Context: an optimization exercise on an open-source flow, tuned for small area, a short achievable clock period and few clock cycles per item. The choices shown serve that exercise and are no tape-out recipe. Only simulation tests tie the RTL to the original design; equivalence was not proved. The series may have gaps, and a smaller design here may also do less where the tests do not look.

### config.mk
export PLATFORM = sky130hd
export DESIGN_NAME = sha256
export DESIGN_NICKNAME = sha256
export VERILOG_FILES = /design/flow/design.v
export SDC_FILE = /design/flow/constraint.sdc
export NUM_CORES = 8
export LEC_CHECK = 0
export CAP_MARGIN = 20
export CORE_MARGIN = 2
export CORE_UTILIZATION = 25
export PLACE_DENSITY = 0.35
export SLEW_MARGIN = 20
### run.sh
#!/bin/bash
# synth_recipe.tcl (not shown) runs the flow's synth.tcl, then flattens the netlist and writes it again
# the make line also repeats each setting of config.mk as NAME=value (left out here)
make -C /OpenROAD-flow-scripts/flow DESIGN_CONFIG=/design/flow/config.mk WORK_HOME=/design/flow/orfs CLKGATE_MAP_FILE= SYNTH_SCRIPT=/design/flow/synth_recipe.tcl finish
### design.v
module carry_save_adder(
   input [31:0] X,
   input [31:0] Y,
   input [31:0] Z,
   output [31:0] VS,
   output [31:0] VC
);
assign VS = X ^ Y ^ Z;
assign VC = {((X[30:0] & Y[30:0]) | ((X[30:0] ^ Y[30:0]) & Z[30:0])),1'b0};
endmodule
module rom(clk, K, RD, addr, iv_control, control, opt_en);
input clk;
input RD;
input [5:0] addr;
input opt_en;
input iv_control;
input [1:0] control; 
output reg [31:0] K;
wire [31:0] k_opt;
assign k_opt = (iv_control && control == 2'b00 && opt_en) ? 32'hc19bf3f4 : 32'hc19bf174;   
always @(posedge clk) begin
	if (RD) begin
		case (addr)
		    6'd0    : K <= 32'h428a2f98; 
		    6'd1    : K <= 32'h71374491; 
		    6'd2    : K <= 32'hb5c0fbcf; 
		    6'd3    : K <= 32'he9b5dba5; 
		    6'd4    : K <= 32'h3956c25b; 
		    6'd5    : K <= 32'h59f111f1; 
		    6'd6    : K <= 32'h923f82a4; 
		    6'd7    : K <= 32'hab1c5ed5; 
		    6'd8    : K <= 32'hd807aa98; 
		    6'd9    : K <= 32'h12835b01; 
		    6'd10   : K <= 32'h243185be;
		    6'd11   : K <= 32'h550c7dc3;
		    6'd12   : K <= 32'h72be5d74;
		    6'd13   : K <= 32'h80deb1fe;
		    6'd14   : K <= 32'h9bdc06a7;
		    6'd15   : K <= k_opt;
		    6'd16   : K <= 32'he49b69c1;
		    6'd17   : K <= 32'hefbe4786;
		    6'd18   : K <= 32'h0fc19dc6;
		    6'd19   : K <= 32'h240ca1cc;
		    6'd20   : K <= 32'h2de92c6f;
		    6'd21   : K <= 32'h4a7484aa;
		    6'd22   : K <= 32'h5cb0a9dc;
		    6'd23   : K <= 32'h76f988da;
		    6'd24   : K <= 32'h983e5152;
		    6'd25   : K <= 32'ha831c66d;
		    6'd26   : K <= 32'hb00327c8;
		    6'd27   : K <= 32'hbf597fc7;
		    6'd28   : K <= 32'hc6e00bf3;
		    6'd29   : K <= 32'hd5a79147;
		    6'd30   : K <= 32'h06ca6351;
		    6'd31   : K <= 32'h14292967;
		    6'd32   : K <= 32'h27b70a85;
		    6'd33   : K <= 32'h2e1b2138;
		    6'd34   : K <= 32'h4d2c6dfc;
		    6'd35   : K <= 32'h53380d13;
		    6'd36   : K <= 32'h650a7354;
		    6'd37   : K <= 32'h766a0abb;
		    6'd38   : K <= 32'h81c2c92e;
		    6'd39   : K <= 32'h92722c85;
		    6'd40   : K <= 32'ha2bfe8a1;
		    6'd41   : K <= 32'ha81a664b;
		    6'd42   : K <= 32'hc24b8b70;
		    6'd43   : K <= 32'hc76c51a3;
		    6'd44   : K <= 32'hd192e819;
		    6'd45   : K <= 32'hd6990624;
		    6'd46   : K <= 32'hf40e3585;
		    6'd47   : K <= 32'h106aa070;
		    6'd48   : K <= 32'h19a4c116;
		    6'd49   : K <= 32'h1e376c08;
		    6'd50   : K <= 32'h2748774c;
		    6'd51   : K <= 32'h34b0bcb5;
		    6'd52   : K <= 32'h391c0cb3;
		    6'd53   : K <= 32'h4ed8aa4a;
		    6'd54   : K <= 32'h5b9cca4f;
		    6'd55   : K <= 32'h682e6ff3;
		    6'd56   : K <= 32'h748f82ee;
		    6'd57   : K <= 32'h78a5636f;
		    6'd58   : K <= 32'h84c87814;
		    6'd59   : K <= 32'h8cc70208;
		    6'd60   : K <= 32'h90befffa;
		    6'd61   : K <= 32'ha4506ceb;
		    6'd62   : K <= 32'hbef9a3f7;
		    6'd63   : K <= 32'hc67178f2;
		    default : K <= 32'h00000000;
	    	endcase
    	end
end
endmodule
`timescale 1ns / 1ps
module current_target(
    input clk,
    input rst,
    input [31:0] target32,
    output reg [255:0] target256
    );
    reg [7:0] exponent;
    reg [23:0] mantissa;
    always @(posedge clk)begin
        if(rst)begin
            exponent <= 1;
            mantissa <= 1;
        end
        else if((target32 > 0) && (exponent == 1))begin
            exponent <= target32[31:24] - 2'h03;
            mantissa <= target32[23:0];    
        end
    end
    always @(posedge clk)begin
        if(rst)
            target256 <= 1;
        else if((target32 > 0) && (exponent > 1) && (target256 == 1))begin
            target256 <= {target256[255:24],mantissa[23:0]};
        end    
        else if((target32 > 0) && (exponent > 1) && (target256 == mantissa))begin
            target256 <= target256 << (exponent*8);
        end
    end
endmodule
module sha256_core(
	input clk,	
	input rst,
	input EN,	
    input init,
    input [6:0] i,
    input iv_control,
    input [1:0] control,
    input [1:0] compare_control,
    input [31:0] nonce,
	input [31:0] idata,
	input [31:0] iv0,
	input [31:0] iv1,
	input [31:0] iv2,
	input [31:0] iv3,
	input [31:0] iv4,
	input [31:0] iv5,
	input [31:0] iv6,
	input [31:0] iv7,
	output [31:0] Hash0,
	output [31:0] Hash1,
	output [31:0] Hash2,
	output [31:0] Hash3,
	output [31:0] Hash4,
	output [31:0] Hash5,
	output [31:0] Hash6,
	output [31:0] Hash7,
	output reg [31:0] a,
	output reg [31:0] e,
	output reg out,
    output busy
);
reg [31:0] Hash0_r;
reg [31:0] Hash1_r;
reg [31:0] Hash2_r;
reg [31:0] Hash3_r;
reg [31:0] Hash4_r;
reg [31:0] Hash5_r;
reg [31:0] Hash6_r;
reg [31:0] Hash7_r;
reg busy_r;	
reg [31:0]  b,c, f,g,r7,r8,r9,r10;
wire [31:0] ch,sig0,sig1,maj,wire2,wire3,wire4,wire_in;
wire [31:0] vs1,vc1,vc2,vs2,vc3,vs3,vs4,vc4,plus;
reg [31:0] w0,w1,w2,w3,w4,w5,w6,w7,w8,w9,w10_r,w11_r,w12_r,w13_r,w14 ;
reg [31:0] w16,w15;
wire [31:0] wt,vc_w1,vs_w1,sig_w0,sig_w1,vs_w2,vc_w2,w_in1,w_in2,k_in; 
reg [31:0] w10,w11,w12 ;
reg [7:0]round;	
reg opt_en;
reg [31:0] k; 
wire [31:0] k_delay;
wire [5:0] addr;
wire rd;
wire [2:0] constant;
assign constant = (rst) ? 3'b000 : (iv_control && (control == 2'b00)) ? 3'b101 : 3'b001;
rom rom(.clk(clk), .K(k_delay), .RD(rd), .addr(addr), .opt_en(opt_en), .control(control), .iv_control(iv_control));     
carry_save_adder CSA1(.X(r7), .Y(maj), .Z(sig0), .VS(vs1), .VC(vc1));
carry_save_adder CSA2(.X(r10), .Y(sig1), .Z(ch), .VS(vs2), .VC(vc2));
carry_save_adder CSA3(.X(k_in), .Y(wt), .Z(wire_in), .VS(vs3), .VC(vc3));
carry_save_adder CSA4(.X(r8), .Y(ch), .Z(sig1), .VS(vs4), .VC(vc4));
carry_save_adder CSA_w1(.X(w_in1), .Y(w_in2), .Z(sig_w0), .VS(vs_w1), .VC(vc_w1));
carry_save_adder CSA_w2(.X(vs_w1), .Y(vc_w1), .Z(sig_w1), .VS(vs_w2), .VC(vc_w2));
assign rd = (init || EN) ? 1'b1 : 1'b0;     
assign addr = (iv_control && control == 2'b00 && (init || round > 'd63))? constant : (((iv_control && ~opt_en) || ~iv_control) && init || (round > 'd63)) ? constant - 1 : (iv_control && (control == 2'b00) && opt_en) ? round[5:0] + 'd2 : round[5:0] + 'd1;
always @(posedge clk)begin
    if(rst)
        opt_en <= 0;
    else if(iv_control && (control == 2'b00) && constant == 3'b101 && round == 67)
        opt_en <= 1;
end
assign k_in = (iv_control && control == 2'b00 && opt_en && round < 15) ? k : k_delay;
assign wire_in = (iv_control && control == 2'b00 && opt_en && round >= 15) ? f : wire4;
assign w_in1 = (iv_control && control == 2'b00 && opt_en && round < 27) ? w1 : w0;
assign w_in2 = (iv_control && control == 2'b00 && opt_en && round < 18) ? w10_r : w9;
always @(posedge clk)begin
    if(rst)
        k <= 32'h00000000;
    else if(init && iv_control && control == 2'b00)
        k <= 32'hb956c25b;
    else if(iv_control && control == 2'b00 && rd)
        k <= k_delay; 
end
always @(posedge clk)begin
    if(rst)
        w10 <= 32'h00000000;
    else if(i==34)
        w10 <= idata;
end
always @(posedge clk)begin
    if(rst)
        w11 <= 32'h00000000;
    else if(i==36)
        w11 <= idata;
end
always @(posedge clk)begin
    if(rst)
        w12 <= 32'h00000000;
    else if(i==38)
        w12 <= idata;
end
always @(posedge clk)begin
	if (rst) round <= 0;
   else begin
      if (init) round <= constant - 1;
      else if (EN) begin
         if(out) round <= 0;   
         else if (round < 'd67) round <= round + 1;
         else if (round == 'd67) round <= 0;
         else round <= round;
      end
   	else round <= round;
   end
end
always @(posedge clk)begin
    if(rst) out <= 0;
    else if(round == 'd66) out <= 1;
    else out <= 0; 
end
assign busy = (iv_control && control == 2'b00 && opt_en && EN && ((round >= 'd14) && (round <= 'd65)))? 1: (((iv_control && ~opt_en) || ~iv_control) && EN && ((round >= 'd15) && (round <= 'd66))) ? 1 : 0;                                  
assign Hash0 = Hash0_r;
assign Hash1 = Hash1_r;
assign Hash2 = Hash2_r;
assign Hash3 = Hash3_r;
assign Hash4 = Hash4_r;
assign Hash5 = Hash5_r;
assign Hash6 = Hash6_r;
assign Hash7 = Hash7_r; 
always @(posedge clk)begin
	if (rst) Hash0_r <= 0;
   else begin
      if (init) Hash0_r <= iv0; 
      else if(iv_control && (control == 2'b00) && (i==57)) Hash0_r <= iv0;
      else if(iv_control && (control == 2'b00) && opt_en && round == 66) Hash0_r <= a + Hash0_r; 
      else if(((iv_control && ~opt_en) || ~iv_control) && round == 67) Hash0_r <= a + Hash0_r;
      else Hash0_r <= Hash0_r;
   end
end
always @(posedge clk)begin
	if (rst) Hash1_r <= 0;
   else begin
      if (init) Hash1_r <= iv1; 
      else if(iv_control && (control == 2'b00) && (i==57)) Hash1_r <= iv1;
      else if(iv_control && (control == 2'b00) && opt_en && round == 65) Hash1_r <= a + Hash1_r;
      else if(((iv_control && ~opt_en) || ~iv_control) && round == 66) Hash1_r <= a + Hash1_r;
      else Hash1_r <= Hash1_r;
   end
end
always @(posedge clk)begin
	if (rst) Hash2_r <= 0;
   else begin
      if (init) Hash2_r <= iv2; 
      else if(iv_control && (control == 2'b00) && (i==57)) Hash2_r <= iv2;
      else if(iv_control && (control == 2'b00) && opt_en && round == 64) Hash2_r <= a + Hash2_r;
      else if(((iv_control && ~opt_en) || ~iv_control) && round == 65) Hash2_r <= a + Hash2_r;
      else Hash2_r <= Hash2_r;
   end
end
always @(posedge clk)begin
	if (rst) Hash3_r <= 0;
   else begin
      if (init) Hash3_r <= iv3; 
      else if(iv_control && (control == 2'b00) && (i==57)) Hash3_r <= iv3; 
      else if(iv_control && (control == 2'b00) && opt_en && round == 63) Hash3_r <= a + Hash3_r;
      else if(((iv_control && ~opt_en) || ~iv_control) && round == 64) Hash3_r <= a + Hash3_r;
      else Hash3_r <= Hash3_r;
   end
end
always @(posedge clk)begin
	if (rst) Hash4_r <= 0;
   else begin
      if (init) Hash4_r <= iv4; 
      else if(iv_control && (control == 2'b00) && (i==57)) Hash4_r <= iv4;
      else if(iv_control && (control == 2'b00) && opt_en && round == 65) Hash4_r <= e + Hash4_r;
      else if(((iv_control && ~opt_en) || ~iv_control) && round == 66) Hash4_r <= e + Hash4_r;
      else Hash4_r <= Hash4_r;
   end
end
always @(posedge clk)begin
	if (rst) Hash5_r <= 0;
   else begin
      if (init) Hash5_r <= iv5; 
      else if(iv_control && (control == 2'b00) && (i==57)) Hash5_r <= iv5;
      else if(iv_control && (control == 2'b00) && opt_en && round == 64) Hash5_r <= e + Hash5_r;
      else if(((iv_control && ~opt_en) || ~iv_control) && round == 65) Hash5_r <= e + Hash5_r;
      else Hash5_r <= Hash5_r;
   end
end
always @(posedge clk)begin
	if (rst) Hash6_r <= 0;
   else begin
      if (init) Hash6_r <= iv6; 
      else if(iv_control && (control == 2'b00) && (i==57)) Hash6_r <= iv6;
      else if(iv_control && (control == 2'b00) && opt_en && round == 63) Hash6_r <= e + Hash6_r;
      else if(((iv_control && ~opt_en) || ~iv_control) && round == 64) Hash6_r <= e + Hash6_r;
      else Hash6_r <= Hash6_r;
   end
end
always @(posedge clk)begin
	if (rst) Hash7_r <= 0;
   else begin
      if (init) Hash7_r <= iv7; 
      else if(iv_control && (control == 2'b00) && (i==57)) Hash7_r <= iv7;
      else if(iv_control && (control == 2'b00) && opt_en && round == 62) Hash7_r <= e + Hash7_r;
      else if(((iv_control && ~opt_en) || ~iv_control) && round == 63) Hash7_r <= e + Hash7_r;
      else Hash7_r <= Hash7_r;
   end
end
assign plus = (iv_control && control == 2'b00 && opt_en && round <= 15) ? wire2 + k + wire4 : wire2 + r9;
assign maj = (a & b) ^ (a & c) ^ (b & c);
assign ch = (e & f) ^ (~e & g);
assign sig0 = {a[1:0],a[31:2]} ^ {a[12:0],a[31:13]} ^ {a[21:0],a[31:22]};
assign sig1 = {e[5:0],e[31:6]} ^ {e[10:0],e[31:11]} ^ {e[24:0],e[31:25]};
assign wire4 = (round == constant - 1)? Hash7 : (iv_control && control == 2'b00 && opt_en) ? g : f;
assign wire3 = (iv_control && control == 2'b00 && opt_en && round == constant-1) ? Hash5 : (((iv_control && ~opt_en) || ~iv_control) && round == constant) ? Hash5 : e;
assign wire2 = (iv_control && control == 2'b00 && opt_en && round == constant-1) ? Hash3 : (((iv_control && ~opt_en) || ~iv_control) && round == constant) ? Hash3 : b;
always @(posedge clk) begin
	if(rst) a <= 0;
    else if (EN) begin
      if(iv_control && control == 2'b00 && opt_en)begin
        if(round == constant) a <= Hash0;
        else if (round <= 67) a <= vs1 + vc1;
        else a <= a;
      end
      else begin
        if (round == constant + 1) a <= Hash0;
        else if (round <= 67) a <= vs1 + vc1;
        else a <= a;
      end
    end
    else a <= a;
end
always @(posedge clk) begin
	if (rst) b <= 0; 
    else if (EN) begin
        if(iv_control && control == 2'b00 && opt_en)begin
           if (round == constant - 1) b <= Hash2; 
           else if (round == constant) b <= Hash1;
           else if (round <= 67) b <= a;
           else b <= b;
	    end
	    else begin 
           if (round == constant) b <= Hash2; 
           else if (round == constant + 1) b <= Hash1;
           else if (round <= 67) b <= a;
           else b <= b;
        end
    end
    else b <= b;
end
always @(posedge clk) begin
	if (rst) c <= 0;
   else if (EN) begin
      if (round <= 67) c <= b;
	   else c <= c;
   end
   else c <= c;
end
always @(posedge clk) begin
	if (rst) e <= 0;
    else if (EN) begin
	   if(iv_control && control == 2'b00 && opt_en)begin
           if (round == constant - 1) e <= Hash4;
           else if (round <= 67) e <= vs2 + vc2;
           else e <= e;
	   end
	   else begin
           if (round == constant) e <= Hash4;
           else if (round <= 67) e <= vs2 + vc2;
           else e <= e;
       end
    end
    else e <= e;
end
always @(posedge clk) begin
	if (rst) f <= 0;
    else if (EN) begin
      if(iv_control && control == 2'b00 && opt_en)begin
          if (round <= 67) f <= wire3;
          else f <= f;
      end
      else begin
          if (round == constant - 1) f <= Hash6;
          else if (round <= 67) f <= wire3;
          else f <= f;
      end
    end
    else if (iv_control && control == 2'b00 && opt_en && round == constant - 1) f <= Hash6;
    else f <= f;
end
always @(posedge clk) begin
	if (rst) g <= 0;
   else if (EN) begin
      if (round <= 67) g <= f;
      else g <= g;
   end
   else g <= g;
end
always @(posedge clk) begin
	if (rst) r7 <= 0;
   else if (EN) begin
      if (round <= 67) r7 <= vs4 + vc4;
	   else r7 <= r7;
   end
   else r7 <= r7;
end
always @(posedge clk) begin
	if (rst) r8 <= 0;
    else if (EN) begin
       if(iv_control && control == 2'b00 && opt_en)begin
           if (round <= 15) r8 <= k + wire4;
           else if(round >= 16) r8 <= r9;
           else r8 <= r8;
       end
       else begin 
           if (round <= 67) r8 <= r9;
           else r8 <= r8;
       end
    end
    else r8 <= r8;
end
always @(posedge clk) begin
	if (rst) r9 <= 0;
   else if (EN) begin
      if (round <= 67) r9 <= vs3 + vc3;
      else r9 <= r9;
   end
   else r9 <= r9;
end
always @(posedge clk) begin
	if (rst) r10 <= 0;
   else if (EN) begin
      if (round <= 67) r10 <= plus;
      else r10 <= r10;
   end
   else r10 <= r10;
end
always @(posedge clk) begin
	if (rst) w0 <= 0;
   else begin
      if (init) w0 <= 0;
      else if (EN) w0 <= w1;
      else w0 <= w0;
   end
end
always @(posedge clk) begin
	if (rst) w1 <= 0;
   else begin
      if (init) w1 <= 0;
      else if (EN) w1 <= w2;
      else w1 <= w1;
   end
end
always @(posedge clk) begin
	if (rst) w2 <= 0;
   else begin
      if (init) w2 <= 0;
      else if (EN) w2 <= w3;
      else w2 <= w2;
   end
end
always @(posedge clk) begin
	if (rst) w3 <= 0;
   else begin
      if (init) w3 <= 0;
      else if (EN) w3 <= w4;
      else w3 <= w3;
   end
end
always @(posedge clk) begin
	if (rst) w4 <= 0;
   else begin
      if (init) w4 <= 0;
      else if (EN) w4 <= w5;
      else w4 <= w4;
   end
end
always @(posedge clk) begin
	if (rst) w5 <= 0;
   else begin
      if (init) w5 <= 0;
      else if (EN) w5 <= w6;
      else w5 <= w5;
   end
end
always @(posedge clk) begin
	if (rst) w6 <= 0;
   else begin
      if (init) w6 <= 0;
      else if (EN) w6 <= w7;
      else w6 <= w6;
   end
end
always @(posedge clk) begin
	if (rst) w7 <= 0;
   else begin
      if (init) w7 <= 0;
	   else if (EN) w7 <= w8;
	   else w7 <= w7;
   end
end
always @(posedge clk) begin
   if (rst) w8 <= 0;
   else begin
      if (init) w8 <= 0;
      else if (EN) w8 <= w9;
      else w8 <= w8;
   end
end
always @(posedge clk) begin
   if (rst) w9 <= 0;
   else begin
      if (init) w9 <= 0;
      else if (EN) w9 <= w10_r;
      else w9 <= w9;
   end
end
always @(posedge clk) begin
   if (rst) w10_r <= 0;
   else begin
      if (init)begin 
        if(iv_control && (control == 2'b00))
            w10_r <= w10;
        else 
            w10_r <= 0;
      end
      else if (EN) w10_r <= w11_r;
      else w10_r <= w10_r;
   end
end
always @(posedge clk) begin
   if (rst) w11_r <= 0;
   else begin
      if (init)begin 
        if(iv_control && (control == 2'b00))
            w11_r <= w11;
        else 
            w11_r <= 0;
      end
      else if (EN) w11_r <= w12_r;
      else w11_r <= w11_r;
   end
end
always @(posedge clk) begin
   if (rst) w12_r <= 0;
   else begin
      if (init)begin 
        if(iv_control && (control == 2'b00))
            w12_r <= w12;
        else 
            w12_r <= 0;
      end
      else if (EN) w12_r <= w13_r;
      else w12_r <= w12_r;
   end
end
always @(posedge clk) begin
   if (rst) w13_r <= 0;
   else begin
      if (init)begin 
        if(iv_control && (control == 2'b00))
            w13_r <= nonce;
        else 
            w13_r <= 0;
      end
      else if (EN) w13_r <= wt;
      else w13_r <= w13_r;
   end
end
always @(posedge clk) begin
   if (rst) w14 <= 0;
   else begin
      if (init) w14 <= 0;
      else if (EN) w14 <= w15 + w16;
      else w14 <= w14;
   end
end
always @(posedge clk) begin
   if (rst) w15 <= 0;
   else begin
      if (init) w15 <= 0;
      else if (EN) w15 <= vs_w2; 
      else w15 <= w15;
   end
end
always @(posedge clk) begin
   if (rst) w16 <= 0;
   else begin
      if (init) w16 <= 0;
      else if (EN) w16 <= vc_w2; 
      else w16 <= w16; 
   end
end
assign sig_w0 = (iv_control && control == 2'b00 && opt_en && round < 26) ? {w2[6:0],w2[31:7]} ^ {w2[17:0],w2[31:18]} ^ {3'b000,w2[31:3]} : {w1[6:0],w1[31:7]} ^ {w1[17:0],w1[31:18]} ^ {3'b000,w1[31:3]};
assign sig_w1 = {wt[16:0],wt[31:17]} ^ {wt[18:0],wt[31:19]} ^ {10'b00_0000_0000,wt[31:10]};
assign wt = (iv_control && control == 2'b00 && opt_en && round <= 13) ? idata : (iv_control && control == 2'b00 && opt_en && round == 14) ? 32'h00000280 : (((iv_control && ~opt_en) || ~iv_control) && round <= 15) ? idata : w14;
endmodule
module sha256_interface(
	input clk,           
	input rst,  
	input load, 
	input init,
	input iv_control,
	input [1:0] control,
	input [31:0] Hash_end0, 
    input [31:0] Hash_end1,
    input [31:0] Hash_end2, 
    input [31:0] Hash_end3,
    input [31:0] Hash_end4,
    input [31:0] Hash_end5, 
    input [31:0] Hash_end6, 
    input [31:0] Hash_end7,
	output EN,
	output reg [6:0] i,
    input busy, 
    output [31:0] nonce,
    output [31:0] nonce_cur,
    input [31:0] nonce_start,
    input [607:0] header,
    output [31:0] idata32 
);  
reg [2:0] state;
reg [2:0] next_state;
reg [15:0] idata;
reg [4:0] Dnum;
reg [31:0] nonce_r;
reg [6:0] counter;
reg load_delay;
reg [2:0] id;
wire [4:0] constant;
assign constant = (rst) ? 5'b00000 : (iv_control && (control == 2'b00)) ? 5'b10110 : 5'b00000;
    assign EN = ((state == 3'b010) && (~Dnum[0]))? 1'b1 : 1'b0; 
    always @(posedge clk)
    begin
        if(rst) load_delay<=0;
        else load_delay <= load;
    end
    always @(posedge clk)
        begin
            if(rst) counter<=0;
            else if(counter == 95 - constant) counter<=0;
            else if(load_delay) counter<=counter + 1;
        end
    always @(posedge clk)
        begin
            if(rst) id<=0;
            else if(i == 'd32) id <= 1;
            else if(i == 'd64) id <= 2;
            else if((id == 2) && (i==96)) id <= 1;
        end
    always @(posedge clk)
        begin
            if(rst) i<=0;
            else if(init)begin 
                if(iv_control && (control == 2'b00))
                    i<= id*32 + 9;
                else    
                    i<= id*32 + 1;
            end
            else if(counter % 3 == 1) i<= i + 1;
            else if((i == 32) || (i == 64) || (i == 96)) i<=0;
        end
    always @(posedge clk)
    begin
        if(rst) nonce_r <= nonce_start;
        else if((id == 2) && (i == 96)) nonce_r <= nonce_r + 1;
    end
    assign nonce_cur = nonce_r;
    assign nonce = {nonce_r[7:0],nonce_r[15:8],nonce_r[23:16],nonce_r[31:24]};
    always @(posedge clk)
        begin
            case(i)
               7'b0000001: idata <= header[607:592];  
               7'b0000010: idata <= header[591:576];
               7'b0000011: idata <= header[575:560];
               7'b0000100: idata <= header[559:544];
               7'b0000101: idata <= header[543:528];
               7'b0000110: idata <= header[527:512];
               7'b0000111: idata <= header[511:496];
               7'b0001000: idata <= header[495:480];
               7'b0001001: idata <= header[479:464];
               7'b0001010: idata <= header[463:448];
               7'b0001011: idata <= header[447:432];
               7'b0001100: idata <= header[431:416];
               7'b0001101: idata <= header[415:400];
               7'b0001110: idata <= header[399:384];
               7'b0001111: idata <= header[383:368];
               7'b0010000: idata <= header[367:352];
               7'b0010001: idata <= header[351:336];
               7'b0010010: idata <= header[335:320];
               7'b0010011: idata <= header[319:304]; 
               7'b0010100: idata <= header[303:288];
               7'b0010101: idata <= header[287:272];
               7'b0010110: idata <= header[271:256];
               7'b0010111: idata <= header[255:240];
               7'b0011000: idata <= header[239:224];
               7'b0011001: idata <= header[223:208];
               7'b0011010: idata <= header[207:192];
               7'b0011011: idata <= header[191:176];
               7'b0011100: idata <= header[175:160];
               7'b0011101: idata <= header[159:144];
               7'b0011110: idata <= header[143:128];
               7'b0011111: idata <= header[127:112];
               7'b0100000: idata <= header[111:96];
               7'b0100001: idata <= header[95:80];
               7'b0100010: idata <= header[79:64];
               7'b0100011: idata <= header[63:48];
               7'b0100100: idata <= header[47:32];
               7'b0100101: idata <= header[31:16];
               7'b0100110: idata <= header[15:0];
               7'b0100111: idata <= nonce[31:16];
               7'b0101000: idata <= nonce[15:0];
               7'b0101001: idata <= 16'h8000;
               7'b0101010: idata <= 16'h0000;
               7'b0101011: idata <= 16'h0000;
               7'b0101100: idata <= 16'h0000;
               7'b0101101: idata <= 16'h0000;
               7'b0101110: idata <= 16'h0000;
               7'b0101111: idata <= 16'h0000;
               7'b0110000: idata <= 16'h0000;
               7'b0110001: idata <= 16'h0000;
               7'b0110010: idata <= 16'h0000;
               7'b0110011: idata <= 16'h0000;
               7'b0110100: idata <= 16'h0000;
               7'b0110101: idata <= 16'h0000;
               7'b0110110: idata <= 16'h0000;
               7'b0110111: idata <= 16'h0000;
               7'b0111000: idata <= 16'h0000;
               7'b0111001: idata <= 16'h0000;
               7'b0111010: idata <= 16'h0000;
               7'b0111011: idata <= 16'h0000;
               7'b0111100: idata <= 16'h0000;
               7'b0111101: idata <= 16'h0000;
               7'b0111110: idata <= 16'h0000;
               7'b0111111: idata <= 16'h0000;
               7'b1000000: idata <= 16'h0280;
               7'b1000001: idata <= Hash_end0[31:16];
               7'b1000010: idata <= Hash_end0[15:0];
               7'b1000011: idata <= Hash_end1[31:16];
               7'b1000100: idata <= Hash_end1[15:0];
               7'b1000101: idata <= Hash_end2[31:16];
               7'b1000110: idata <= Hash_end2[15:0];
               7'b1000111: idata <= Hash_end3[31:16];
               7'b1001000: idata <= Hash_end3[15:0];
               7'b1001001: idata <= Hash_end4[31:16];
               7'b1001010: idata <= Hash_end4[15:0];
               7'b1001011: idata <= Hash_end5[31:16];
               7'b1001100: idata <= Hash_end5[15:0];
               7'b1001101: idata <= Hash_end6[31:16];
               7'b1001110: idata <= Hash_end6[15:0];
               7'b1001111: idata <= Hash_end7[31:16];
               7'b1010000: idata <= Hash_end7[15:0];
               7'b1010001: idata <= 16'h8000;
               7'b1010010: idata <= 16'h0000;
               7'b1010011: idata <= 16'h0000;
               7'b1010100: idata <= 16'h0000;
               7'b1010101: idata <= 16'h0000;
               7'b1010110: idata <= 16'h0000;
               7'b1010111: idata <= 16'h0000;
               7'b1011000: idata <= 16'h0000;
               7'b1011001: idata <= 16'h0000;
               7'b1011010: idata <= 16'h0000;
               7'b1011011: idata <= 16'h0000;
               7'b1011100: idata <= 16'h0000;
               7'b1011101: idata <= 16'h0000;
               7'b1011110: idata <= 16'h0000;
               7'b1011111: idata <= 16'h0000;
               7'b1100000: idata <= 16'h0100;
            endcase
         end
reg [31:0] idata_r; 
always @(posedge clk) begin
   if (rst) Dnum <= 5'd0;                              
   else if ((state == 3'b001) || (state == 3'b100)) Dnum <= Dnum + 1;  
   else if (Dnum == 'd32) Dnum <= 5'd0;
	else Dnum <= Dnum;
end
assign idata32 = idata_r;
always @(posedge clk) begin
	if (rst) idata_r <= 32'h00000000;
	else if (state == 3'b001) idata_r <= {idata_r[15:0],idata};
	else idata_r <= idata_r;
end
always @(posedge clk)begin
	if (rst) state <= 3'b000;
   else state <= next_state;
end
always @(load or state or busy) begin   
   case (state)
      3'b000      : begin                         
         if (load) next_state <= 3'b001;               
         else next_state <= 3'b000;
      end
      3'b001  : next_state <= 3'b010;             
      3'b010  : begin                            
         if (~busy) next_state <= 3'b000;        
         else next_state <= 3'b010;
      end         
      3'b100  : next_state <= 3'b000;
      default: next_state <= 3'b000;
   endcase
end
endmodule
module sha256(
   input clk,
   input rst,
   input init_start,
   input [607:0] header,
   input [31:0] nonce_start,
   output found,
   output reg [31:0] nonce_out,
   output [255:0] hash_out
);   
wire [31:0] iv0;
wire [31:0] iv1;
wire [31:0] iv2;
wire [31:0] iv3;
wire [31:0] iv4;
wire [31:0] iv5;
wire [31:0] iv6;
wire [31:0] iv7;
reg [31:0] iv0_opt;
reg [31:0] iv1_opt;
reg [31:0] iv2_opt;
reg [31:0] iv3_opt;
reg [31:0] iv4_opt;
reg [31:0] iv5_opt;
reg [31:0] iv6_opt;
reg [31:0] iv7_opt;
reg [31:0] iv0_start;
reg [31:0] iv1_start;
reg [31:0] iv2_start;
reg [31:0] iv3_start;
reg [31:0] iv4_start;
reg [31:0] iv5_start;
reg [31:0] iv6_start;
reg [31:0] iv7_start;
reg [31:0] iv0_r;
reg [31:0] iv1_r;
reg [31:0] iv2_r;
reg [31:0] iv3_r;
reg [31:0] iv4_r;
reg [31:0] iv5_r;
reg [31:0] iv6_r;
reg [31:0] iv7_r;
wire [31:0] Hash0;
wire [31:0] Hash1;
wire [31:0] Hash2;
wire [31:0] Hash3;
wire [31:0] Hash4;
wire [31:0] Hash5;
wire [31:0] Hash6;
wire [31:0] Hash7;
reg [31:0] Hash0_in;
reg [31:0] Hash1_in;
reg [31:0] Hash2_in;
reg [31:0] Hash3_in;
reg [31:0] Hash4_in;
reg [31:0] Hash5_in;
reg [31:0] Hash6_in;
reg [31:0] Hash7_in;
wire out;
reg out_delay;
reg out_delay2;
wire busy;
wire EN;
wire [31:0] a,e;
wire [6:0] i;
wire [255:0] difficulty;
reg [31:0] compact;
reg [255:0] compare_hash;
reg [1:0] compare_control;
reg stop;
wire [31:0] idata32;
reg [1:0] control;
reg iv_control;
reg load;
reg [6:0] counter;
reg [1:0] input_control;
wire [31:0] nonce;
wire [31:0] nonce_cur;
wire [31:0] nonce_next;
wire [31:0] w3_delta;
assign nonce_next = nonce_cur + 1;
assign w3_delta = {nonce_next[7:0],nonce_next[15:8],nonce_next[23:16],nonce_next[31:24]} - {nonce_cur[7:0],nonce_cur[15:8],nonce_cur[23:16],nonce_cur[31:24]};
wire init;
reg init_delay;
wire [4:0] constant;
assign constant = (rst) ? 5'b00000 : (iv_control && (control == 2'b00)) ? 5'b10110 : 5'b00000;
assign found = stop;
assign hash_out = compare_hash;
    always @(posedge clk)begin
        if(rst)
            out_delay <= 0;
        else
            out_delay <= out;
        end
    always @(posedge clk)begin
        if(rst)
            out_delay2 <= 0;
        else
            out_delay2 <= out_delay;
        end
    always @(posedge clk)begin
        if(rst)
            control <= 2'b01;
        else if(out && (control > 2'b00))
            control <= 2'b10;
        else if((counter == 95) && iv_control)
            control <= 2'b00;
    end
    always @(posedge clk)begin
        if(rst)
            iv_control <= 0;
        else if(out_delay)
            iv_control <= ~iv_control;    
        end
    always @(posedge clk)begin
        init_delay <= init_start;
    end
    assign init = init_delay && (init_delay ^ init_start);
    always @(posedge clk)begin
        if(rst)begin
            iv0_r <= 32'h00000000;
            iv1_r <= 32'h00000000;
            iv2_r <= 32'h00000000;
            iv3_r <= 32'h00000000;
            iv4_r <= 32'h00000000;
            iv5_r <= 32'h00000000;
            iv6_r <= 32'h00000000;
            iv7_r <= 32'h00000000;
         end
         else if(out_delay && (control == 2'b10))begin
            iv0_r <= Hash0;
            iv1_r <= Hash1;
            iv2_r <= Hash2;
            iv3_r <= Hash3;
            iv4_r <= Hash4;
            iv5_r <= Hash5;
            iv6_r <= Hash6;
            iv7_r <= Hash7;
         end   
         else if(out_delay && (control == 2'b00))begin
            iv0_r <= iv0_opt;
            iv1_r <= iv1_opt;
            iv2_r <= iv2_opt;
            iv3_r <= iv3_opt;
            iv4_r <= iv4_opt;
            iv5_r <= iv5_opt;
            iv6_r <= iv6_opt;
            iv7_r <= iv7_opt;
         end
         else if((control == 2'b00) && (i==56))begin
            iv0_r <= iv0_start;
            iv1_r <= iv1_start;
            iv2_r <= iv2_start;
            iv3_r <= iv3_start;
            iv4_r <= iv4_start;
            iv5_r <= iv5_start;
            iv6_r <= iv6_start;
            iv7_r <= iv7_start;
         end 
    end
    assign iv0 = (init) ? 32'h6a09e667 : (iv_control) ? iv0_r : 32'h6a09e667;
    assign iv1 = (init) ? 32'hbb67ae85 : (iv_control) ? iv1_r : 32'hbb67ae85;
    assign iv2 = (init) ? 32'h3c6ef372 : (iv_control) ? iv2_r : 32'h3c6ef372;
    assign iv3 = (init) ? 32'ha54ff53a : (iv_control) ? iv3_r : 32'ha54ff53a;
    assign iv4 = (init) ? 32'h510e527f : (iv_control) ? iv4_r : 32'h510e527f;
    assign iv5 = (init) ? 32'h9b05688c : (iv_control) ? iv5_r : 32'h9b05688c;
    assign iv6 = (init) ? 32'h1f83d9ab : (iv_control) ? iv6_r : 32'h1f83d9ab;
    assign iv7 = (init) ? 32'h5be0cd19 : (iv_control) ? iv7_r : 32'h5be0cd19;
    always @(posedge clk)begin
        if(rst)
            counter <= 0;
        else if(counter == 95 - constant)
            counter <= 0;    
        else if(init || out_delay2 || (counter > 0))
            counter <= counter + 1;     
    end 
    always @(posedge clk)begin
        if(rst)
            load <= 0;
        else if(init || out_delay2)
            load <= 1;
        else if(counter == 95 - constant)
            load <= 0;    
    end
    always @(posedge clk)begin
        if(rst)
            input_control <= 0;
        else if(out)
            input_control <= input_control + 1;
        else if(input_control == 2)
            input_control <= 0;
    end
    always @(posedge clk)begin
        if(input_control == 2)begin
            Hash0_in <= Hash0;
            Hash1_in <= Hash1;
            Hash2_in <= Hash2;
            Hash3_in <= Hash3;
            Hash4_in <= Hash4;
            Hash5_in <= Hash5;
            Hash6_in <= Hash6;
            Hash7_in <= Hash7;
        end
    end
    always @(posedge clk)begin
        if(rst)
            iv0_opt <= 32'h00000000;
        else if(iv_control && control == 2'b10 && i==47)
            iv0_opt <= a + w3_delta;
        else if(iv_control && control == 2'b00 && i==46)
            iv0_opt <= a + w3_delta;
    end
    always @(posedge clk)begin
        if(rst)
            iv1_opt <= 32'h00000000;
        else if((i==45) && (control == 2'b10))
            iv1_opt <= a;
    end
    always @(posedge clk)begin
        if(rst)
            iv2_opt <= 32'h00000000;
        else if((i==43) && (control == 2'b10))
            iv2_opt <= a;
    end
    always @(posedge clk)begin
        if(rst)
            iv3_opt <= 32'h00000000;
        else if((i==41) && (control == 2'b10))
            iv3_opt <= a;
    end
    always @(posedge clk)begin
        if(rst)
            iv4_opt <= 32'h00000000;
        else if(iv_control && control == 2'b10 && i==45)
            iv4_opt <= e + w3_delta;
        else if(iv_control && control == 2'b00 && i==44)
            iv4_opt <= e + w3_delta;
    end
    always @(posedge clk)begin
        if(rst)
            iv5_opt <= 32'h00000000;
        else if((i==43) && (control == 2'b10))
            iv5_opt <= e;
    end
    always @(posedge clk)begin
        if(rst)
            iv6_opt <= 32'h00000000;
        else if((i==41) && (control == 2'b10))
            iv6_opt <= e;
    end
    always @(posedge clk)begin
        if(rst)
            iv7_opt <= 32'h00000000;
        else if((i==39) && (control == 2'b10))
            iv7_opt <= e;
    end
    always @(posedge clk)begin
        if(rst)
            iv0_start <= 32'h00000000;
        else if(out_delay && (control == 2'b10))
            iv0_start <= Hash0;
    end
    always @(posedge clk)begin
        if(rst)
            iv1_start <= 32'h00000000;
        else if(out_delay && (control == 2'b10))
            iv1_start <= Hash1;
    end
    always @(posedge clk)begin
        if(rst)
            iv2_start <= 32'h00000000;
        else if(out_delay && (control == 2'b10))
            iv2_start <= Hash2;
    end
    always @(posedge clk)begin
        if(rst)
            iv3_start <= 32'h00000000;
        else if(out_delay && (control == 2'b10))
            iv3_start <= Hash3;
    end
    always @(posedge clk)begin
        if(rst)
            iv4_start <= 32'h00000000;
        else if(out_delay && (control == 2'b10))
            iv4_start <= Hash4;
    end
    always @(posedge clk)begin
        if(rst)
            iv5_start <= 32'h00000000;
        else if(out_delay && (control == 2'b10))
            iv5_start <= Hash5;
    end
    always @(posedge clk)begin
        if(rst)
            iv6_start <= 32'h00000000;
        else if(out_delay && (control == 2'b10))
            iv6_start <= Hash6;
    end
    always @(posedge clk)begin
        if(rst)
            iv7_start <= 32'h00000000;
        else if(out_delay && (control == 2'b10))
            iv7_start <= Hash7;
    end
always @(posedge clk)begin
    if(rst)
        compact <= 0;
    else if(i==39)
        compact <= {idata32[7:0],idata32[15:8],idata32[23:16],idata32[31:24]};    
end
always @(posedge clk)begin
    if(rst)
        compare_control <= 0;
    else if(out)
        compare_control <= compare_control + 1;
    else if((compare_control == 3))
        compare_control <= 1;
end
always @(posedge clk)begin
    if(rst)
        compare_hash <= 256'hffffffffffffffffffffffffffffffffffffffffffffffffffffffffffffffff;
    else if((control == 2'b00) && (compare_control == 2'b11))
        compare_hash <= {Hash7[7:0],Hash7[15:8],Hash7[23:16],Hash7[31:24],Hash6[7:0],Hash6[15:8],Hash6[23:16],Hash6[31:24],Hash5[7:0],Hash5[15:8],Hash5[23:16],Hash5[31:24],Hash4[7:0],Hash4[15:8],Hash4[23:16],Hash4[31:24],
        Hash3[7:0],Hash3[15:8],Hash3[23:16],Hash3[31:24],Hash2[7:0],Hash2[15:8],Hash2[23:16],Hash2[31:24],Hash1[7:0],Hash1[15:8],Hash1[23:16],Hash1[31:24],Hash0[7:0],Hash0[15:8],Hash0[23:16],Hash0[31:24]};
end
always @(posedge clk)begin
    if(rst)
        stop <= 0;
    else if((control == 2'b00) && (compare_control == 2'b01) && (compare_hash < difficulty))
        stop <= 1;
end
always @(posedge clk)begin
    if(rst)
        nonce_out <= 0;
    else if(~stop && (control == 2'b00) && (compare_control == 2'b01) && (compare_hash < difficulty))
        nonce_out <= nonce_cur - 1;
end
current_target current_target(
    .clk(clk),
    .rst(rst),
    .target32(compact),
    .target256(difficulty)
);
sha256_interface sha256_interface(
   .clk(clk),
   .rst(rst),
   .load(load), 
   .busy(busy),
   .init(init || out_delay2),
   .iv_control(iv_control),
   .control(control),
   .EN(EN),
   .Hash_end0(Hash0_in),
   .Hash_end1(Hash1_in),
   .Hash_end2(Hash2_in),
   .Hash_end3(Hash3_in),
   .Hash_end4(Hash4_in),
   .Hash_end5(Hash5_in),
   .Hash_end6(Hash6_in),
   .Hash_end7(Hash7_in),
   .i(i),
   .nonce(nonce),
   .nonce_cur(nonce_cur),
   .nonce_start(nonce_start),
   .header(header),
   .idata32(idata32)
);
sha256_core sha256_core(
   .clk(clk), 
   .rst(rst || stop),
   .busy(busy), 
   .EN(EN),
   .init(init || out_delay2),
   .i(i),
   .nonce(nonce),
   .iv_control(iv_control),
   .control(control),
   .compare_control(compare_control),
   .iv0(iv0),
   .iv1(iv1),
   .iv2(iv2),
   .iv3(iv3),
   .iv4(iv4),
   .iv5(iv5),
   .iv6(iv6),
   .iv7(iv7),
   .Hash0(Hash0),
   .Hash1(Hash1), 
   .Hash2(Hash2), 
   .Hash3(Hash3),
   .Hash4(Hash4), 
   .Hash5(Hash5), 
   .Hash6(Hash6), 
   .Hash7(Hash7),
   .a(a),
   .e(e),
   .out(out),
   .idata(idata32) 
);
endmodule
### constraint.sdc
create_clock -name core_clock -period 10.0 [get_ports {clk}]
set_input_delay 2.0000 -clock core_clock [delete_from_list [all_inputs] [get_ports {clk}]]
set_output_delay 2.0000 -clock core_clock [all_outputs]
set_load 0.01 [all_outputs]
**Run 1: sequential cells coloured by instance or generate block**

Drawn at 1 px/um. Other sequential cells in the stronger grey, the rest of the logic in the fainter grey.
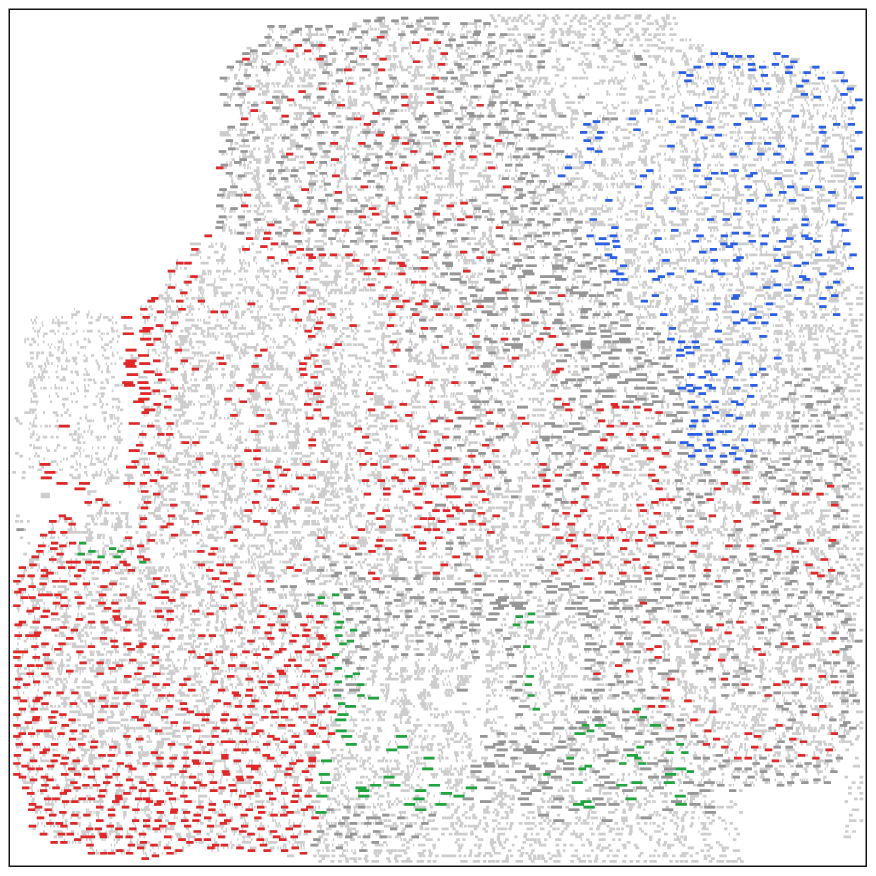
| colour | scope | sequential cells |
|---|---|---|
| blue | current_target | 288 |
| green | sha256_interface | 100 |
| red | sha256_core | 1,289 |
not coloured: 1,363
die area: 731,900 um2
final cell count without fillers: 33,600

**Run 1: the clock tree on the layout**

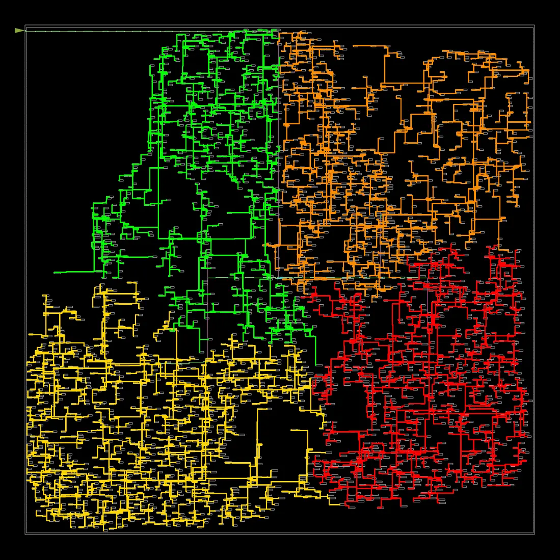
CTS buffer count: 400
seq_cells: 3,040
clock sink count: 3,040
htree depth: 5

==> impl_metrics.yaml, run 1 <==
clock_network:
  cts_setup_buffers: 0
  cts_hold_buf: 0
  clockBufferDepth: 4
  cts.clk_slew.worst_paths_ns: 0.06
  root_buffer: "clkbuf_16"
  insertion_delay_ns: 1.13
  cts_resized: 0
  cts_tree: "built"
sta:
  setup_slack_ns: 1.324
  timing.hold.ws_ns: 0.4444
  setup_tns_ns: 0
  clock_skew_ns: 0.1516
  hold_viol: 0
  drv_slew: 0
  worstMarginPinSlew_ns: 1.400
  period_share: 0.8676
  post-route-min-period_ns: 8.676
  finalSetupViolCount: 0
  relSlewSlack: 0.06666
  grt_setup_unrepaired: "no"
  fmax_mhz: 115.3
detailed_routing:
  viasPerCell: 5.625
  wl_per_cell_um: 39.72
  highest_layer: "met5"
  wirelength_um: 1335000
  met1Wirelength_um: 547400
  first_pass_iters: 7
  wl_met2_um: 581900
  ant_nets: 0
  met3_length_um: 97580
  drc: 0
  drt_iter0_drc: 24320
  via_count: 189000
critical_path:
  crit_arrival_ns: 9.68
  cp-startpoint: "sha256_interface.nonce_r[1]"
  cp-end-kind: "flip-flop"
  crit_cells: 31
  critPathKind: "reg -> reg"
  slowest_stage: "a2111oi_0"
  r2r_end: "iv0_opt[28]"
  rr_worst_depth: 31
  rrSetupSlack_ns: 1.32
  critPathTopFamily: "compound AO/OA/AOI/OAI gates"
  cp.required_ns: 11.01
  timing.rr.start: "sha256_interface.nonce_r[1]"
  startpoint_type: "flip-flop"
  critPathMaxFanout: 7
  crit_end: "iv0_opt[28]"
  max_stage_delay_ns: 0.68
  critPathBufInv: 0
final_layout:
  buffer_area_frac: 0.07031
  drive_above_1_share: 0.08023
  n_clock_buffer: 594
  fin_nets: 25160
  clkCellAreaFrac: 0.06367
  multi_input_area_um2: 108400
  antenna-diode-count: 259
  reg_top3: "compare_hash: 256 flops, current_target.target256: 256 flops"
  area_delta_synth_final_pct: 20.14
  register_area_um2: 64270
  sh_seq_area: 0.2951
  n_all_inverters: 890
  multi_input_area_share: 0.4975
  largestClassByArea: "multi-input combinational cells"
  nNonClkBuffers: 1670
  multi_input_cells: 17420
  num-fill-cells: 78080
  fin_util: 0.3015
yosys:
  synthArstFlopShare: 0
  synth_top_family_by_area: "compound AO/OA/AOI/OAI gates"
  ys_ff_latch: 3040
  synth_ff_type: "dfxtp_1"
  synth_compound_area_frac: 0.2116
  yosysMostFrequentCell: "nand2_1"
  syn-cell-area_um2: 181300
  synth_edf_count: 336
  syn_avg_cell_area_um2: 7.864
  ys_warn_count: 5
  synth_top_area_frac: 0.2986
  synth_xor_area_frac: 0.04431
  syn_inst: 23050
  synth.distinct_cells: 96
  synth_common_cells: "nand2_1 (4,259), a21oi_1 (2,839), dfxtp_1 (2,704)"
  synthMuxAreaShare: 0.05272
  yosysTopAreaCell: "dfxtp_1"
  ys_seq_area_frac: 0.3543
  synth_adder_area_share: 0.08700
  yosys-top-cells-area: "dfxtp_1 (30%), nand2_1 (8.8%), a21oi_1 (7.8%)"
  synth_simple_gate_area_share: 0.1963
global_routing:
  gr-usage-all-layers: 0.3490
  use_met3: 0.05884
  met2_usage: 0.5317
  grt_pass1_wl_um: 1724000
  grt_antenna_before_repair: 348
  grt_max_degree: 201
  met1_usage: 0.4472
  grt_remaining_overflow: 0
  first_global_vias: 172800
  grt.busiest_layer: "met2"
floorplan:
  coreArea_um2: 722200
  die_h_um: 855.5
  die_w_um: 855.5
  initial_core_util: 0.2510
  nWellTaps: 9577
place:
  pre_cts_ws_ns: 0.5247
  dp.cells: 32590
  gp_congestion: 0.9906
  dp.final_hpwl_um: 1010000
  place_area_um2: 203200
min_path:
  hold_path_end: "sha256_core.w7[15]"
  holdCritStartpoint: "sha256_core.w8[15]"
  min_path_type: "reg -> reg"
  holdPathStages: 2
run:
  cap_viol_max_count: 0
status:
  status: "complete, no violations"
Testbench counts for the RTL of run 1, summed over its fixed seeds: cycles 1,689,701, nonces 6,203.
**Run 1: wires at chosen ports, followed through buffers**

Drawn at 1 px/um.
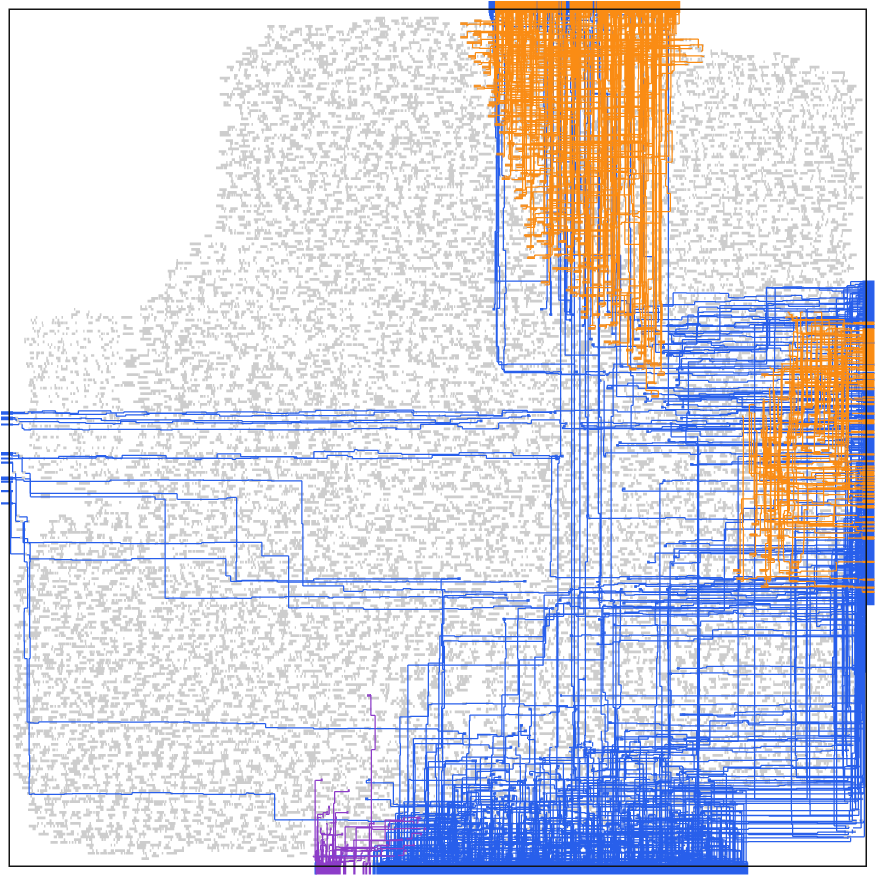
| colour | port | direction | edge | end cells | buffers | wire |
|---|---|---|---|---|---|---|
| purple | nonce_start | input | bottom | 32 | 32 | 1,970 um |
| orange | hash_out | output | 176 top, 80 right | 256 | 260 | 57.6 mm |
| blue | header | input | 406 bottom, 157 right, 31 top, 14 left | 409 | 613 | 115 mm |
Port Buf Inserts: 931
# IOs: 932

**Run 1: placed cells, one colour a class**

Drawn at 1 px/um.
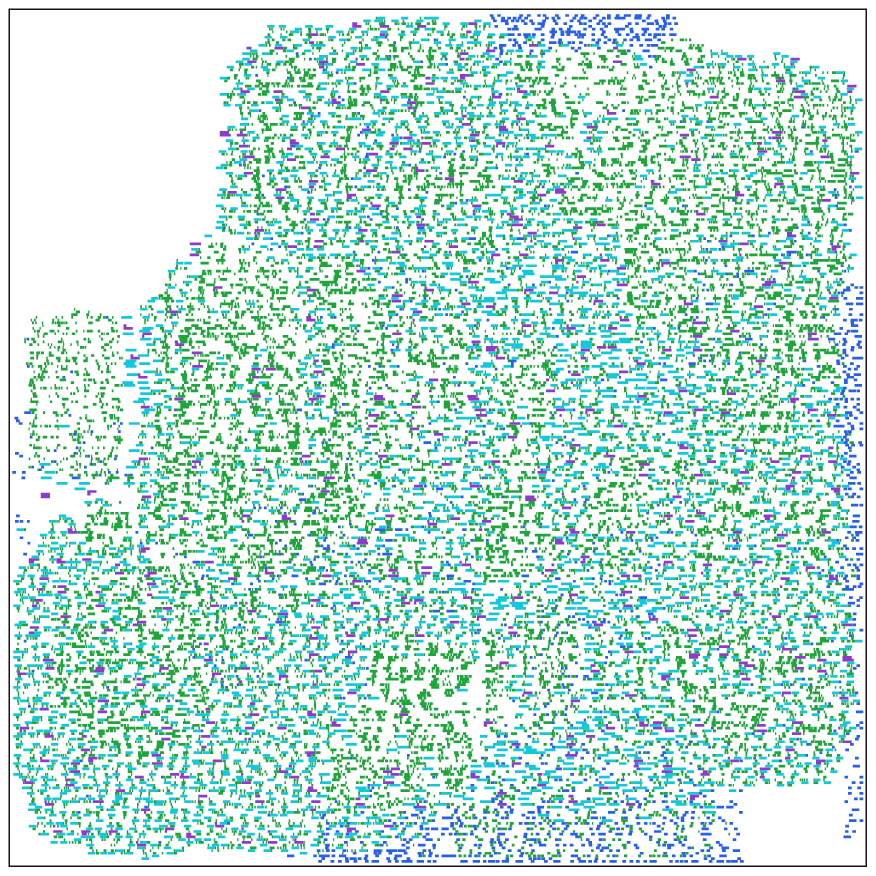
| colour | class | cells | share of their area |
|---|---|---|---|
| purple | clock drivers and dummy loads | 749 | 6.8% |
| cyan | flops | 3,040 | 31% |
| green | all other logic | 18,309 | 54% |
| blue | other buffers and delay cells | 1,670 | 7.5% |
FP Rows: 312
post-route design area: 217,800 um2

==> run 1: placed cells by master, fill, tap and decap left out, types with 92 or more instances in the layout <==
cell	n
nand2_1	4245
a21oi_1	2832
dfxtp_1	2679
nor2_1	1912
o21ai_0	1124
clkdlybuf4s50_1	930
inv_1	882
ha_1	861
buf_4	706
xnor2_1	628
mux2i_1	522
a211oi_1	497
nand3_1	464
clkbuf_16	409
edfxtp_1	336
a21o_1	314
nor3_1	302
xor2_1	289
a22oi_1	278
nand3b_1	272
diode_2	259
fa_1	234
nand4_1	205
a31oi_1	188
a221oi_1	183
nor4_1	145
mux4_2	139
o211ai_1	125
a22o_1	120
nand2b_1	111
nor2b_1	105
mux2_2	104
o22ai_1	100
clkbuf_1	93
clkbuf_8	92
**Run 1: ports around the boundary**

Drawn at 0.5 px/um. Pins as bars across the die edge, other pins in grey.
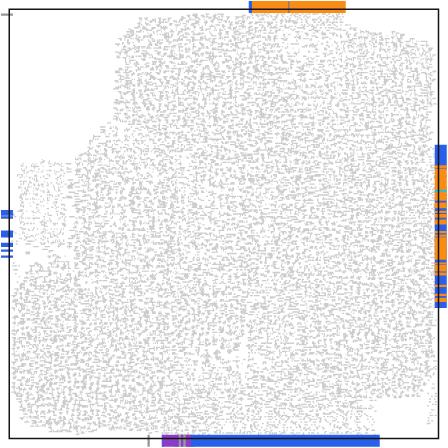

--- run 2 (changed files replaced; the others as in run 1) ---
==> design.v <==
module sha256(
   input clk,
   input rst,
   input init_start,
   input [607:0] header,
   input [31:0] nonce_start,
   output found,
   output [31:0] nonce_out,
   output [255:0] hash_out
);
localparam [3:0] P_IDLE = 4'd0, P_S = 4'd1, P_J = 4'd2, P_B1 = 4'd3, P_F = 4'd4,
                 P_B2 = 4'd5, P_E = 4'd6, P_I = 4'd7, P_B3 = 4'd8, P_L = 4'd9,
                 P_DONE = 4'd10;
function [31:0] bswap(input [31:0] x);
   bswap = {x[7:0], x[15:8], x[23:16], x[31:24]};
endfunction
function [31:0] iv(input [2:0] k);
   case (k)
      3'd0: iv = 32'h6a09e667;
      3'd1: iv = 32'hbb67ae85;
      3'd2: iv = 32'h3c6ef372;
      3'd3: iv = 32'ha54ff53a;
      3'd4: iv = 32'h510e527f;
      3'd5: iv = 32'h9b05688c;
      3'd6: iv = 32'h1f83d9ab;
      default: iv = 32'h5be0cd19;
   endcase
endfunction
function [31:0] kc(input [5:0] t);
   case (t)
      6'd0: kc = 32'h428a2f98; 6'd1: kc = 32'h71374491; 6'd2: kc = 32'hb5c0fbcf; 6'd3: kc = 32'he9b5dba5;
      6'd4: kc = 32'h3956c25b; 6'd5: kc = 32'h59f111f1; 6'd6: kc = 32'h923f82a4; 6'd7: kc = 32'hab1c5ed5;
      6'd8: kc = 32'hd807aa98; 6'd9: kc = 32'h12835b01; 6'd10: kc = 32'h243185be; 6'd11: kc = 32'h550c7dc3;
      6'd12: kc = 32'h72be5d74; 6'd13: kc = 32'h80deb1fe; 6'd14: kc = 32'h9bdc06a7; 6'd15: kc = 32'hc19bf174;
      6'd16: kc = 32'he49b69c1; 6'd17: kc = 32'hefbe4786; 6'd18: kc = 32'h0fc19dc6; 6'd19: kc = 32'h240ca1cc;
      6'd20: kc = 32'h2de92c6f; 6'd21: kc = 32'h4a7484aa; 6'd22: kc = 32'h5cb0a9dc; 6'd23: kc = 32'h76f988da;
      6'd24: kc = 32'h983e5152; 6'd25: kc = 32'ha831c66d; 6'd26: kc = 32'hb00327c8; 6'd27: kc = 32'hbf597fc7;
      6'd28: kc = 32'hc6e00bf3; 6'd29: kc = 32'hd5a79147; 6'd30: kc = 32'h06ca6351; 6'd31: kc = 32'h14292967;
      6'd32: kc = 32'h27b70a85; 6'd33: kc = 32'h2e1b2138; 6'd34: kc = 32'h4d2c6dfc; 6'd35: kc = 32'h53380d13;
      6'd36: kc = 32'h650a7354; 6'd37: kc = 32'h766a0abb; 6'd38: kc = 32'h81c2c92e; 6'd39: kc = 32'h92722c85;
      6'd40: kc = 32'ha2bfe8a1; 6'd41: kc = 32'ha81a664b; 6'd42: kc = 32'hc24b8b70; 6'd43: kc = 32'hc76c51a3;
      6'd44: kc = 32'hd192e819; 6'd45: kc = 32'hd6990624; 6'd46: kc = 32'hf40e3585; 6'd47: kc = 32'h106aa070;
      6'd48: kc = 32'h19a4c116; 6'd49: kc = 32'h1e376c08; 6'd50: kc = 32'h2748774c; 6'd51: kc = 32'h34b0bcb5;
      6'd52: kc = 32'h391c0cb3; 6'd53: kc = 32'h4ed8aa4a; 6'd54: kc = 32'h5b9cca4f; 6'd55: kc = 32'h682e6ff3;
      6'd56: kc = 32'h748f82ee; 6'd57: kc = 32'h78a5636f; 6'd58: kc = 32'h84c87814; 6'd59: kc = 32'h8cc70208;
      6'd60: kc = 32'h90befffa; 6'd61: kc = 32'ha4506ceb; 6'd62: kc = 32'hbef9a3f7; default: kc = 32'hc67178f2;
   endcase
endfunction
function [31:0] rotr(input [31:0] x, input integer n);
   rotr = (x >> n) | (x << (32 - n));
endfunction
function [31:0] bsig0(input [31:0] x);
   bsig0 = rotr(x, 2) ^ rotr(x, 13) ^ rotr(x, 22);
endfunction
function [31:0] bsig1(input [31:0] x);
   bsig1 = rotr(x, 6) ^ rotr(x, 11) ^ rotr(x, 25);
endfunction
function [31:0] ssig0(input [31:0] x);
   ssig0 = rotr(x, 7) ^ rotr(x, 18) ^ (x >> 3);
endfunction
function [31:0] ssig1(input [31:0] x);
   ssig1 = rotr(x, 17) ^ rotr(x, 19) ^ (x >> 10);
endfunction
function [31:0] csa_s(input [31:0] x, input [31:0] y, input [31:0] z);
   csa_s = x ^ y ^ z;
endfunction
function [31:0] csa_c(input [31:0] x, input [31:0] y, input [31:0] z);
   csa_c = {(x[30:0] & y[30:0]) | (x[30:0] & z[30:0]) | (y[30:0] & z[30:0]), 1'b0};
endfunction
function [31:0] tword(input [2:0] w, input [7:0] ex, input [23:0] m);
   integer bb;
   reg [8:0] o;
   begin
      for (bb = 0; bb < 4; bb = bb + 1) begin
         o = {4'd0, w, 2'd0} + bb + 9'd3 - {1'b0, ex};
         tword[8*bb +: 8] = (o == 9'd0) ? m[7:0] : (o == 9'd1) ? m[15:8] :
                            (o == 9'd2) ? m[23:16] : 8'h00;
      end
   end
endfunction
reg [3:0] ph;
reg [5:0] cnt;
reg init_d;
always @(posedge clk) init_d <= init_start;
wire start = init_d & ~init_start;
wire isB  = (ph == P_B1) | (ph == P_B2) | (ph == P_B3);
wire inE  = (ph == P_E);
wire inL  = (ph == P_L);
wire inF  = (ph == P_F);
reg found_r;
reg cap_r;
reg first;
reg [31:0] N;
wire found_now;
wire cap_now;
wire cap_eff = (cnt[1:0] == 2'd0) ? cap_now : cap_r;
always @(posedge clk) begin
   if (rst) begin
      ph <= P_IDLE;
      cnt <= 6'd0;
   end else begin
      cnt <= cnt + 6'd1;
      case (ph)
         P_IDLE: begin cnt <= 6'd0; if (start) ph <= P_S; end
         P_S:  if (cnt == 6'd5) begin ph <= P_J; cnt <= 6'd0; end
         P_J:  if (cnt == 6'd3) begin ph <= P_B1; cnt <= 6'd0; end
         P_B1: if (cnt == 6'd63) ph <= P_F;
         P_F:  if (cnt == 6'd3) begin ph <= P_B2; cnt <= 6'd0; end
         P_B2: if (cnt == 6'd63) ph <= P_E;
         P_E:  if (cnt == 6'd3) begin ph <= P_I; cnt <= 6'd0; end
         P_I:  if (cnt == 6'd1) begin ph <= P_B3; cnt <= 6'd0; end
         P_B3: if (cnt == 6'd63) ph <= P_L;
         P_L:  if (cnt == 6'd3) begin
                  cnt <= 6'd0;
                  ph <= found_now ? P_DONE : cap_eff ? P_S : P_B2;
               end
         default: cnt <= 6'd0;
      endcase
   end
end
reg [4:0] ic;
reg [1:0] iblk;
always @(posedge clk) begin
   if (rst) begin
      ic <= 5'd16;
      iblk <= 2'd0;
   end else if ((ph == P_IDLE && start) || (inL && cnt == 6'd3 && !found_now && cap_eff)) begin
      ic <= 5'd0;
      iblk <= 2'd1;
   end else if ((ph == P_B1 || ph == P_B3) && cnt == 6'd57) begin
      ic <= 5'd0;
      iblk <= 2'd2;
   end else if (ph == P_B2 && cnt == 6'd59) begin
      ic <= 5'd0;
      iblk <= 2'd3;
   end else if (!ic[4])
      ic <= ic + 5'd1;
end
wire [31:0] Nplus = N + {31'd0, ~first};
always @(posedge clk) begin
   if (rst) begin
      N <= nonce_start;
      first <= 1'b1;
      found_r <= 1'b0;
   end else begin
      if (iblk == 2'd2 && ic == 5'd3) first <= 1'b0;
      if (inL && cnt == 6'd3) begin
         if (found_now) found_r <= 1'b1;
         else begin
            N <= Nplus;
            if (cap_eff) first <= 1'b1;
         end
      end
   end
end
always @(posedge clk) if (inL && cnt == 6'd0) cap_r <= cap_now;
reg [31:0] a, b, c, d, e, f, g, h;
reg [31:0] w [0:15];
reg [31:0] ma0, ma1, ma2, ma3, me0, me1, me2, me3;
wire [31:0] S1 = bsig1(e);
wire [31:0] CH = (e & f) ^ (~e & g);
wire [31:0] S0 = bsig0(a);
wire [31:0] MJ = (a & b) | (a & c) | (b & c);
wire [31:0] t1s = csa_s(h, S1, CH);
wire [31:0] t1c = csa_c(h, S1, CH);
wire [31:0] es = csa_s(d, t1s, t1c);
wire [31:0] ec = csa_c(d, t1s, t1c);
wire [31:0] enew = es + ec;
wire [31:0] as1 = csa_s(t1s, t1c, S0);
wire [31:0] ac1 = csa_c(t1s, t1c, S0);
wire [31:0] as2 = csa_s(as1, ac1, MJ);
wire [31:0] ac2 = csa_c(as1, ac1, MJ);
wire [31:0] anew = as2 + ac2;
wire kwen = (isB && cnt != 6'd63) ||
            (cnt[1:0] == 2'd3 && (ph == P_J || inF || inL)) ||
            (ph == P_I && cnt[0]);
wire [5:0] kidx = isB ? cnt + 6'd1 : 6'd0;
wire [31:0] kv = kwen ? kc(kidx) : 32'd0;
wire [31:0] wv = kwen ? w[7] : 32'd0;
wire [31:0] hn = csa_s(g, kv, wv) + csa_c(g, kv, wv);
wire [1:0] nc = ~cnt[1:0];
wire [31:0] xa = inE ? (cnt[0] ? c : a) : d;
wire [31:0] ya = inE ? (cnt[0] ? ma2 : ma0) : iv({1'b0, nc});
wire [31:0] addA = xa + ya;
wire [31:0] xe = inE ? (cnt[0] ? g : e) : h;
wire [31:0] ye = inE ? (cnt[0] ? me2 : me0) : iv({1'b1, nc});
wire [31:0] addE = xe + ye;
wire [1:0] ivi = (ph == P_J) ? nc : {inE, ~cnt[0]};
wire aload_iv = (ph == P_J) || (ph == P_I) || (inE && cnt[1]);
always @(posedge clk) begin
   if (isB) begin
      a <= anew;
      e <= enew;
   end else if (aload_iv) begin
      a <= iv({1'b0, ivi});
      e <= iv({1'b1, ivi});
   end else if (inF) begin
      a <= addA;
      e <= addE;
   end else if (inE) begin
      a <= d;
      e <= h;
   end else begin
      a <= ma3;
      e <= me3;
   end
   b <= a; c <= b; d <= c;
   f <= e; g <= f; h <= hn;
end
wire [31:0] sched = ssig1(w[14]) + w[9] + ssig0(w[1]) + w[0];
wire [31:0] hw [0:18];
genvar gi;
generate for (gi = 0; gi < 19; gi = gi + 1) begin : g_hw
   assign hw[gi] = header[607 - 32*gi -: 32];
end endgenerate
wire [4:0] hidx = (iblk == 2'd2) ? (5'd16 + ic) : ic;
wire [31:0] hword = hw[hidx];
reg [31:0] msg;
always @(*) begin
   msg = 32'd0;
   case (iblk)
      2'd1: msg = hword;
      2'd2: if (ic < 5'd3) msg = hword;
            else if (ic == 5'd3) msg = bswap(Nplus);
            else if (ic == 5'd4) msg = 32'h80000000;
            else if (ic == 5'd15) msg = 32'h00000280;
      2'd3: if (ic[4:2] == 3'd1) msg = addE;
            else if (ic == 5'd8) msg = 32'h80000000;
            else if (ic == 5'd15) msg = 32'h00000100;
      default: msg = 32'd0;
   endcase
end
integer k;
always @(posedge clk) begin
   for (k = 0; k < 15; k = k + 1) w[k] <= w[k+1];
   if (inE) w[11] <= addA;
   w[15] <= ic[4] ? sched : msg;
end
wire rot = inF || inL || inE;
wire ins = inF || (inL && cap_eff);
always @(posedge clk) begin
   if (rot && !found_r) begin
      ma1 <= ma0; ma2 <= ma1; ma3 <= ma2; ma0 <= ins ? addA : ma3;
      me1 <= me0; me2 <= me1; me3 <= me2; me0 <= ins ? addE : me3;
   end
end
wire [7:0]  bexp = header[7:0];
wire [23:0] mant = {header[15:8], header[23:16], header[31:24]};
wire [31:0] th = tword({1'b1, nc}, bexp, mant);
wire [31:0] tl = tword({1'b0, nc}, bexp, mant);
wire [31:0] vh = bswap(addE);
wire [31:0] vl = bswap(addA);
wire hlt_w = vh < th;
wire heq_w = vh == th;
wire llt_w = vl < tl;
wire leq_w = vl == tl;
reg hlt, heq, llt, leq;
wire c0 = (cnt[1:0] == 2'd0);
wire hlt_n = c0 ? hlt_w : (hlt | (heq & hlt_w));
wire heq_n = c0 ? heq_w : (heq & heq_w);
wire llt_n = c0 ? llt_w : (llt | (leq & llt_w));
wire leq_n = c0 ? leq_w : (leq & leq_w);
always @(posedge clk) if (inL) begin
   hlt <= hlt_n; heq <= heq_n; llt <= llt_n; leq <= leq_n;
end
assign cap_now = hlt_w | heq_w;
assign found_now = hlt_n | (heq_n & llt_n);
assign found = found_r;
assign nonce_out = N;
assign hash_out = {bswap(me3), bswap(me2), bswap(me1), bswap(me0),
                   bswap(ma3), bswap(ma2), bswap(ma1), bswap(ma0)};
endmodule
**Run 2: ports around the boundary**

Pins as bars across the die edge, other pins in grey.
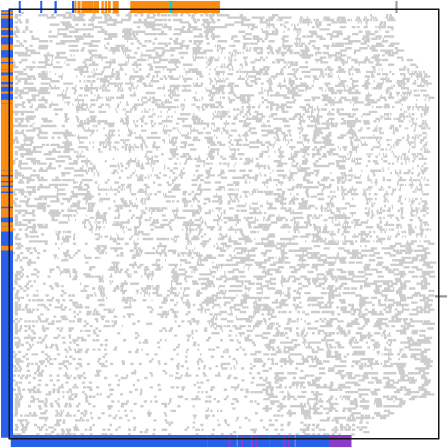
| colour | port | pins | direction | edge |
|---|---|---|---|---|
| orange | hash_out | 256 | output | 137 top, 119 left |
| cyan | found | 1 | output | top |
| blue | header | 608 | input | 361 bottom, 243 left, 4 top |
| purple | nonce_start | 32 | input | bottom |

**Run 2: where the registers sit**

Drawn at 1 px/um. Other sequential cells in the stronger grey, the rest of the logic in the fainter grey.
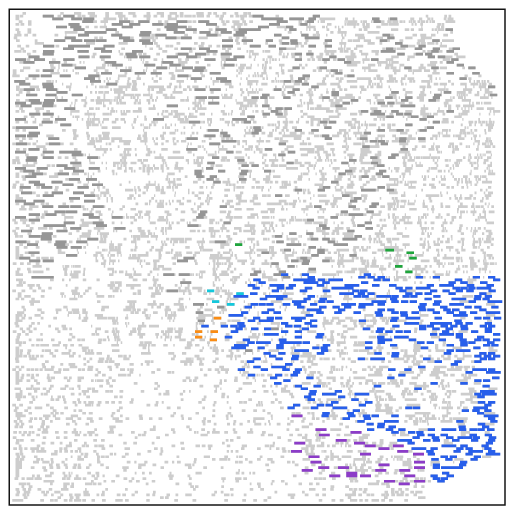
| colour | netlist name | sequential cells |
|---|---|---|
| green | cnt | 6 |
| cyan | ph | 4 |
| blue | w | 512 |
| purple | N | 32 |
| orange | ic | 5 |
not coloured: 522
register fraction of the total cell area: 0.3128
Register Area: 24,580 um2
fin util: 0.3276

==> run 2 against run 1 <==
- maximum frequency fell by 2.7%
- wire length decreased by 68%
- setup slack worse by 0.24 ns
- highest routed layer unchanged
==> impl_metrics.yaml, run 2 <==
status:
  status: "complete, no violations"
final_layout:
  drive_above_1_share: 0.07670
  fin_nets: 8178
  top_register: "w"
  final_common_cell: "clkdlybuf4s50_1"
  area_delta_synth_final_pct: 30.70
  num-fill-cells: 24910
  most-common-layout-cells: "clkdlybuf4s50_1 (931), dfxtp_1 (787), nand2_1 (599)"
  largest_reg_flops: 512
  stdcell_count: 10350
  finalInstanceArea_um2: 78570
sta:
  clock_skew_ns: 0.08684
  fmax_mhz: 112.1
  drv_slew: 0
  worstMarginPinSlew_ns: 1.332
  period_share: 0.8919
  setup_tns_ns: 0
  post-route-min-period_ns: 8.919
  finalSetupViolCount: 0
  timing.hold.ws_ns: 0.2768
  hold_viol: 0
  setup_slack_ns: 1.081
yosys:
  yosys-top-cells-area: "dfxtp_1 (26%), edfxtp_1 (15%), fa_1 (7.4%)"
  synthArstFlopShare: 0
  synth.distinct_cells: 98
  ys_ff_latch: 1081
  synth_ff_type: "dfxtp_1"
  syn-cell-area_um2: 60110
  synth_simple_gate_area_share: 0.1155
  syn_inst: 6135
  ys_warn_count: 2
  synth_xor_area_frac: 0.06542
  yosysTopAreaCell: "dfxtp_1"
  synth_top_family_by_area: "compound AO/OA/AOI/OAI gates"
  synth_top_area_frac: 0.2624
  ys_seq_area_frac: 0.4088
  synth_common_cells: "dfxtp_1 (788), nand2_1 (601), a21oi_1 (427)"
  synth_compound_area_frac: 0.1856
  synthMuxAreaShare: 0.04075
  yosysMostFrequentCell: "dfxtp_1"
  synth_adder_area_share: 0.1416
floorplan:
  dieArea_um2: 244400
  die_w_um: 494.4
  ios: 932
  rows: 180
  initial_core_util: 0.2506
  coreArea_um2: 239900
  die_h_um: 494.4
detailed_routing:
  wirelength_um: 424700
  via_count: 56080
  wl_met2_um: 182800
  highest_layer: "met5"
  drc: 0
  met1Wirelength_um: 194700
  ant_nets: 0
  first_pass_iters: 13
  wl_per_cell_um: 41.04
  drt_iter0_drc: 6582
  met3_length_um: 29260
  viasPerCell: 5.420
critical_path:
  r2r_end: "me0[25]"
  cp-end-kind: "flip-flop"
  timing.rr.start: "ph[2]"
  cp-startpoint: "ph[2]"
  critPathKind: "reg -> reg"
  rrSetupSlack_ns: 1.08
  rr_worst_depth: 23
  critPathMaxFanout: 40
  cp.required_ns: 10.52
  startpoint_type: "flip-flop"
  crit_end: "me0[25]"
  crit_arrival_ns: 9.44
clock_network:
  cts_buffers: 133
  cts.clk_slew.worst_paths_ns: 0.06
  insertion_delay_ns: 0.83
  cts_hold_buf: 0
  cts_tree: "built"
  cts_setup_buffers: 0
  cts_resized: 0
  clockBufferDepth: 3
global_routing:
  gr-usage-all-layers: 0.3370
  use_met3: 0.05909
  grt_antenna_before_repair: 139
  grt_pass1_wl_um: 545900
  grt_remaining_overflow: 0
  grt.busiest_layer: "met2"
  grt_max_degree: 155
  met2_usage: 0.5060
  met1_usage: 0.4803
  first_global_vias: 53890
place:
  place_area_um2: 73720
  dp.final_hpwl_um: 353700
  gp_congestion: 1.078
  port_buffers: 931
  pre_cts_ws_ns: 0.9928
  dp.cells: 10060
min_path:
  holdCritStartpoint: "w[4][10]"
  holdPathStages: 0
  min_path_type: "reg -> reg"
  hold_path_end: "w[3][10]"
run:
  cap_viol_max_count: 0
Testbench counts for the RTL of run 2, summed over its fixed seeds: cycles 859,854, nonces 6,203.
**Run 2: the clock tree on the layout**

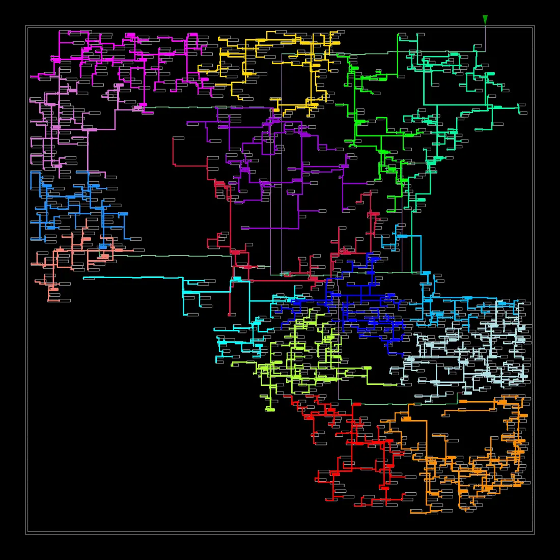
htree depth: 4
seq_cells: 1,081
clk root buf: clkbuf_16
clock sink count: 1,081

-- run 2: cell types whose count changed in the layout (fill, tap and decap cells not counted), moves of 563 or more --
cell,before,now
ha_1,861,298
inv_1,882,267
a21oi_1,2832,425
dfxtp_1,2679,787
nor2_1,1912,343
o21ai_0,1124,252
nand2_1,4245,599
-- run 2: cell type report --
class                           count  area (um2)  share of cell area
Antenna cell                       43       107.6            0.001370
Clock inverter                     58       857.1             0.01091
Sequential cell                  1081       24580              0.3128
Multi-Input combinational cell   4405       33290              0.4237
Inverter                          271        1017             0.01295
Tap cell                         3185        3985             0.05072
Clock buffer                      182        3879             0.04937
Timing Repair Buffer             1122       10860              0.1382
-- run 2: critical path, stage by stage, from the launching register on --
cell and delay, ns:
dfxtp_1 0.65, nor2b_1 0.54, and3_4 0.40, buf_4 0.46, nor3_1 0.22, or2_2 0.38
a21oi_1 0.13, ha_1 0.30, a211oi_1 0.31, o21ai_0 0.23, a41o_1 0.33, o21ai_0 0.32
a21oi_1 0.22, a311oi_1 0.35, xnor2_1 0.40, ha_1 0.39, a41oi_1 0.21, o21ai_0 0.12
a221o_1 0.33, o31a_1 0.29, a2111oi_4 0.49, o22ai_2 0.29, o21ai_4 0.78, mux2_2 0.41
**Run 2: wires at chosen ports, followed through buffers**

Drawn at 1 px/um.
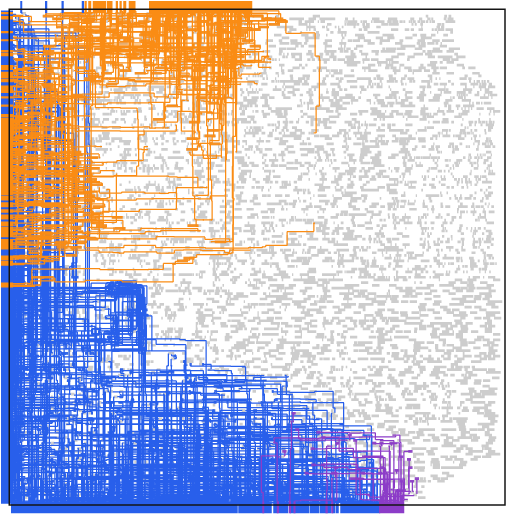

--- run 3 (changed files replaced; the others as in run 2) ---
removed: run.sh
==> design.v <==
module sha256(
   input clk,
   input rst,
   input init_start,
   input [607:0] header,
   input [31:0] nonce_start,
   output found,
   output [31:0] nonce_out,
   output [255:0] hash_out
);
localparam [3:0] P_IDLE = 4'd0, P_S = 4'd1, P_J = 4'd2, P_B1 = 4'd3, P_F = 4'd4,
                 P_B2 = 4'd5, P_E = 4'd6, P_I = 4'd7, P_B3 = 4'd8, P_L = 4'd9,
                 P_DONE = 4'd10;
function [31:0] bswap(input [31:0] x);
   bswap = {x[7:0], x[15:8], x[23:16], x[31:24]};
endfunction
function [31:0] iv(input [2:0] k);
   case (k)
      3'd0: iv = 32'h6a09e667;
      3'd1: iv = 32'hbb67ae85;
      3'd2: iv = 32'h3c6ef372;
      3'd3: iv = 32'ha54ff53a;
      3'd4: iv = 32'h510e527f;
      3'd5: iv = 32'h9b05688c;
      3'd6: iv = 32'h1f83d9ab;
      default: iv = 32'h5be0cd19;
   endcase
endfunction
function [31:0] kc(input [5:0] t);
   case (t)
      6'd0: kc = 32'h428a2f98; 6'd1: kc = 32'h71374491; 6'd2: kc = 32'hb5c0fbcf; 6'd3: kc = 32'he9b5dba5;
      6'd4: kc = 32'h3956c25b; 6'd5: kc = 32'h59f111f1; 6'd6: kc = 32'h923f82a4; 6'd7: kc = 32'hab1c5ed5;
      6'd8: kc = 32'hd807aa98; 6'd9: kc = 32'h12835b01; 6'd10: kc = 32'h243185be; 6'd11: kc = 32'h550c7dc3;
      6'd12: kc = 32'h72be5d74; 6'd13: kc = 32'h80deb1fe; 6'd14: kc = 32'h9bdc06a7; 6'd15: kc = 32'hc19bf174;
      6'd16: kc = 32'he49b69c1; 6'd17: kc = 32'hefbe4786; 6'd18: kc = 32'h0fc19dc6; 6'd19: kc = 32'h240ca1cc;
      6'd20: kc = 32'h2de92c6f; 6'd21: kc = 32'h4a7484aa; 6'd22: kc = 32'h5cb0a9dc; 6'd23: kc = 32'h76f988da;
      6'd24: kc = 32'h983e5152; 6'd25: kc = 32'ha831c66d; 6'd26: kc = 32'hb00327c8; 6'd27: kc = 32'hbf597fc7;
      6'd28: kc = 32'hc6e00bf3; 6'd29: kc = 32'hd5a79147; 6'd30: kc = 32'h06ca6351; 6'd31: kc = 32'h14292967;
      6'd32: kc = 32'h27b70a85; 6'd33: kc = 32'h2e1b2138; 6'd34: kc = 32'h4d2c6dfc; 6'd35: kc = 32'h53380d13;
      6'd36: kc = 32'h650a7354; 6'd37: kc = 32'h766a0abb; 6'd38: kc = 32'h81c2c92e; 6'd39: kc = 32'h92722c85;
      6'd40: kc = 32'ha2bfe8a1; 6'd41: kc = 32'ha81a664b; 6'd42: kc = 32'hc24b8b70; 6'd43: kc = 32'hc76c51a3;
      6'd44: kc = 32'hd192e819; 6'd45: kc = 32'hd6990624; 6'd46: kc = 32'hf40e3585; 6'd47: kc = 32'h106aa070;
      6'd48: kc = 32'h19a4c116; 6'd49: kc = 32'h1e376c08; 6'd50: kc = 32'h2748774c; 6'd51: kc = 32'h34b0bcb5;
      6'd52: kc = 32'h391c0cb3; 6'd53: kc = 32'h4ed8aa4a; 6'd54: kc = 32'h5b9cca4f; 6'd55: kc = 32'h682e6ff3;
      6'd56: kc = 32'h748f82ee; 6'd57: kc = 32'h78a5636f; 6'd58: kc = 32'h84c87814; 6'd59: kc = 32'h8cc70208;
      6'd60: kc = 32'h90befffa; 6'd61: kc = 32'ha4506ceb; 6'd62: kc = 32'hbef9a3f7; default: kc = 32'hc67178f2;
   endcase
endfunction
function [31:0] rotr(input [31:0] x, input integer n);
   rotr = (x >> n) | (x << (32 - n));
endfunction
function [31:0] bsig0(input [31:0] x);
   bsig0 = rotr(x, 2) ^ rotr(x, 13) ^ rotr(x, 22);
endfunction
function [31:0] bsig1(input [31:0] x);
   bsig1 = rotr(x, 6) ^ rotr(x, 11) ^ rotr(x, 25);
endfunction
function [31:0] ssig0(input [31:0] x);
   ssig0 = rotr(x, 7) ^ rotr(x, 18) ^ (x >> 3);
endfunction
function [31:0] ssig1(input [31:0] x);
   ssig1 = rotr(x, 17) ^ rotr(x, 19) ^ (x >> 10);
endfunction
function [31:0] csa_s(input [31:0] x, input [31:0] y, input [31:0] z);
   csa_s = x ^ y ^ z;
endfunction
function [31:0] csa_c(input [31:0] x, input [31:0] y, input [31:0] z);
   csa_c = {(x[30:0] & y[30:0]) | (x[30:0] & z[30:0]) | (y[30:0] & z[30:0]), 1'b0};
endfunction
localparam [3:0] P_D = 4'd11, P_D1 = 4'd12;
reg [3:0] ph;
reg [5:0] cnt;
reg init_d;
always @(posedge clk) init_d <= init_start;
wire start = init_d & ~init_start;
reg found_r;
reg cap_r;
reg first;
reg [31:0] N;
reg hlt, heq, llt, leq;
wire found_d = hlt | (heq & llt);
reg [3:0] phn;
reg [5:0] cntn;
always @(*) begin
   phn = ph;
   cntn = cnt + 6'd1;
   case (ph)
      P_IDLE: begin cntn = 6'd0; if (start) phn = P_S; end
      P_S:  if (cnt == 6'd5) begin phn = P_J; cntn = 6'd0; end
      P_J:  if (cnt == 6'd3) begin phn = P_B1; cntn = 6'd0; end
      P_B1: if (cnt == 6'd63) phn = P_F;
      P_F:  if (cnt == 6'd3) begin phn = P_B2; cntn = 6'd0; end
      P_B2: if (cnt == 6'd63) phn = P_E;
      P_E:  if (cnt == 6'd3) begin phn = P_I; cntn = 6'd0; end
      P_I:  if (cnt == 6'd1) begin phn = P_B3; cntn = 6'd0; end
      P_B3: if (cnt == 6'd63) phn = P_L;
      P_L:  if (cnt == 6'd3) begin phn = cap_r ? P_D : P_B2; cntn = 6'd0; end
      P_D:  begin phn = P_D1; cntn = 6'd0; end
      P_D1: begin phn = found_d ? P_DONE : P_S; cntn = 6'd0; end
      default: cntn = 6'd0;
   endcase
end
wire nB = (phn == P_B1) | (phn == P_B2) | (phn == P_B3);
wire nE = (phn == P_E);
wire nL = (phn == P_L);
wire nF = (phn == P_F);
wire nR61 = (phn == P_B3) & (cntn == 6'd61);
reg c_isB, c_aiv, c_aF, c_aE, c_aL, c_kwen, c_E, c_L, c_L0, c_rot, c_F;
reg [1:0] c_ivi;
reg [31:0] K_r;
reg c_xa_a, c_xa_c, c_xa_d, c_ya_0, c_ya_2, c_ya_iv;
reg c_xe_e, c_xe_g, c_xe_h;
reg [1:0] c_yiv;     
reg [1:0] c_twi;     
reg c_R61;           
always @(posedge clk) begin
   if (rst) begin
      ph <= P_IDLE;
      cnt <= 6'd0;
      c_isB <= 1'b0; c_aiv <= 1'b0; c_aF <= 1'b0; c_aE <= 1'b0; c_aL <= 1'b0;
      c_kwen <= 1'b0; c_E <= 1'b0; c_L <= 1'b0; c_L0 <= 1'b0; c_rot <= 1'b0; c_F <= 1'b0;
      c_R61 <= 1'b0;
   end else begin
      ph <= phn;
      cnt <= cntn;
      c_isB <= nB;
      c_aiv <= (phn == P_J) | (phn == P_I) | (nE & cntn[1]);
      c_aF <= nF;
      c_aE <= nE & ~cntn[1];
      c_aL <= nL;
      c_kwen <= (nB & (cntn != 6'd63)) | ((cntn[1:0] == 2'd3) & ((phn == P_J) | nF | nL)) |
                ((phn == P_I) & cntn[0]);
      c_E <= nE;
      c_L <= nL;
      c_L0 <= nL & (cntn[1:0] == 2'd0);
      c_rot <= nF | nL | nE;
      c_F <= nF;
      c_R61 <= (phn == P_B3) & (cntn == 6'd61);
   end
   c_ivi <= (phn == P_J) ? ~cntn[1:0] : {nE, ~cntn[0]};
   c_xa_a <= nE & ~cntn[0];
   c_xa_c <= nE & cntn[0];
   c_xa_d <= ~nE;
   c_ya_0 <= nE & ~cntn[0];
   c_ya_2 <= nE & cntn[0];
   c_ya_iv <= ~nE;
   c_xe_e <= (nE & ~cntn[0]) | nR61;
   c_xe_g <= nE & cntn[0];
   c_xe_h <= ~nE & ~nR61;
   c_yiv <= nR61 ? 2'd0 : cntn[1:0];
   c_twi <= nR61 ? 2'd3 : ~cntn[1:0];
end
reg [4:0] ic;
reg [1:0] iblk;
reg [4:0] icn;
reg [1:0] iblkn;
always @(*) begin
   icn = ic;
   iblkn = iblk;
   if ((ph == P_IDLE && start) || (ph == P_D1 && !found_d)) begin
      icn = 5'd0; iblkn = 2'd1;
   end else if ((ph == P_B1 || ph == P_B3) && cnt == 6'd57) begin
      icn = 5'd0; iblkn = 2'd2;
   end else if (ph == P_B2 && cnt == 6'd59) begin
      icn = 5'd0; iblkn = 2'd3;
   end else if (!ic[4])
      icn = ic + 5'd1;
end
always @(posedge clk) begin
   if (rst) begin
      ic <= 5'd16;
      iblk <= 2'd0;
   end else begin
      ic <= icn;
      iblk <= iblkn;
   end
end
wire [31:0] Nplus = N + {31'd0, ~first};
always @(posedge clk) begin
   if (rst) begin
      N <= nonce_start;
      first <= 1'b1;
      found_r <= 1'b0;
   end else begin
      if (iblk == 2'd2 && ic == 5'd3) first <= 1'b0;
      if ((ph == P_L && cnt == 6'd3 && !cap_r) || (ph == P_D1 && !found_d)) N <= Nplus;
      if (ph == P_D1) begin
         if (found_d) found_r <= 1'b1;
         else first <= 1'b1;
      end
   end
end
reg [31:0] a, b, c, d, e, f, g, h;
reg [31:0] w [0:15];
reg [31:0] ma0, ma1, ma2, ma3, me0, me1, me2, me3;
wire [31:0] S1 = bsig1(e);
wire [31:0] CH = (e & f) ^ (~e & g);
wire [31:0] S0 = bsig0(a);
wire [31:0] MJ = (a & b) | (a & c) | (b & c);
wire [31:0] t1s = csa_s(h, S1, CH);
wire [31:0] t1c = csa_c(h, S1, CH);
wire [31:0] es = csa_s(d, t1s, t1c);
wire [31:0] ec = csa_c(d, t1s, t1c);
wire [31:0] enew;
cpa32 cpa_e(.x(es), .y(ec), .s(enew));
wire [31:0] as1 = csa_s(t1s, t1c, S0);
wire [31:0] ac1 = csa_c(t1s, t1c, S0);
wire [31:0] as2 = csa_s(as1, ac1, MJ);
wire [31:0] ac2 = csa_c(as1, ac1, MJ);
wire [31:0] anew;
cpa32 cpa_a(.x(as2), .y(ac2), .s(anew));
always @(posedge clk) K_r <= c_isB ? kc(cnt + 6'd2) : c_kwen ? 32'h71374491 : 32'h428a2f98;
wire [31:0] kv = c_kwen ? K_r : 32'd0;
wire [31:0] wv = c_kwen ? w[7] : 32'd0;
wire [31:0] hn = csa_s(g, kv, wv) + csa_c(g, kv, wv);
wire [31:0] xa = ({32{c_xa_a}} & a) | ({32{c_xa_c}} & c) | ({32{c_xa_d}} & d);
wire [31:0] ya = ({32{c_ya_0}} & ma0) | ({32{c_ya_2}} & ma2) | ({32{c_ya_iv}} & iv({1'b0, ~c_yiv}));
wire [31:0] addA = xa + ya;
wire [31:0] xe = ({32{c_xe_e}} & e) | ({32{c_xe_g}} & g) | ({32{c_xe_h}} & h);
wire [31:0] ye = ({32{c_ya_0}} & me0) | ({32{c_ya_2}} & me2) | ({32{c_ya_iv}} & iv({1'b1, ~c_yiv}));
wire [31:0] addE = xe + ye;
reg [31:0] a_oth, e_oth;
always @(*) begin
   if (c_aiv) begin
      a_oth = iv({1'b0, c_ivi});
      e_oth = iv({1'b1, c_ivi});
   end else if (c_aF) begin
      a_oth = addA;
      e_oth = addE;
   end else if (c_aE) begin
      a_oth = d;
      e_oth = h;
   end else begin
      a_oth = ma3;
      e_oth = me3;
   end
end
always @(posedge clk) begin
   a <= c_isB ? anew : a_oth;
   e <= c_isB ? enew : e_oth;
   b <= a; c <= b; d <= c;
   f <= e; g <= f; h <= hn;
end
wire [31:0] sched = ssig1(w[14]) + w[9] + ssig0(w[1]) + w[0];
wire [31:0] hw [0:18];
genvar gi;
generate for (gi = 0; gi < 19; gi = gi + 1) begin : g_hw
   assign hw[gi] = header[607 - 32*gi -: 32];
end endgenerate
reg [18:0] hsel;
wire [4:0] hidxn = (iblkn == 2'd2) ? (5'd16 + icn) : icn;
integer hi;
always @(posedge clk)
   for (hi = 0; hi < 19; hi = hi + 1) hsel[hi] <= (hidxn == hi);
reg [31:0] hword;
always @(*) begin
   hword = 32'd0;
   for (hi = 0; hi < 19; hi = hi + 1) hword = hword | ({32{hsel[hi]}} & hw[hi]);
end
reg [31:0] msg;
always @(*) begin
   msg = 32'd0;
   case (iblk)
      2'd1: msg = hword;
      2'd2: if (ic < 5'd3) msg = hword;
            else if (ic == 5'd3) msg = bswap(Nplus);
            else if (ic == 5'd4) msg = 32'h80000000;
            else if (ic == 5'd15) msg = 32'h00000280;
      2'd3: if (ic[4:2] == 3'd1) msg = addE;
            else if (ic == 5'd8) msg = 32'h80000000;
            else if (ic == 5'd15) msg = 32'h00000100;
      default: msg = 32'd0;
   endcase
end
integer k;
always @(posedge clk) begin
   for (k = 0; k < 15; k = k + 1) w[k] <= w[k+1];
   if (c_E) w[11] <= addA;
   w[15] <= ic[4] ? sched : msg;
end
wire ins = c_F | (c_L & cap_r);
always @(posedge clk) begin
   if (c_rot) begin
      ma1 <= ma0; ma2 <= ma1; ma3 <= ma2; ma0 <= ins ? addA : ma3;
      me1 <= me0; me2 <= me1; me3 <= me2; me0 <= ins ? addE : me3;
   end
end
reg [5:0] qs, qs1;
reg [1:0] rs;
reg [23:0] mant;
wire [7:0] sx = header[7:0] - 8'd3;
always @(posedge clk) begin
   qs <= sx[7:2];
   qs1 <= sx[7:2] + 6'd1;
   rs <= sx[1:0];
   mant <= {header[15:8], header[23:16], header[31:24]};
end
wire [55:0] mm = {32'd0, mant} << {rs, 3'b000};
reg [31:0] vh_r, vl_r;
reg [1:0] cmp_twi;
reg cmp_v, cmp_L0, cmp_cap;
wire [5:0] wh = {4'd1, cmp_twi};
wire [5:0] wl = {4'd0, cmp_twi};
wire [31:0] th = (wh == qs) ? mm[31:0] : (wh == qs1) ? mm[55:32] : 32'd0;
wire [31:0] tl = (wl == qs) ? mm[31:0] : (wl == qs1) ? mm[55:32] : 32'd0;
wire hlt_w, heq_w, llt_w, leq_w;
cmp32 cmph(.x(vh_r), .y(th), .lt(hlt_w), .eq(heq_w));
cmp32 cmpl(.x(vl_r), .y(tl), .lt(llt_w), .eq(leq_w));
always @(posedge clk) begin
   vh_r <= bswap(addE);
   vl_r <= bswap(addA);
   cmp_twi <= c_twi;
   cmp_v <= c_L;
   cmp_L0 <= c_L0;
   cmp_cap <= c_R61;
   if (cmp_cap) cap_r <= hlt_w | heq_w;
   if (cmp_v) begin
      hlt <= cmp_L0 ? hlt_w : (hlt | (heq & hlt_w));
      heq <= cmp_L0 ? heq_w : (heq & heq_w);
      llt <= cmp_L0 ? llt_w : (llt | (leq & llt_w));
      leq <= cmp_L0 ? leq_w : (leq & leq_w);
   end
end
assign found = found_r;
assign nonce_out = N;
assign hash_out = {bswap(me3), bswap(me2), bswap(me1), bswap(me0),
                   bswap(ma3), bswap(ma2), bswap(ma1), bswap(ma0)};
endmodule
module cmp32(input [31:0] x, input [31:0] y, output lt, output eq);
   wire [3:0] bl, be;
   genvar i;
   generate for (i = 0; i < 4; i = i + 1) begin : g_b
      assign bl[i] = x[8*i +: 8] < y[8*i +: 8];
      assign be[i] = x[8*i +: 8] == y[8*i +: 8];
   end endgenerate
   assign lt = bl[3] | (be[3] & bl[2]) | (be[3] & be[2] & bl[1]) | (be[3] & be[2] & be[1] & bl[0]);
   assign eq = &be;
endmodule
module cpa32(input [31:0] x, input [31:0] y, output [31:0] s);
   assign s = x + y;
endmodule
==> flow/run.sh <==
#!/bin/bash
# Layout flow: the standard synthesis, then the standard ORFS steps with
# small port buffers and a tighter setup-repair margin.  Each step's full
# output goes to a log file in this folder (ORFS's own logs are kept under
# orfs/logs).
set -uo pipefail
EXTRA=$(cat flow/extra_vars.txt)
bash standard.sh synth > synth.log 2>&1 || { echo "synth failed"; exit 1; }
eval "bash standard.sh $EXTRA finish" > layout.log 2>&1 || { echo "layout failed"; exit 1; }
test -f out/final.def || { echo "no final.def"; exit 1; }
==> flow/extra_vars.txt <==
'BUFFER_PORTS_ARGS=-buffer_cell sky130_fd_sc_hd__buf_1' SETUP_SLACK_MARGIN=5.5
==> standard.sh <==
#!/bin/bash
# synth_recipe.tcl (not shown) runs the flow's synth.tcl, then flattens the netlist and writes it again
# the make line also repeats each setting of config.mk as NAME=value (left out here)
make -C /OpenROAD-flow-scripts/flow DESIGN_CONFIG=/design/flow/config.mk WORK_HOME=/design/flow/orfs CLKGATE_MAP_FILE= SYNTH_SCRIPT=/design/flow/synth_recipe.tcl "${@:-finish}"
==> config.mk <==
export PLATFORM = sky130hd
export DESIGN_NAME = sha256
export DESIGN_NICKNAME = sha256
export VERILOG_FILES = /design/flow/design.v
export SDC_FILE = /design/flow/constraint.sdc
export NUM_CORES = 8
export LEC_CHECK = 0
export CAP_MARGIN = 20
export CORE_MARGIN = 2
export CORE_UTILIZATION = 35
export CTS_BUF_LIST = sky130_fd_sc_hd__clkbuf_4 sky130_fd_sc_hd__clkbuf_8
export PLACE_DENSITY = 0.5
export SETUP_SLACK_MARGIN = 5
export SLEW_MARGIN = 20
export SYNTH_HIERARCHICAL = 1
export SYNTH_MINIMUM_KEEP_SIZE = 0
**Run 3: wires at chosen ports, followed through buffers**

Drawn at 1.5 px/um.
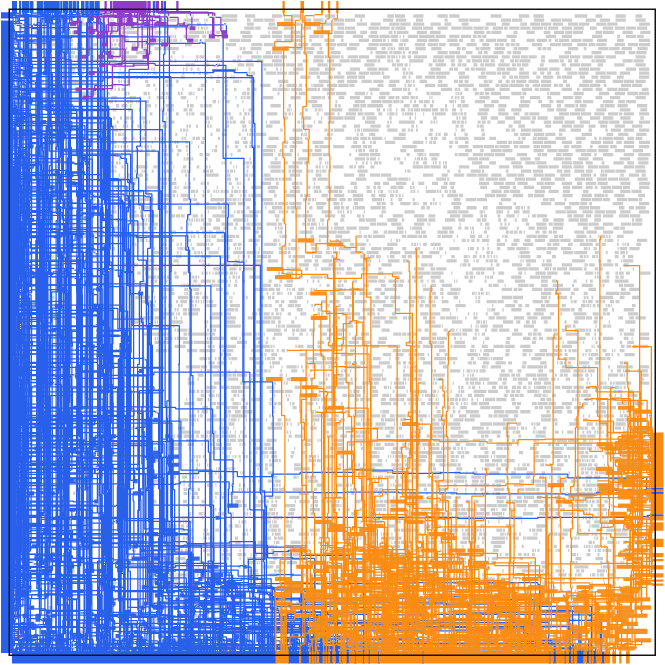
| colour | port | direction | edge | end cells | buffers | wire |
|---|---|---|---|---|---|---|
| blue | header | input | 313 left, 245 bottom, 47 top, 3 right | 326 | 609 | 90.6 mm |
| orange | hash_out | output | 193 bottom, 57 right, 6 top | 256 | 256 | 31.1 mm |
| purple | nonce_start | input | top | 32 | 32 | 1,310 um |

**Run 3: the clock tree on the layout**

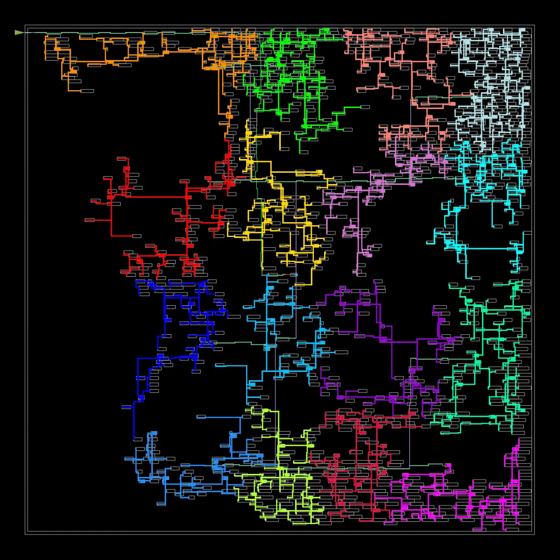
clk root buf: clkbuf_8
CTS buffer count: 205

==> run 3 against run 2 <==
- still clean
- cell count shrank 5.4%
- critical path type unchanged
- non-clock buffer count is 5 higher
- critical endpoint is now a[28]
- via count grew 5.4%
- synthesized cell count grew 1.2%
- clock skew shrank 0.015 ns
==> impl_metrics.yaml, run 3 <==
status:
  status: "complete, no violations"
global_routing:
  first_global_vias: 56060
  met1_usage: 0.4788
  met2_usage: 0.6478
  use_met3: 0.1310
  grt_max_degree: 79
  grt.busiest_layer: "met2"
sta:
  finalSetupViolCount: 0
  setup_slack_ns: 5.404
yosys:
  ys_seq_area_frac: 0.4440
  yosysMostFrequentCell: "dfxtp_1"
  synthMuxAreaShare: 0.02977
  synth_xor_area_frac: 0.06613
  synth_ff_type: "dfxtp_1"
  ys_ff_latch: 1260
  syn_inst: 6210
  ys_warn_count: 8
  synth_adder_area_share: 0.1319
  yosys-top-cells-area: "dfxtp_1 (31%), edfxtp_1 (14%), fa_1 (6.9%)"
  synth_top_family_by_area: "compound AO/OA/AOI/OAI gates"
  synthArstFlopShare: 0
floorplan:
  ios: 932
  coreArea_um2: 180400
  initial_core_util: 0.3516
  dieArea_um2: 184600
critical_path:
  critPathTopFamily: "adder cells"
  crit_cells: 16
  cp.required_ns: 10.87
  crit_path_cell_trace: "xor2_1 -> xnor2_1 -> fa_1 -> inv_1 -> fa_1 -> fa_1 -> ha_1 -> a21oi_2 -> o21ai_0 -> a221oi_1 -> o21ai_0 -> a21oi_1 -> o21ai_0 -> xor2_1 -> nor2_1 -> o22ai_1"
  max_stage_delay_ns: 0.55
  rr_worst_depth: 16
  cp-end-kind: "flip-flop"
  slowest_stage: "fa_1"
  critPathMaxFanout: 6
clock_network:
  clockBufferDepth: 3
  cts_max_level: 4
  cts_tree: "built"
  cts.clk_slew.worst_paths_ns: 0.07
  insertion_delay_ns: 1.03
final_layout:
  top_register: "w"
  drive_above_1_share: 0.1540
  fin_nets: 8321
  num-fill-cells: 17910
detailed_routing:
  ant_nets: 0
  wirelength_um: 408700
  wl_met2_um: 177700
  met3_length_um: 38290
  first_pass_iters: 9
  met1Wirelength_um: 143800
  drt_iter0_drc: 7793
  wl_per_cell_um: 41.74
place:
  gp_congestion: 1.154
  port_buffers: 931
  dp.cells: 9258
min_path:
  holdPathStages: 0
  min_path_type: "reg -> reg"
Testbench counts for the RTL of run 3, summed over its fixed seeds: cycles 859,950, nonces 6,203.
**Run 3: ports around the boundary**

Pins as bars across the die edge, other pins in grey.
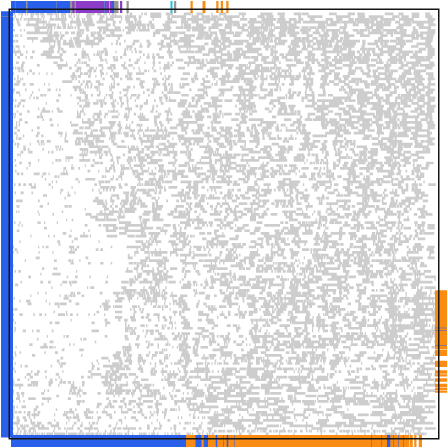
| colour | port | pins | direction | edge |
|---|---|---|---|---|
| orange | hash_out | 256 | output | 193 bottom, 57 right, 6 top |
| purple | nonce_start | 32 | input | top |
| blue | header | 608 | input | 313 left, 245 bottom, 47 top, 3 right |
| cyan | found | 1 | output | top |
all pins by edge: 438 bottom, 314 left, 120 top, 60 right
Die Ht: 429.7 um
width of the die: 429.7 um

## run 3: cell types whose count changed after synthesis, sizes merged, moves of 23 or more
cell / before / now
mux2i: 196 / 105
a221o: 9 / 32
a21oi: 427 / 348
and2: 28 / 80
and3: 64 / 28
o211ai: 87 / 59
inv: 270 / 326
a222oi: 41 / 101
buf: 99 / 59
dfxtp: 788 / 967
mux2: 41 / 72
clkbuf: 279 / 317
a31oi: 82 / 40
nand2: 602 / 491
## run 3: final timing paths
path	from	endpoint	slack, ns
min reg2reg	w[2][0]	w[1][0]	0.30
min	w[2][0]	w[1][0]	0.30
max	e[24]	a[28]	5.40
max reg2reg	e[24]	a[28]	5.40
## run 3: what timing repair did
item                       4_1_cts  5_1_grt
setup endpoints to repair      169       90
gates resized for setup        241      236
gates cloned                     0        2
pin swaps                       44      106
hold buffers                     0        0
buffers inserted                29       38
## run 3: cell type report
class,instances,area (um2),share of cell area
diodes,77,192.7,0.002480
clock buffers,304,3815,0.04910
clock inverters,79,1045,0.01345
inverters,328,1231,0.01584
multi-input cells,4247,34910,0.4493
flip-flops and latches,1260,28390,0.3654
well taps,2370,2965,0.03816
repair buffers,1127,5154,0.06633
**Run 3: where the registers sit**

Drawn at 1.5 px/um. Other sequential cells in the stronger grey, the rest of the logic in the fainter grey.
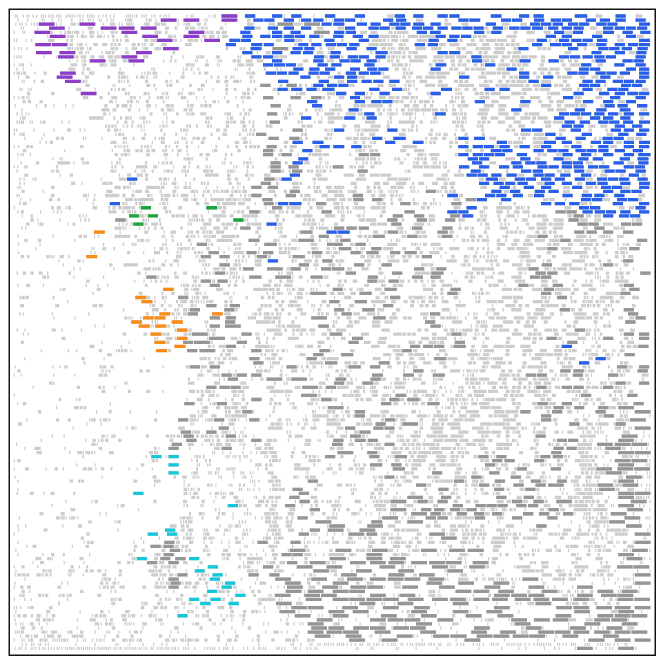

--- run 4: outline of the changes from run 3 ---
design.v: 341 -> 418 lines; modules unchanged: 1
  sha256: edited, 328 -> 393 lines
  cpa32: edited, 3 -> 15 lines
==> flow/extra_vars.txt (replaced) <==
'BUFFER_PORTS_ARGS=-buffer_cell sky130_fd_sc_hd__buf_1' SETUP_SLACK_MARGIN=6
**Run 4: where the registers sit**

Drawn at 1 px/um. Other sequential cells in the stronger grey, the rest of the logic in the fainter grey.
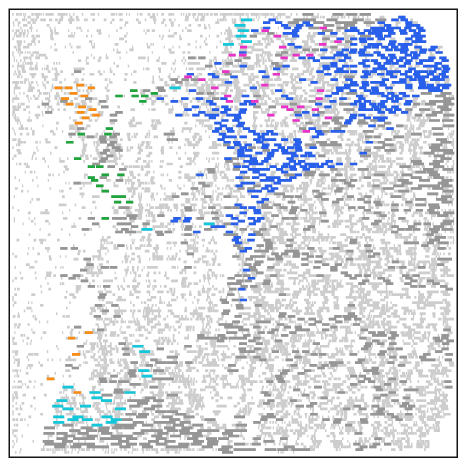
| colour | netlist name | sequential cells |
|---|---|---|
| green | mant | 24 |
| magenta | sc_c | 31 |
| orange | hsel | 19 |
| cyan | N | 32 |
| blue | w | 480 |

**Run 4: ports around the boundary**

Pins as bars across the die edge, other pins in grey.
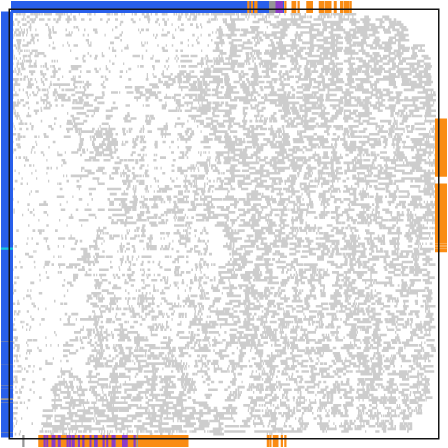
| colour | port | pins | direction | edge |
|---|---|---|---|---|
| cyan | found | 1 | output | left |
| purple | nonce_start | 32 | input | 25 bottom, 7 top |
| blue | header | 608 | input | 317 left, 288 top, 3 bottom |
| orange | hash_out | 256 | output | 131 bottom, 93 right, 32 top |
all pins by edge: 336 top, 326 left, 177 bottom, 93 right

==> run 4 against run 3 <==
- final area increased by 5.0%
- via count decreased by 1.9%
- non-clock buffer count decreased by 60
- utilization decreased by 1.2 points
- clock-buffer cell count increased by 46
- critical path depth decreased by 4
- die area increased by 7.9%
- critical path type unchanged
- critical endpoint is now me0[31]
==> impl_metrics.yaml, run 4 <==
status:
  status: "complete, no violations"
yosys:
  ys_warn_count: 8
  syn_avg_cell_area_um2: 10.67
  synth_common_cells: "dfxtp_1 (1,119), inv_1 (500), xnor2_1 (388)"
  synth.distinct_cells: 93
  syn_inst: 6422
  synth_edf_count: 293
  yosys-top-cells-area: "dfxtp_1 (33%), edfxtp_1 (13%), fa_1 (7.5%)"
  synthArstFlopShare: 0
  synth_ff_type: "dfxtp_1"
  yosysTopAreaCell: "dfxtp_1"
  yosysMostFrequentCell: "dfxtp_1"
  ys_seq_area_frac: 0.4554
  ys_ff_latch: 1412
  synth_top_area_frac: 0.3270
  syn-cell-area_um2: 68500
clock_network:
  cts.clk_slew.worst_paths_ns: 0.06
  root_buffer: "clkbuf_8"
  insertion_delay_ns: 1.09
  cts_max_level: 4
  cts_setup_buffers: 28
  cts_hold_buf: 0
  cts_tree: "built"
  cts_resized: 51
  clockBufferDepth: 3
min_path:
  holdPathStages: 0
  holdCritStartpoint: "w[5][25]"
  min_path_type: "reg -> reg"
  hold_path_end: "w[4][25]"
critical_path:
  rr_worst_depth: 12
  crit_path_cell_trace: "buf_12 -> a222oi_1 -> inv_1 -> buf_6 -> ha_4 -> a211oi_4 -> o211ai_1 -> a22oi_2 -> a21oi_2 -> a221o_2 -> mux2i_4 -> mux2_2"
  critPathMaxFanout: 35
  slowest_stage: "a222oi_1"
  rrSetupSlack_ns: 5.94
  critPathKind: "reg -> reg"
  startpoint_type: "flip-flop"
  max_stage_delay_ns: 1.09
  r2r_end: "me0[31]"
  timing.rr.start: "c_xa_c"
  cp-end-kind: "flip-flop"
  crit_arrival_ns: 4.81
  critPathBufInv: 3
  critPathTopFamily: "compound AO/OA/AOI/OAI gates"
  cp.required_ns: 10.75
floorplan:
  nWellTaps: 2624
  coreArea_um2: 194800
  initial_core_util: 0.3517
  die_w_um: 446.4
  ios: 932
  dieArea_um2: 199300
  die_h_um: 446.4
  rows: 162
place:
  pre_cts_ws_ns: 5.491
  gp_congestion: 1.035
  dp.cells: 9738
  dp.final_hpwl_um: 313200
  place_area_um2: 74870
  port_buffers: 931
final_layout:
  clkCellAreaFrac: 0.07058
  multi_input_area_um2: 34680
  num-fill-cells: 19160
  final_common_cell: "dfxtp_1"
  n_all_inverters: 504
  area_delta_synth_final_pct: 19.12
  fin_util: 0.4189
  register_area_um2: 31280
  n_clock_buffer: 350
  multi_input_area_share: 0.4249
  largestClassByArea: "multi-input combinational cells"
  stdcell_count: 10270
  largest_reg_flops: 480
  multi_input_cells: 4178
  most-common-layout-cells: "dfxtp_1 (1,066), buf_1 (926), inv_1 (499)"
  sh_seq_area: 0.3833
  antenna-diode-count: 44
  finalInstanceArea_um2: 81600
  drive_above_1_share: 0.1315
  buffer_area_frac: 0.05644
  fin_nets: 8639
  top_register: "w"
  nNonClkBuffers: 1067
sta:
  finalSetupViolCount: 0
  setup_tns_ns: 0
  drv_slew: 0
  hold_viol: 0
  period_share: 0.4058
  post-route-min-period_ns: 4.058
  clock_skew_ns: 0.1134
  worstMarginPinSlew_ns: 1.324
  relSlewSlack: 0.1176
  fmax_mhz: 246.4
  timing.hold.ws_ns: 0.2667
  setup_slack_ns: 5.942
  grt_setup_unrepaired: "yes"
detailed_routing:
  via_count: 57990
  wl_per_cell_um: 37.17
  drc: 0
  wirelength_um: 381500
  drt_iter0_drc: 6795
  viasPerCell: 5.649
  ant_nets: 0
  first_pass_iters: 10
global_routing:
  grt_antenna_before_repair: 125
  grt_remaining_overflow: 0
  grt_pass1_wl_um: 498000
  first_global_vias: 55950
  gr-usage-all-layers: 0.3720
  grt_max_degree: 91
run:
  cap_viol_max_count: 0
Testbench counts for the RTL of run 4, summed over its fixed seeds: cycles 860,286, nonces 6,203.
**Run 4: the clock tree on the layout**

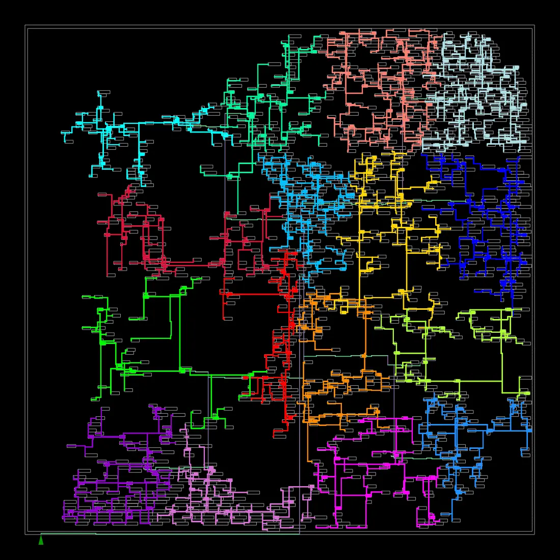
seq_cells: 1,412
CTS buffer count: 235
clock sink count: 1,412

run 4: cell count changes after synthesis, sizes merged, moves of 32 or more:
cell / change
xnor2: +41
a21o: -39
a21oi: -32
mux2: +119
fa: +36
nor2b: +49
inv: +175
and2: -54
dfxtp: +152
ha: +53
nand2: -132
run 4: per-layer routing:
metal  global-route usage  vias to the layer above  part of all wire
met1               0.4580                    29120              0.39
met5             0.003663                        -            0.0015
met3              0.08874                      735             0.080
met2               0.5737                     3010              0.45
met4               0.2582                       68             0.079
li1                     -                    25060                 -
run 4: worst max path at each step:
| stage | startpoint | slack (ns) | cells after the start | end |
|---|---|---|---|---|
| after floorplan | c_rot | 6.42 | 0 | me0[0] |
| after global placement | rs[1] | 5.46 | 13 | hlt |
| after detailed placement | rs[1] | 5.49 | 13 | hlt |
| after CTS | N[26] | 6.00 | 1 | nonce_out[26] |
| after global routing | qs[3] | 5.94 | 17 | hlt |
| final | c_xa_c | 5.94 | 12 | me0[31] |
run 4: kinds of logic after synthesis:
group                      synth area share
xor gates and xnor gates            0.06559
buffers and inverters               0.04604
adders and majority gates            0.1418
AOI/OAI and AO/OA                    0.1613
other                            0.00005474
muxes                               0.04356
DFF                                  0.4554
and+or+nand+nor                     0.08617
**Run 4: wires at chosen ports, followed through buffers**

Drawn at 1 px/um.
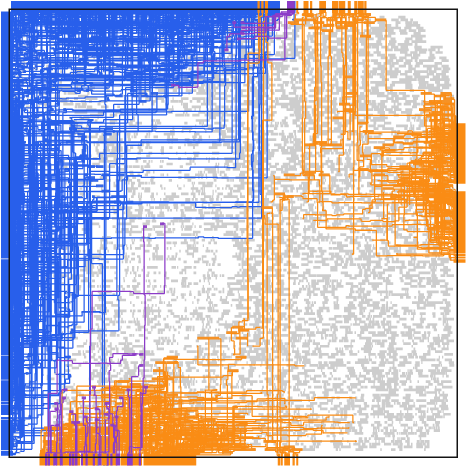

--- run 5 (diff from run 4) ---
--- a/config.mk
+++ b/config.mk
@@ -10,3 +10,5 @@
 export CORE_UTILIZATION = 35
-export CTS_BUF_LIST = sky130_fd_sc_hd__clkbuf_4 sky130_fd_sc_hd__clkbuf_8
+export CTS_BUF_LIST = sky130_fd_sc_hd__clkbuf_8 sky130_fd_sc_hd__clkbuf_16
+export CTS_CLUSTER_DIAMETER = 50
+export CTS_CLUSTER_SIZE = 20
 export PLACE_DENSITY = 0.5
**Run 5: wires at chosen ports, followed through buffers**

Drawn at 1 px/um.
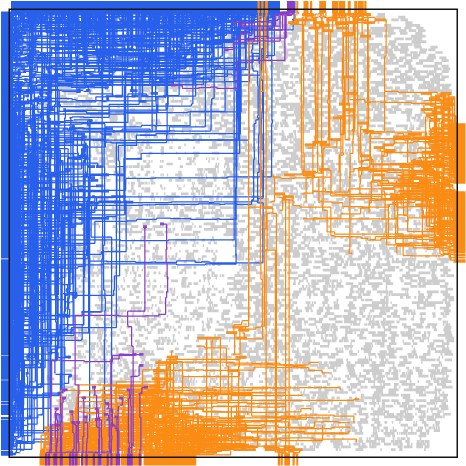
| colour | port | direction | edge | end cells | buffers | wire |
|---|---|---|---|---|---|---|
| purple | nonce_start | input | 25 bottom, 7 top | 32 | 32 | 2,810 um |
| orange | hash_out | output | 131 bottom, 93 right, 32 top | 256 | 256 | 33.1 mm |
| blue | header | input | 317 left, 288 top, 3 bottom | 326 | 608 | 68.3 mm |

**Run 5: where the registers sit**

Drawn at 1 px/um. Other sequential cells in the stronger grey, the rest of the logic in the fainter grey.
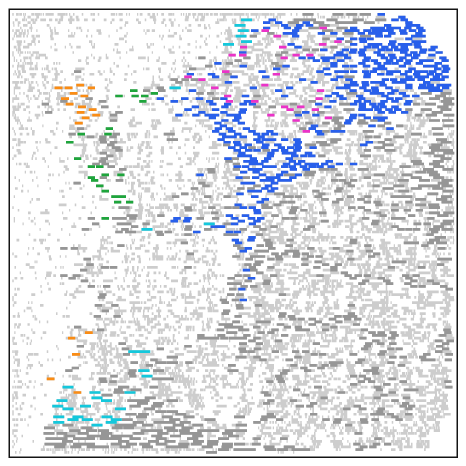
| colour | netlist name | sequential cells |
|---|---|---|
| magenta | sc_c | 31 |
| blue | w | 480 |
| cyan | N | 32 |
| green | mant | 24 |
| orange | hsel | 19 |
Register Area: 31,280 um2
fin util: 0.4155

**Run 5: the clock tree on the layout**

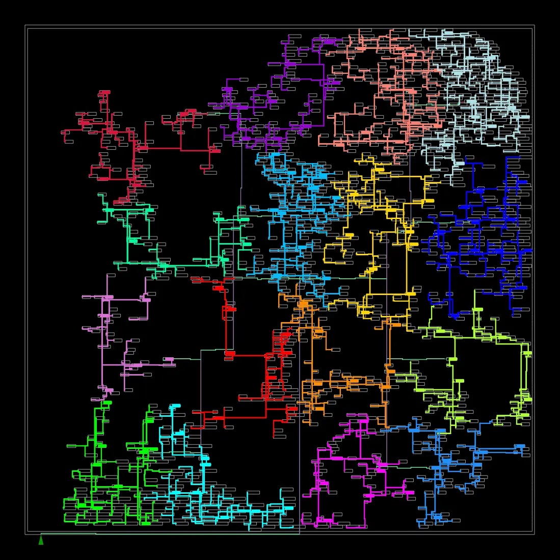
CTS buffer count: 150
clk root buf: clkbuf_16

==> run 5 against run 4 <==
- still clean
- die area is the same
- clock skew shrank 0.060 ns
- setup slack gained 0.089 ns
- critical path depth is the same
- wire length shrank 0.69%
==> impl_metrics.yaml, run 5 <==
clock_network:
  cts.sinks: 1412
  insertion_delay_ns: 0.84
sta:
  grt_setup_unrepaired: "yes"
  period_share: 0.3970
  setup_slack_ns: 6.030
  setup_tns_ns: 0
yosys:
  ys_ff_latch: 1412
  synth_edf_count: 293
  synth_top_area_frac: 0.3270
  synth.distinct_cells: 93
  synth_common_cells: "dfxtp_1 (1,119), inv_1 (500), xnor2_1 (388)"
  syn_inst: 6422
critical_path:
  cp.required_ns: 10.58
  critPathKind: "reg -> reg"
  r2r_end: "me0[17]"
  startpoint_type: "flip-flop"
  critPathBufInv: 3
  critPathMaxFanout: 35
  slowest_stage: "a222oi_1"
  cp-end-kind: "flip-flop"
  critPathTopFamily: "compound AO/OA/AOI/OAI gates"
min_path:
  holdPathStages: 0
  holdCritStartpoint: "c_L0_a"
final_layout:
  n_clock_buffer: 155
  multi_input_area_um2: 34650
  largestClassByArea: "multi-input combinational cells"
  clkCellAreaFrac: 0.06524
  seq_cell_count: 1412
  nNonClkBuffers: 1049
  largest_reg_flops: 480
  fin_nets: 8536
  final_common_cell: "dfxtp_1"
  sh_seq_area: 0.3865
  stdcell_count: 10090
  top_register: "w"
  finalInstanceArea_um2: 80930
  multi_input_area_share: 0.4281
  multi_input_cells: 4178
  most-common-layout-cells: "dfxtp_1 (1,063), buf_1 (930), inv_1 (509)"
global_routing:
  grt_remaining_overflow: 0
  met1_usage: 0.4563
  grt_max_degree: 91
  first_global_vias: 54940
  grt_pass1_wl_um: 494500
floorplan:
  ios: 932
  die_h_um: 446.4
  coreArea_um2: 194800
  dieArea_um2: 199300
place:
  dp.final_hpwl_um: 313200
  port_buffers: 931
  place_area_um2: 74870
detailed_routing:
  drc: 0
  wl_per_cell_um: 37.57
  drt_iter0_drc: 6701
  viasPerCell: 5.691
  via_count: 57400
  wirelength_um: 378900
  ant_nets: 0
run:
  cap_viol_max_count: 0
status:
  status: "complete, no violations"
[run 5: cell counts after synthesis]
Identical to the previous run, type by type.
[run 5: worst max path at each step]
stage                       from      end  slack [ns]
final                     c_xa_c  me0[17]        6.03
after global placement     rs[1]      hlt        5.46
after detailed placement   rs[1]      hlt        5.49
after floorplan            c_rot   me0[0]        6.42
after global routing       qs[3]      hlt        5.90
after CTS                  qs[3]    cap_r        5.99
[run 5: layer usage]
metal	share of wire	up-vias
met1	0.40	28850
met4	0.078	56
li1	-	24840
met3	0.076	720
met5	0.0012	-
met2	0.45	2934
[run 5: cell families (layout without fill, tap and decap cells)]
logic type,count (synthesis),count (layout),share of synthesized area
AND/OR/NAND/NOR,1236,1236,0.08617
adder cells (fa/ha/maj),630,630,0.1418
XOR/XNOR,513,513,0.06559
buffers and inverters,837,1830,0.04604
AO/OA/AOI/OAI,1520,1520,0.1613
other,1,48,0.00005474
multiplexers,273,273,0.04356
flip-flops,1412,1412,0.4554
[run 5: repair_timing]
item | in CTS | in global routing
hold endpoints to repair | 0 | 0
setup buffers | 11 | 14
endpoints found under the setup margin | 115 | 99
pin swaps | 12 | 25
hold buffers | 0 | 0
gates cloned | 0 | 0
gates resized for setup | 45 | 67

==> screenshots <==
Placed cells, one colour a class.
Drawn at 1 px/um.
picture 1
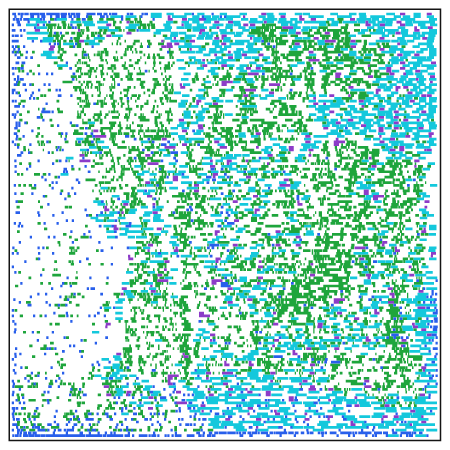
picture 2
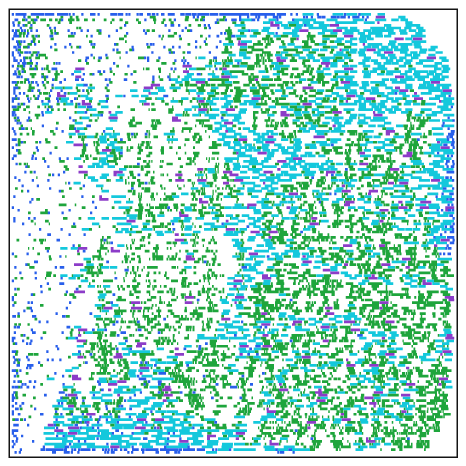
picture 3
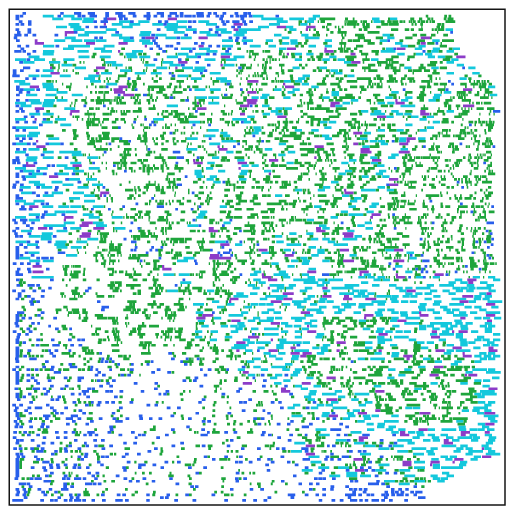
| picture | from |
|---|---|
| picture 1 | run 3 |
| picture 3 | run 2 |
| picture 2 | run 5 |
Of these, fewest sequential cells: picture 3
Of these, largest die: picture 3

Key to picture 2:
| colour | class | cells | share of their area |
|---|---|---|---|
| blue | other buffers and delay cells | 1,049 | 5.7% |
| purple | clock drivers and dummy loads | 277 | 6.8% |
| green | all other logic | 4,682 | 47% |
| cyan | flops | 1,412 | 40% |

[port drivers added, routing unchanged]
Ports are ideal in the flow. The routed layouts listed here were re-timed in OpenROAD. Step 1 assumes that a clkbuf_16 drives the clock port and a buf_2 every other input. Step 2, shift: input delay + t, output delay - t, t = (earliest + latest rising clock arrival at the registers) / 2. This alone moves slack from input paths to output paths. Slacks: no drivers / after step 1 / after step 2; pairs: no drivers / after step 1.
| run | t, ns | setup slack, ns | latest minus earliest clock arrival (ns) | slew at the worst register clock pin (ns) |
|---|---|---|---|---|
| run 1 | 1.200 | 1.324 / 1.324 / 0.563 | 0.153 / 0.153 | 0.07 / 0.07 |
| run 2 | 0.896 | 1.081 / 1.081 / 0.928 | 0.090 / 0.090 | 0.07 / 0.07 |
| run 3 | 1.089 | 5.404 / 5.404 / 4.943 | 0.072 / 0.073 | 0.08 / 0.08 |
| run 4 | 1.111 | 5.942 / 5.942 / 5.639 | 0.118 / 0.119 | 0.07 / 0.07 |
| run 5 | 0.901 | 6.030 / 6.001 / 5.712 | 0.061 / 0.062 | 0.09 / 0.09 |
After both steps setup and hold are still met in every run listed. For run 1, which loses most, drivers alone change the setup slack by 0.000 ns; drivers and shift together by -0.761 ns.
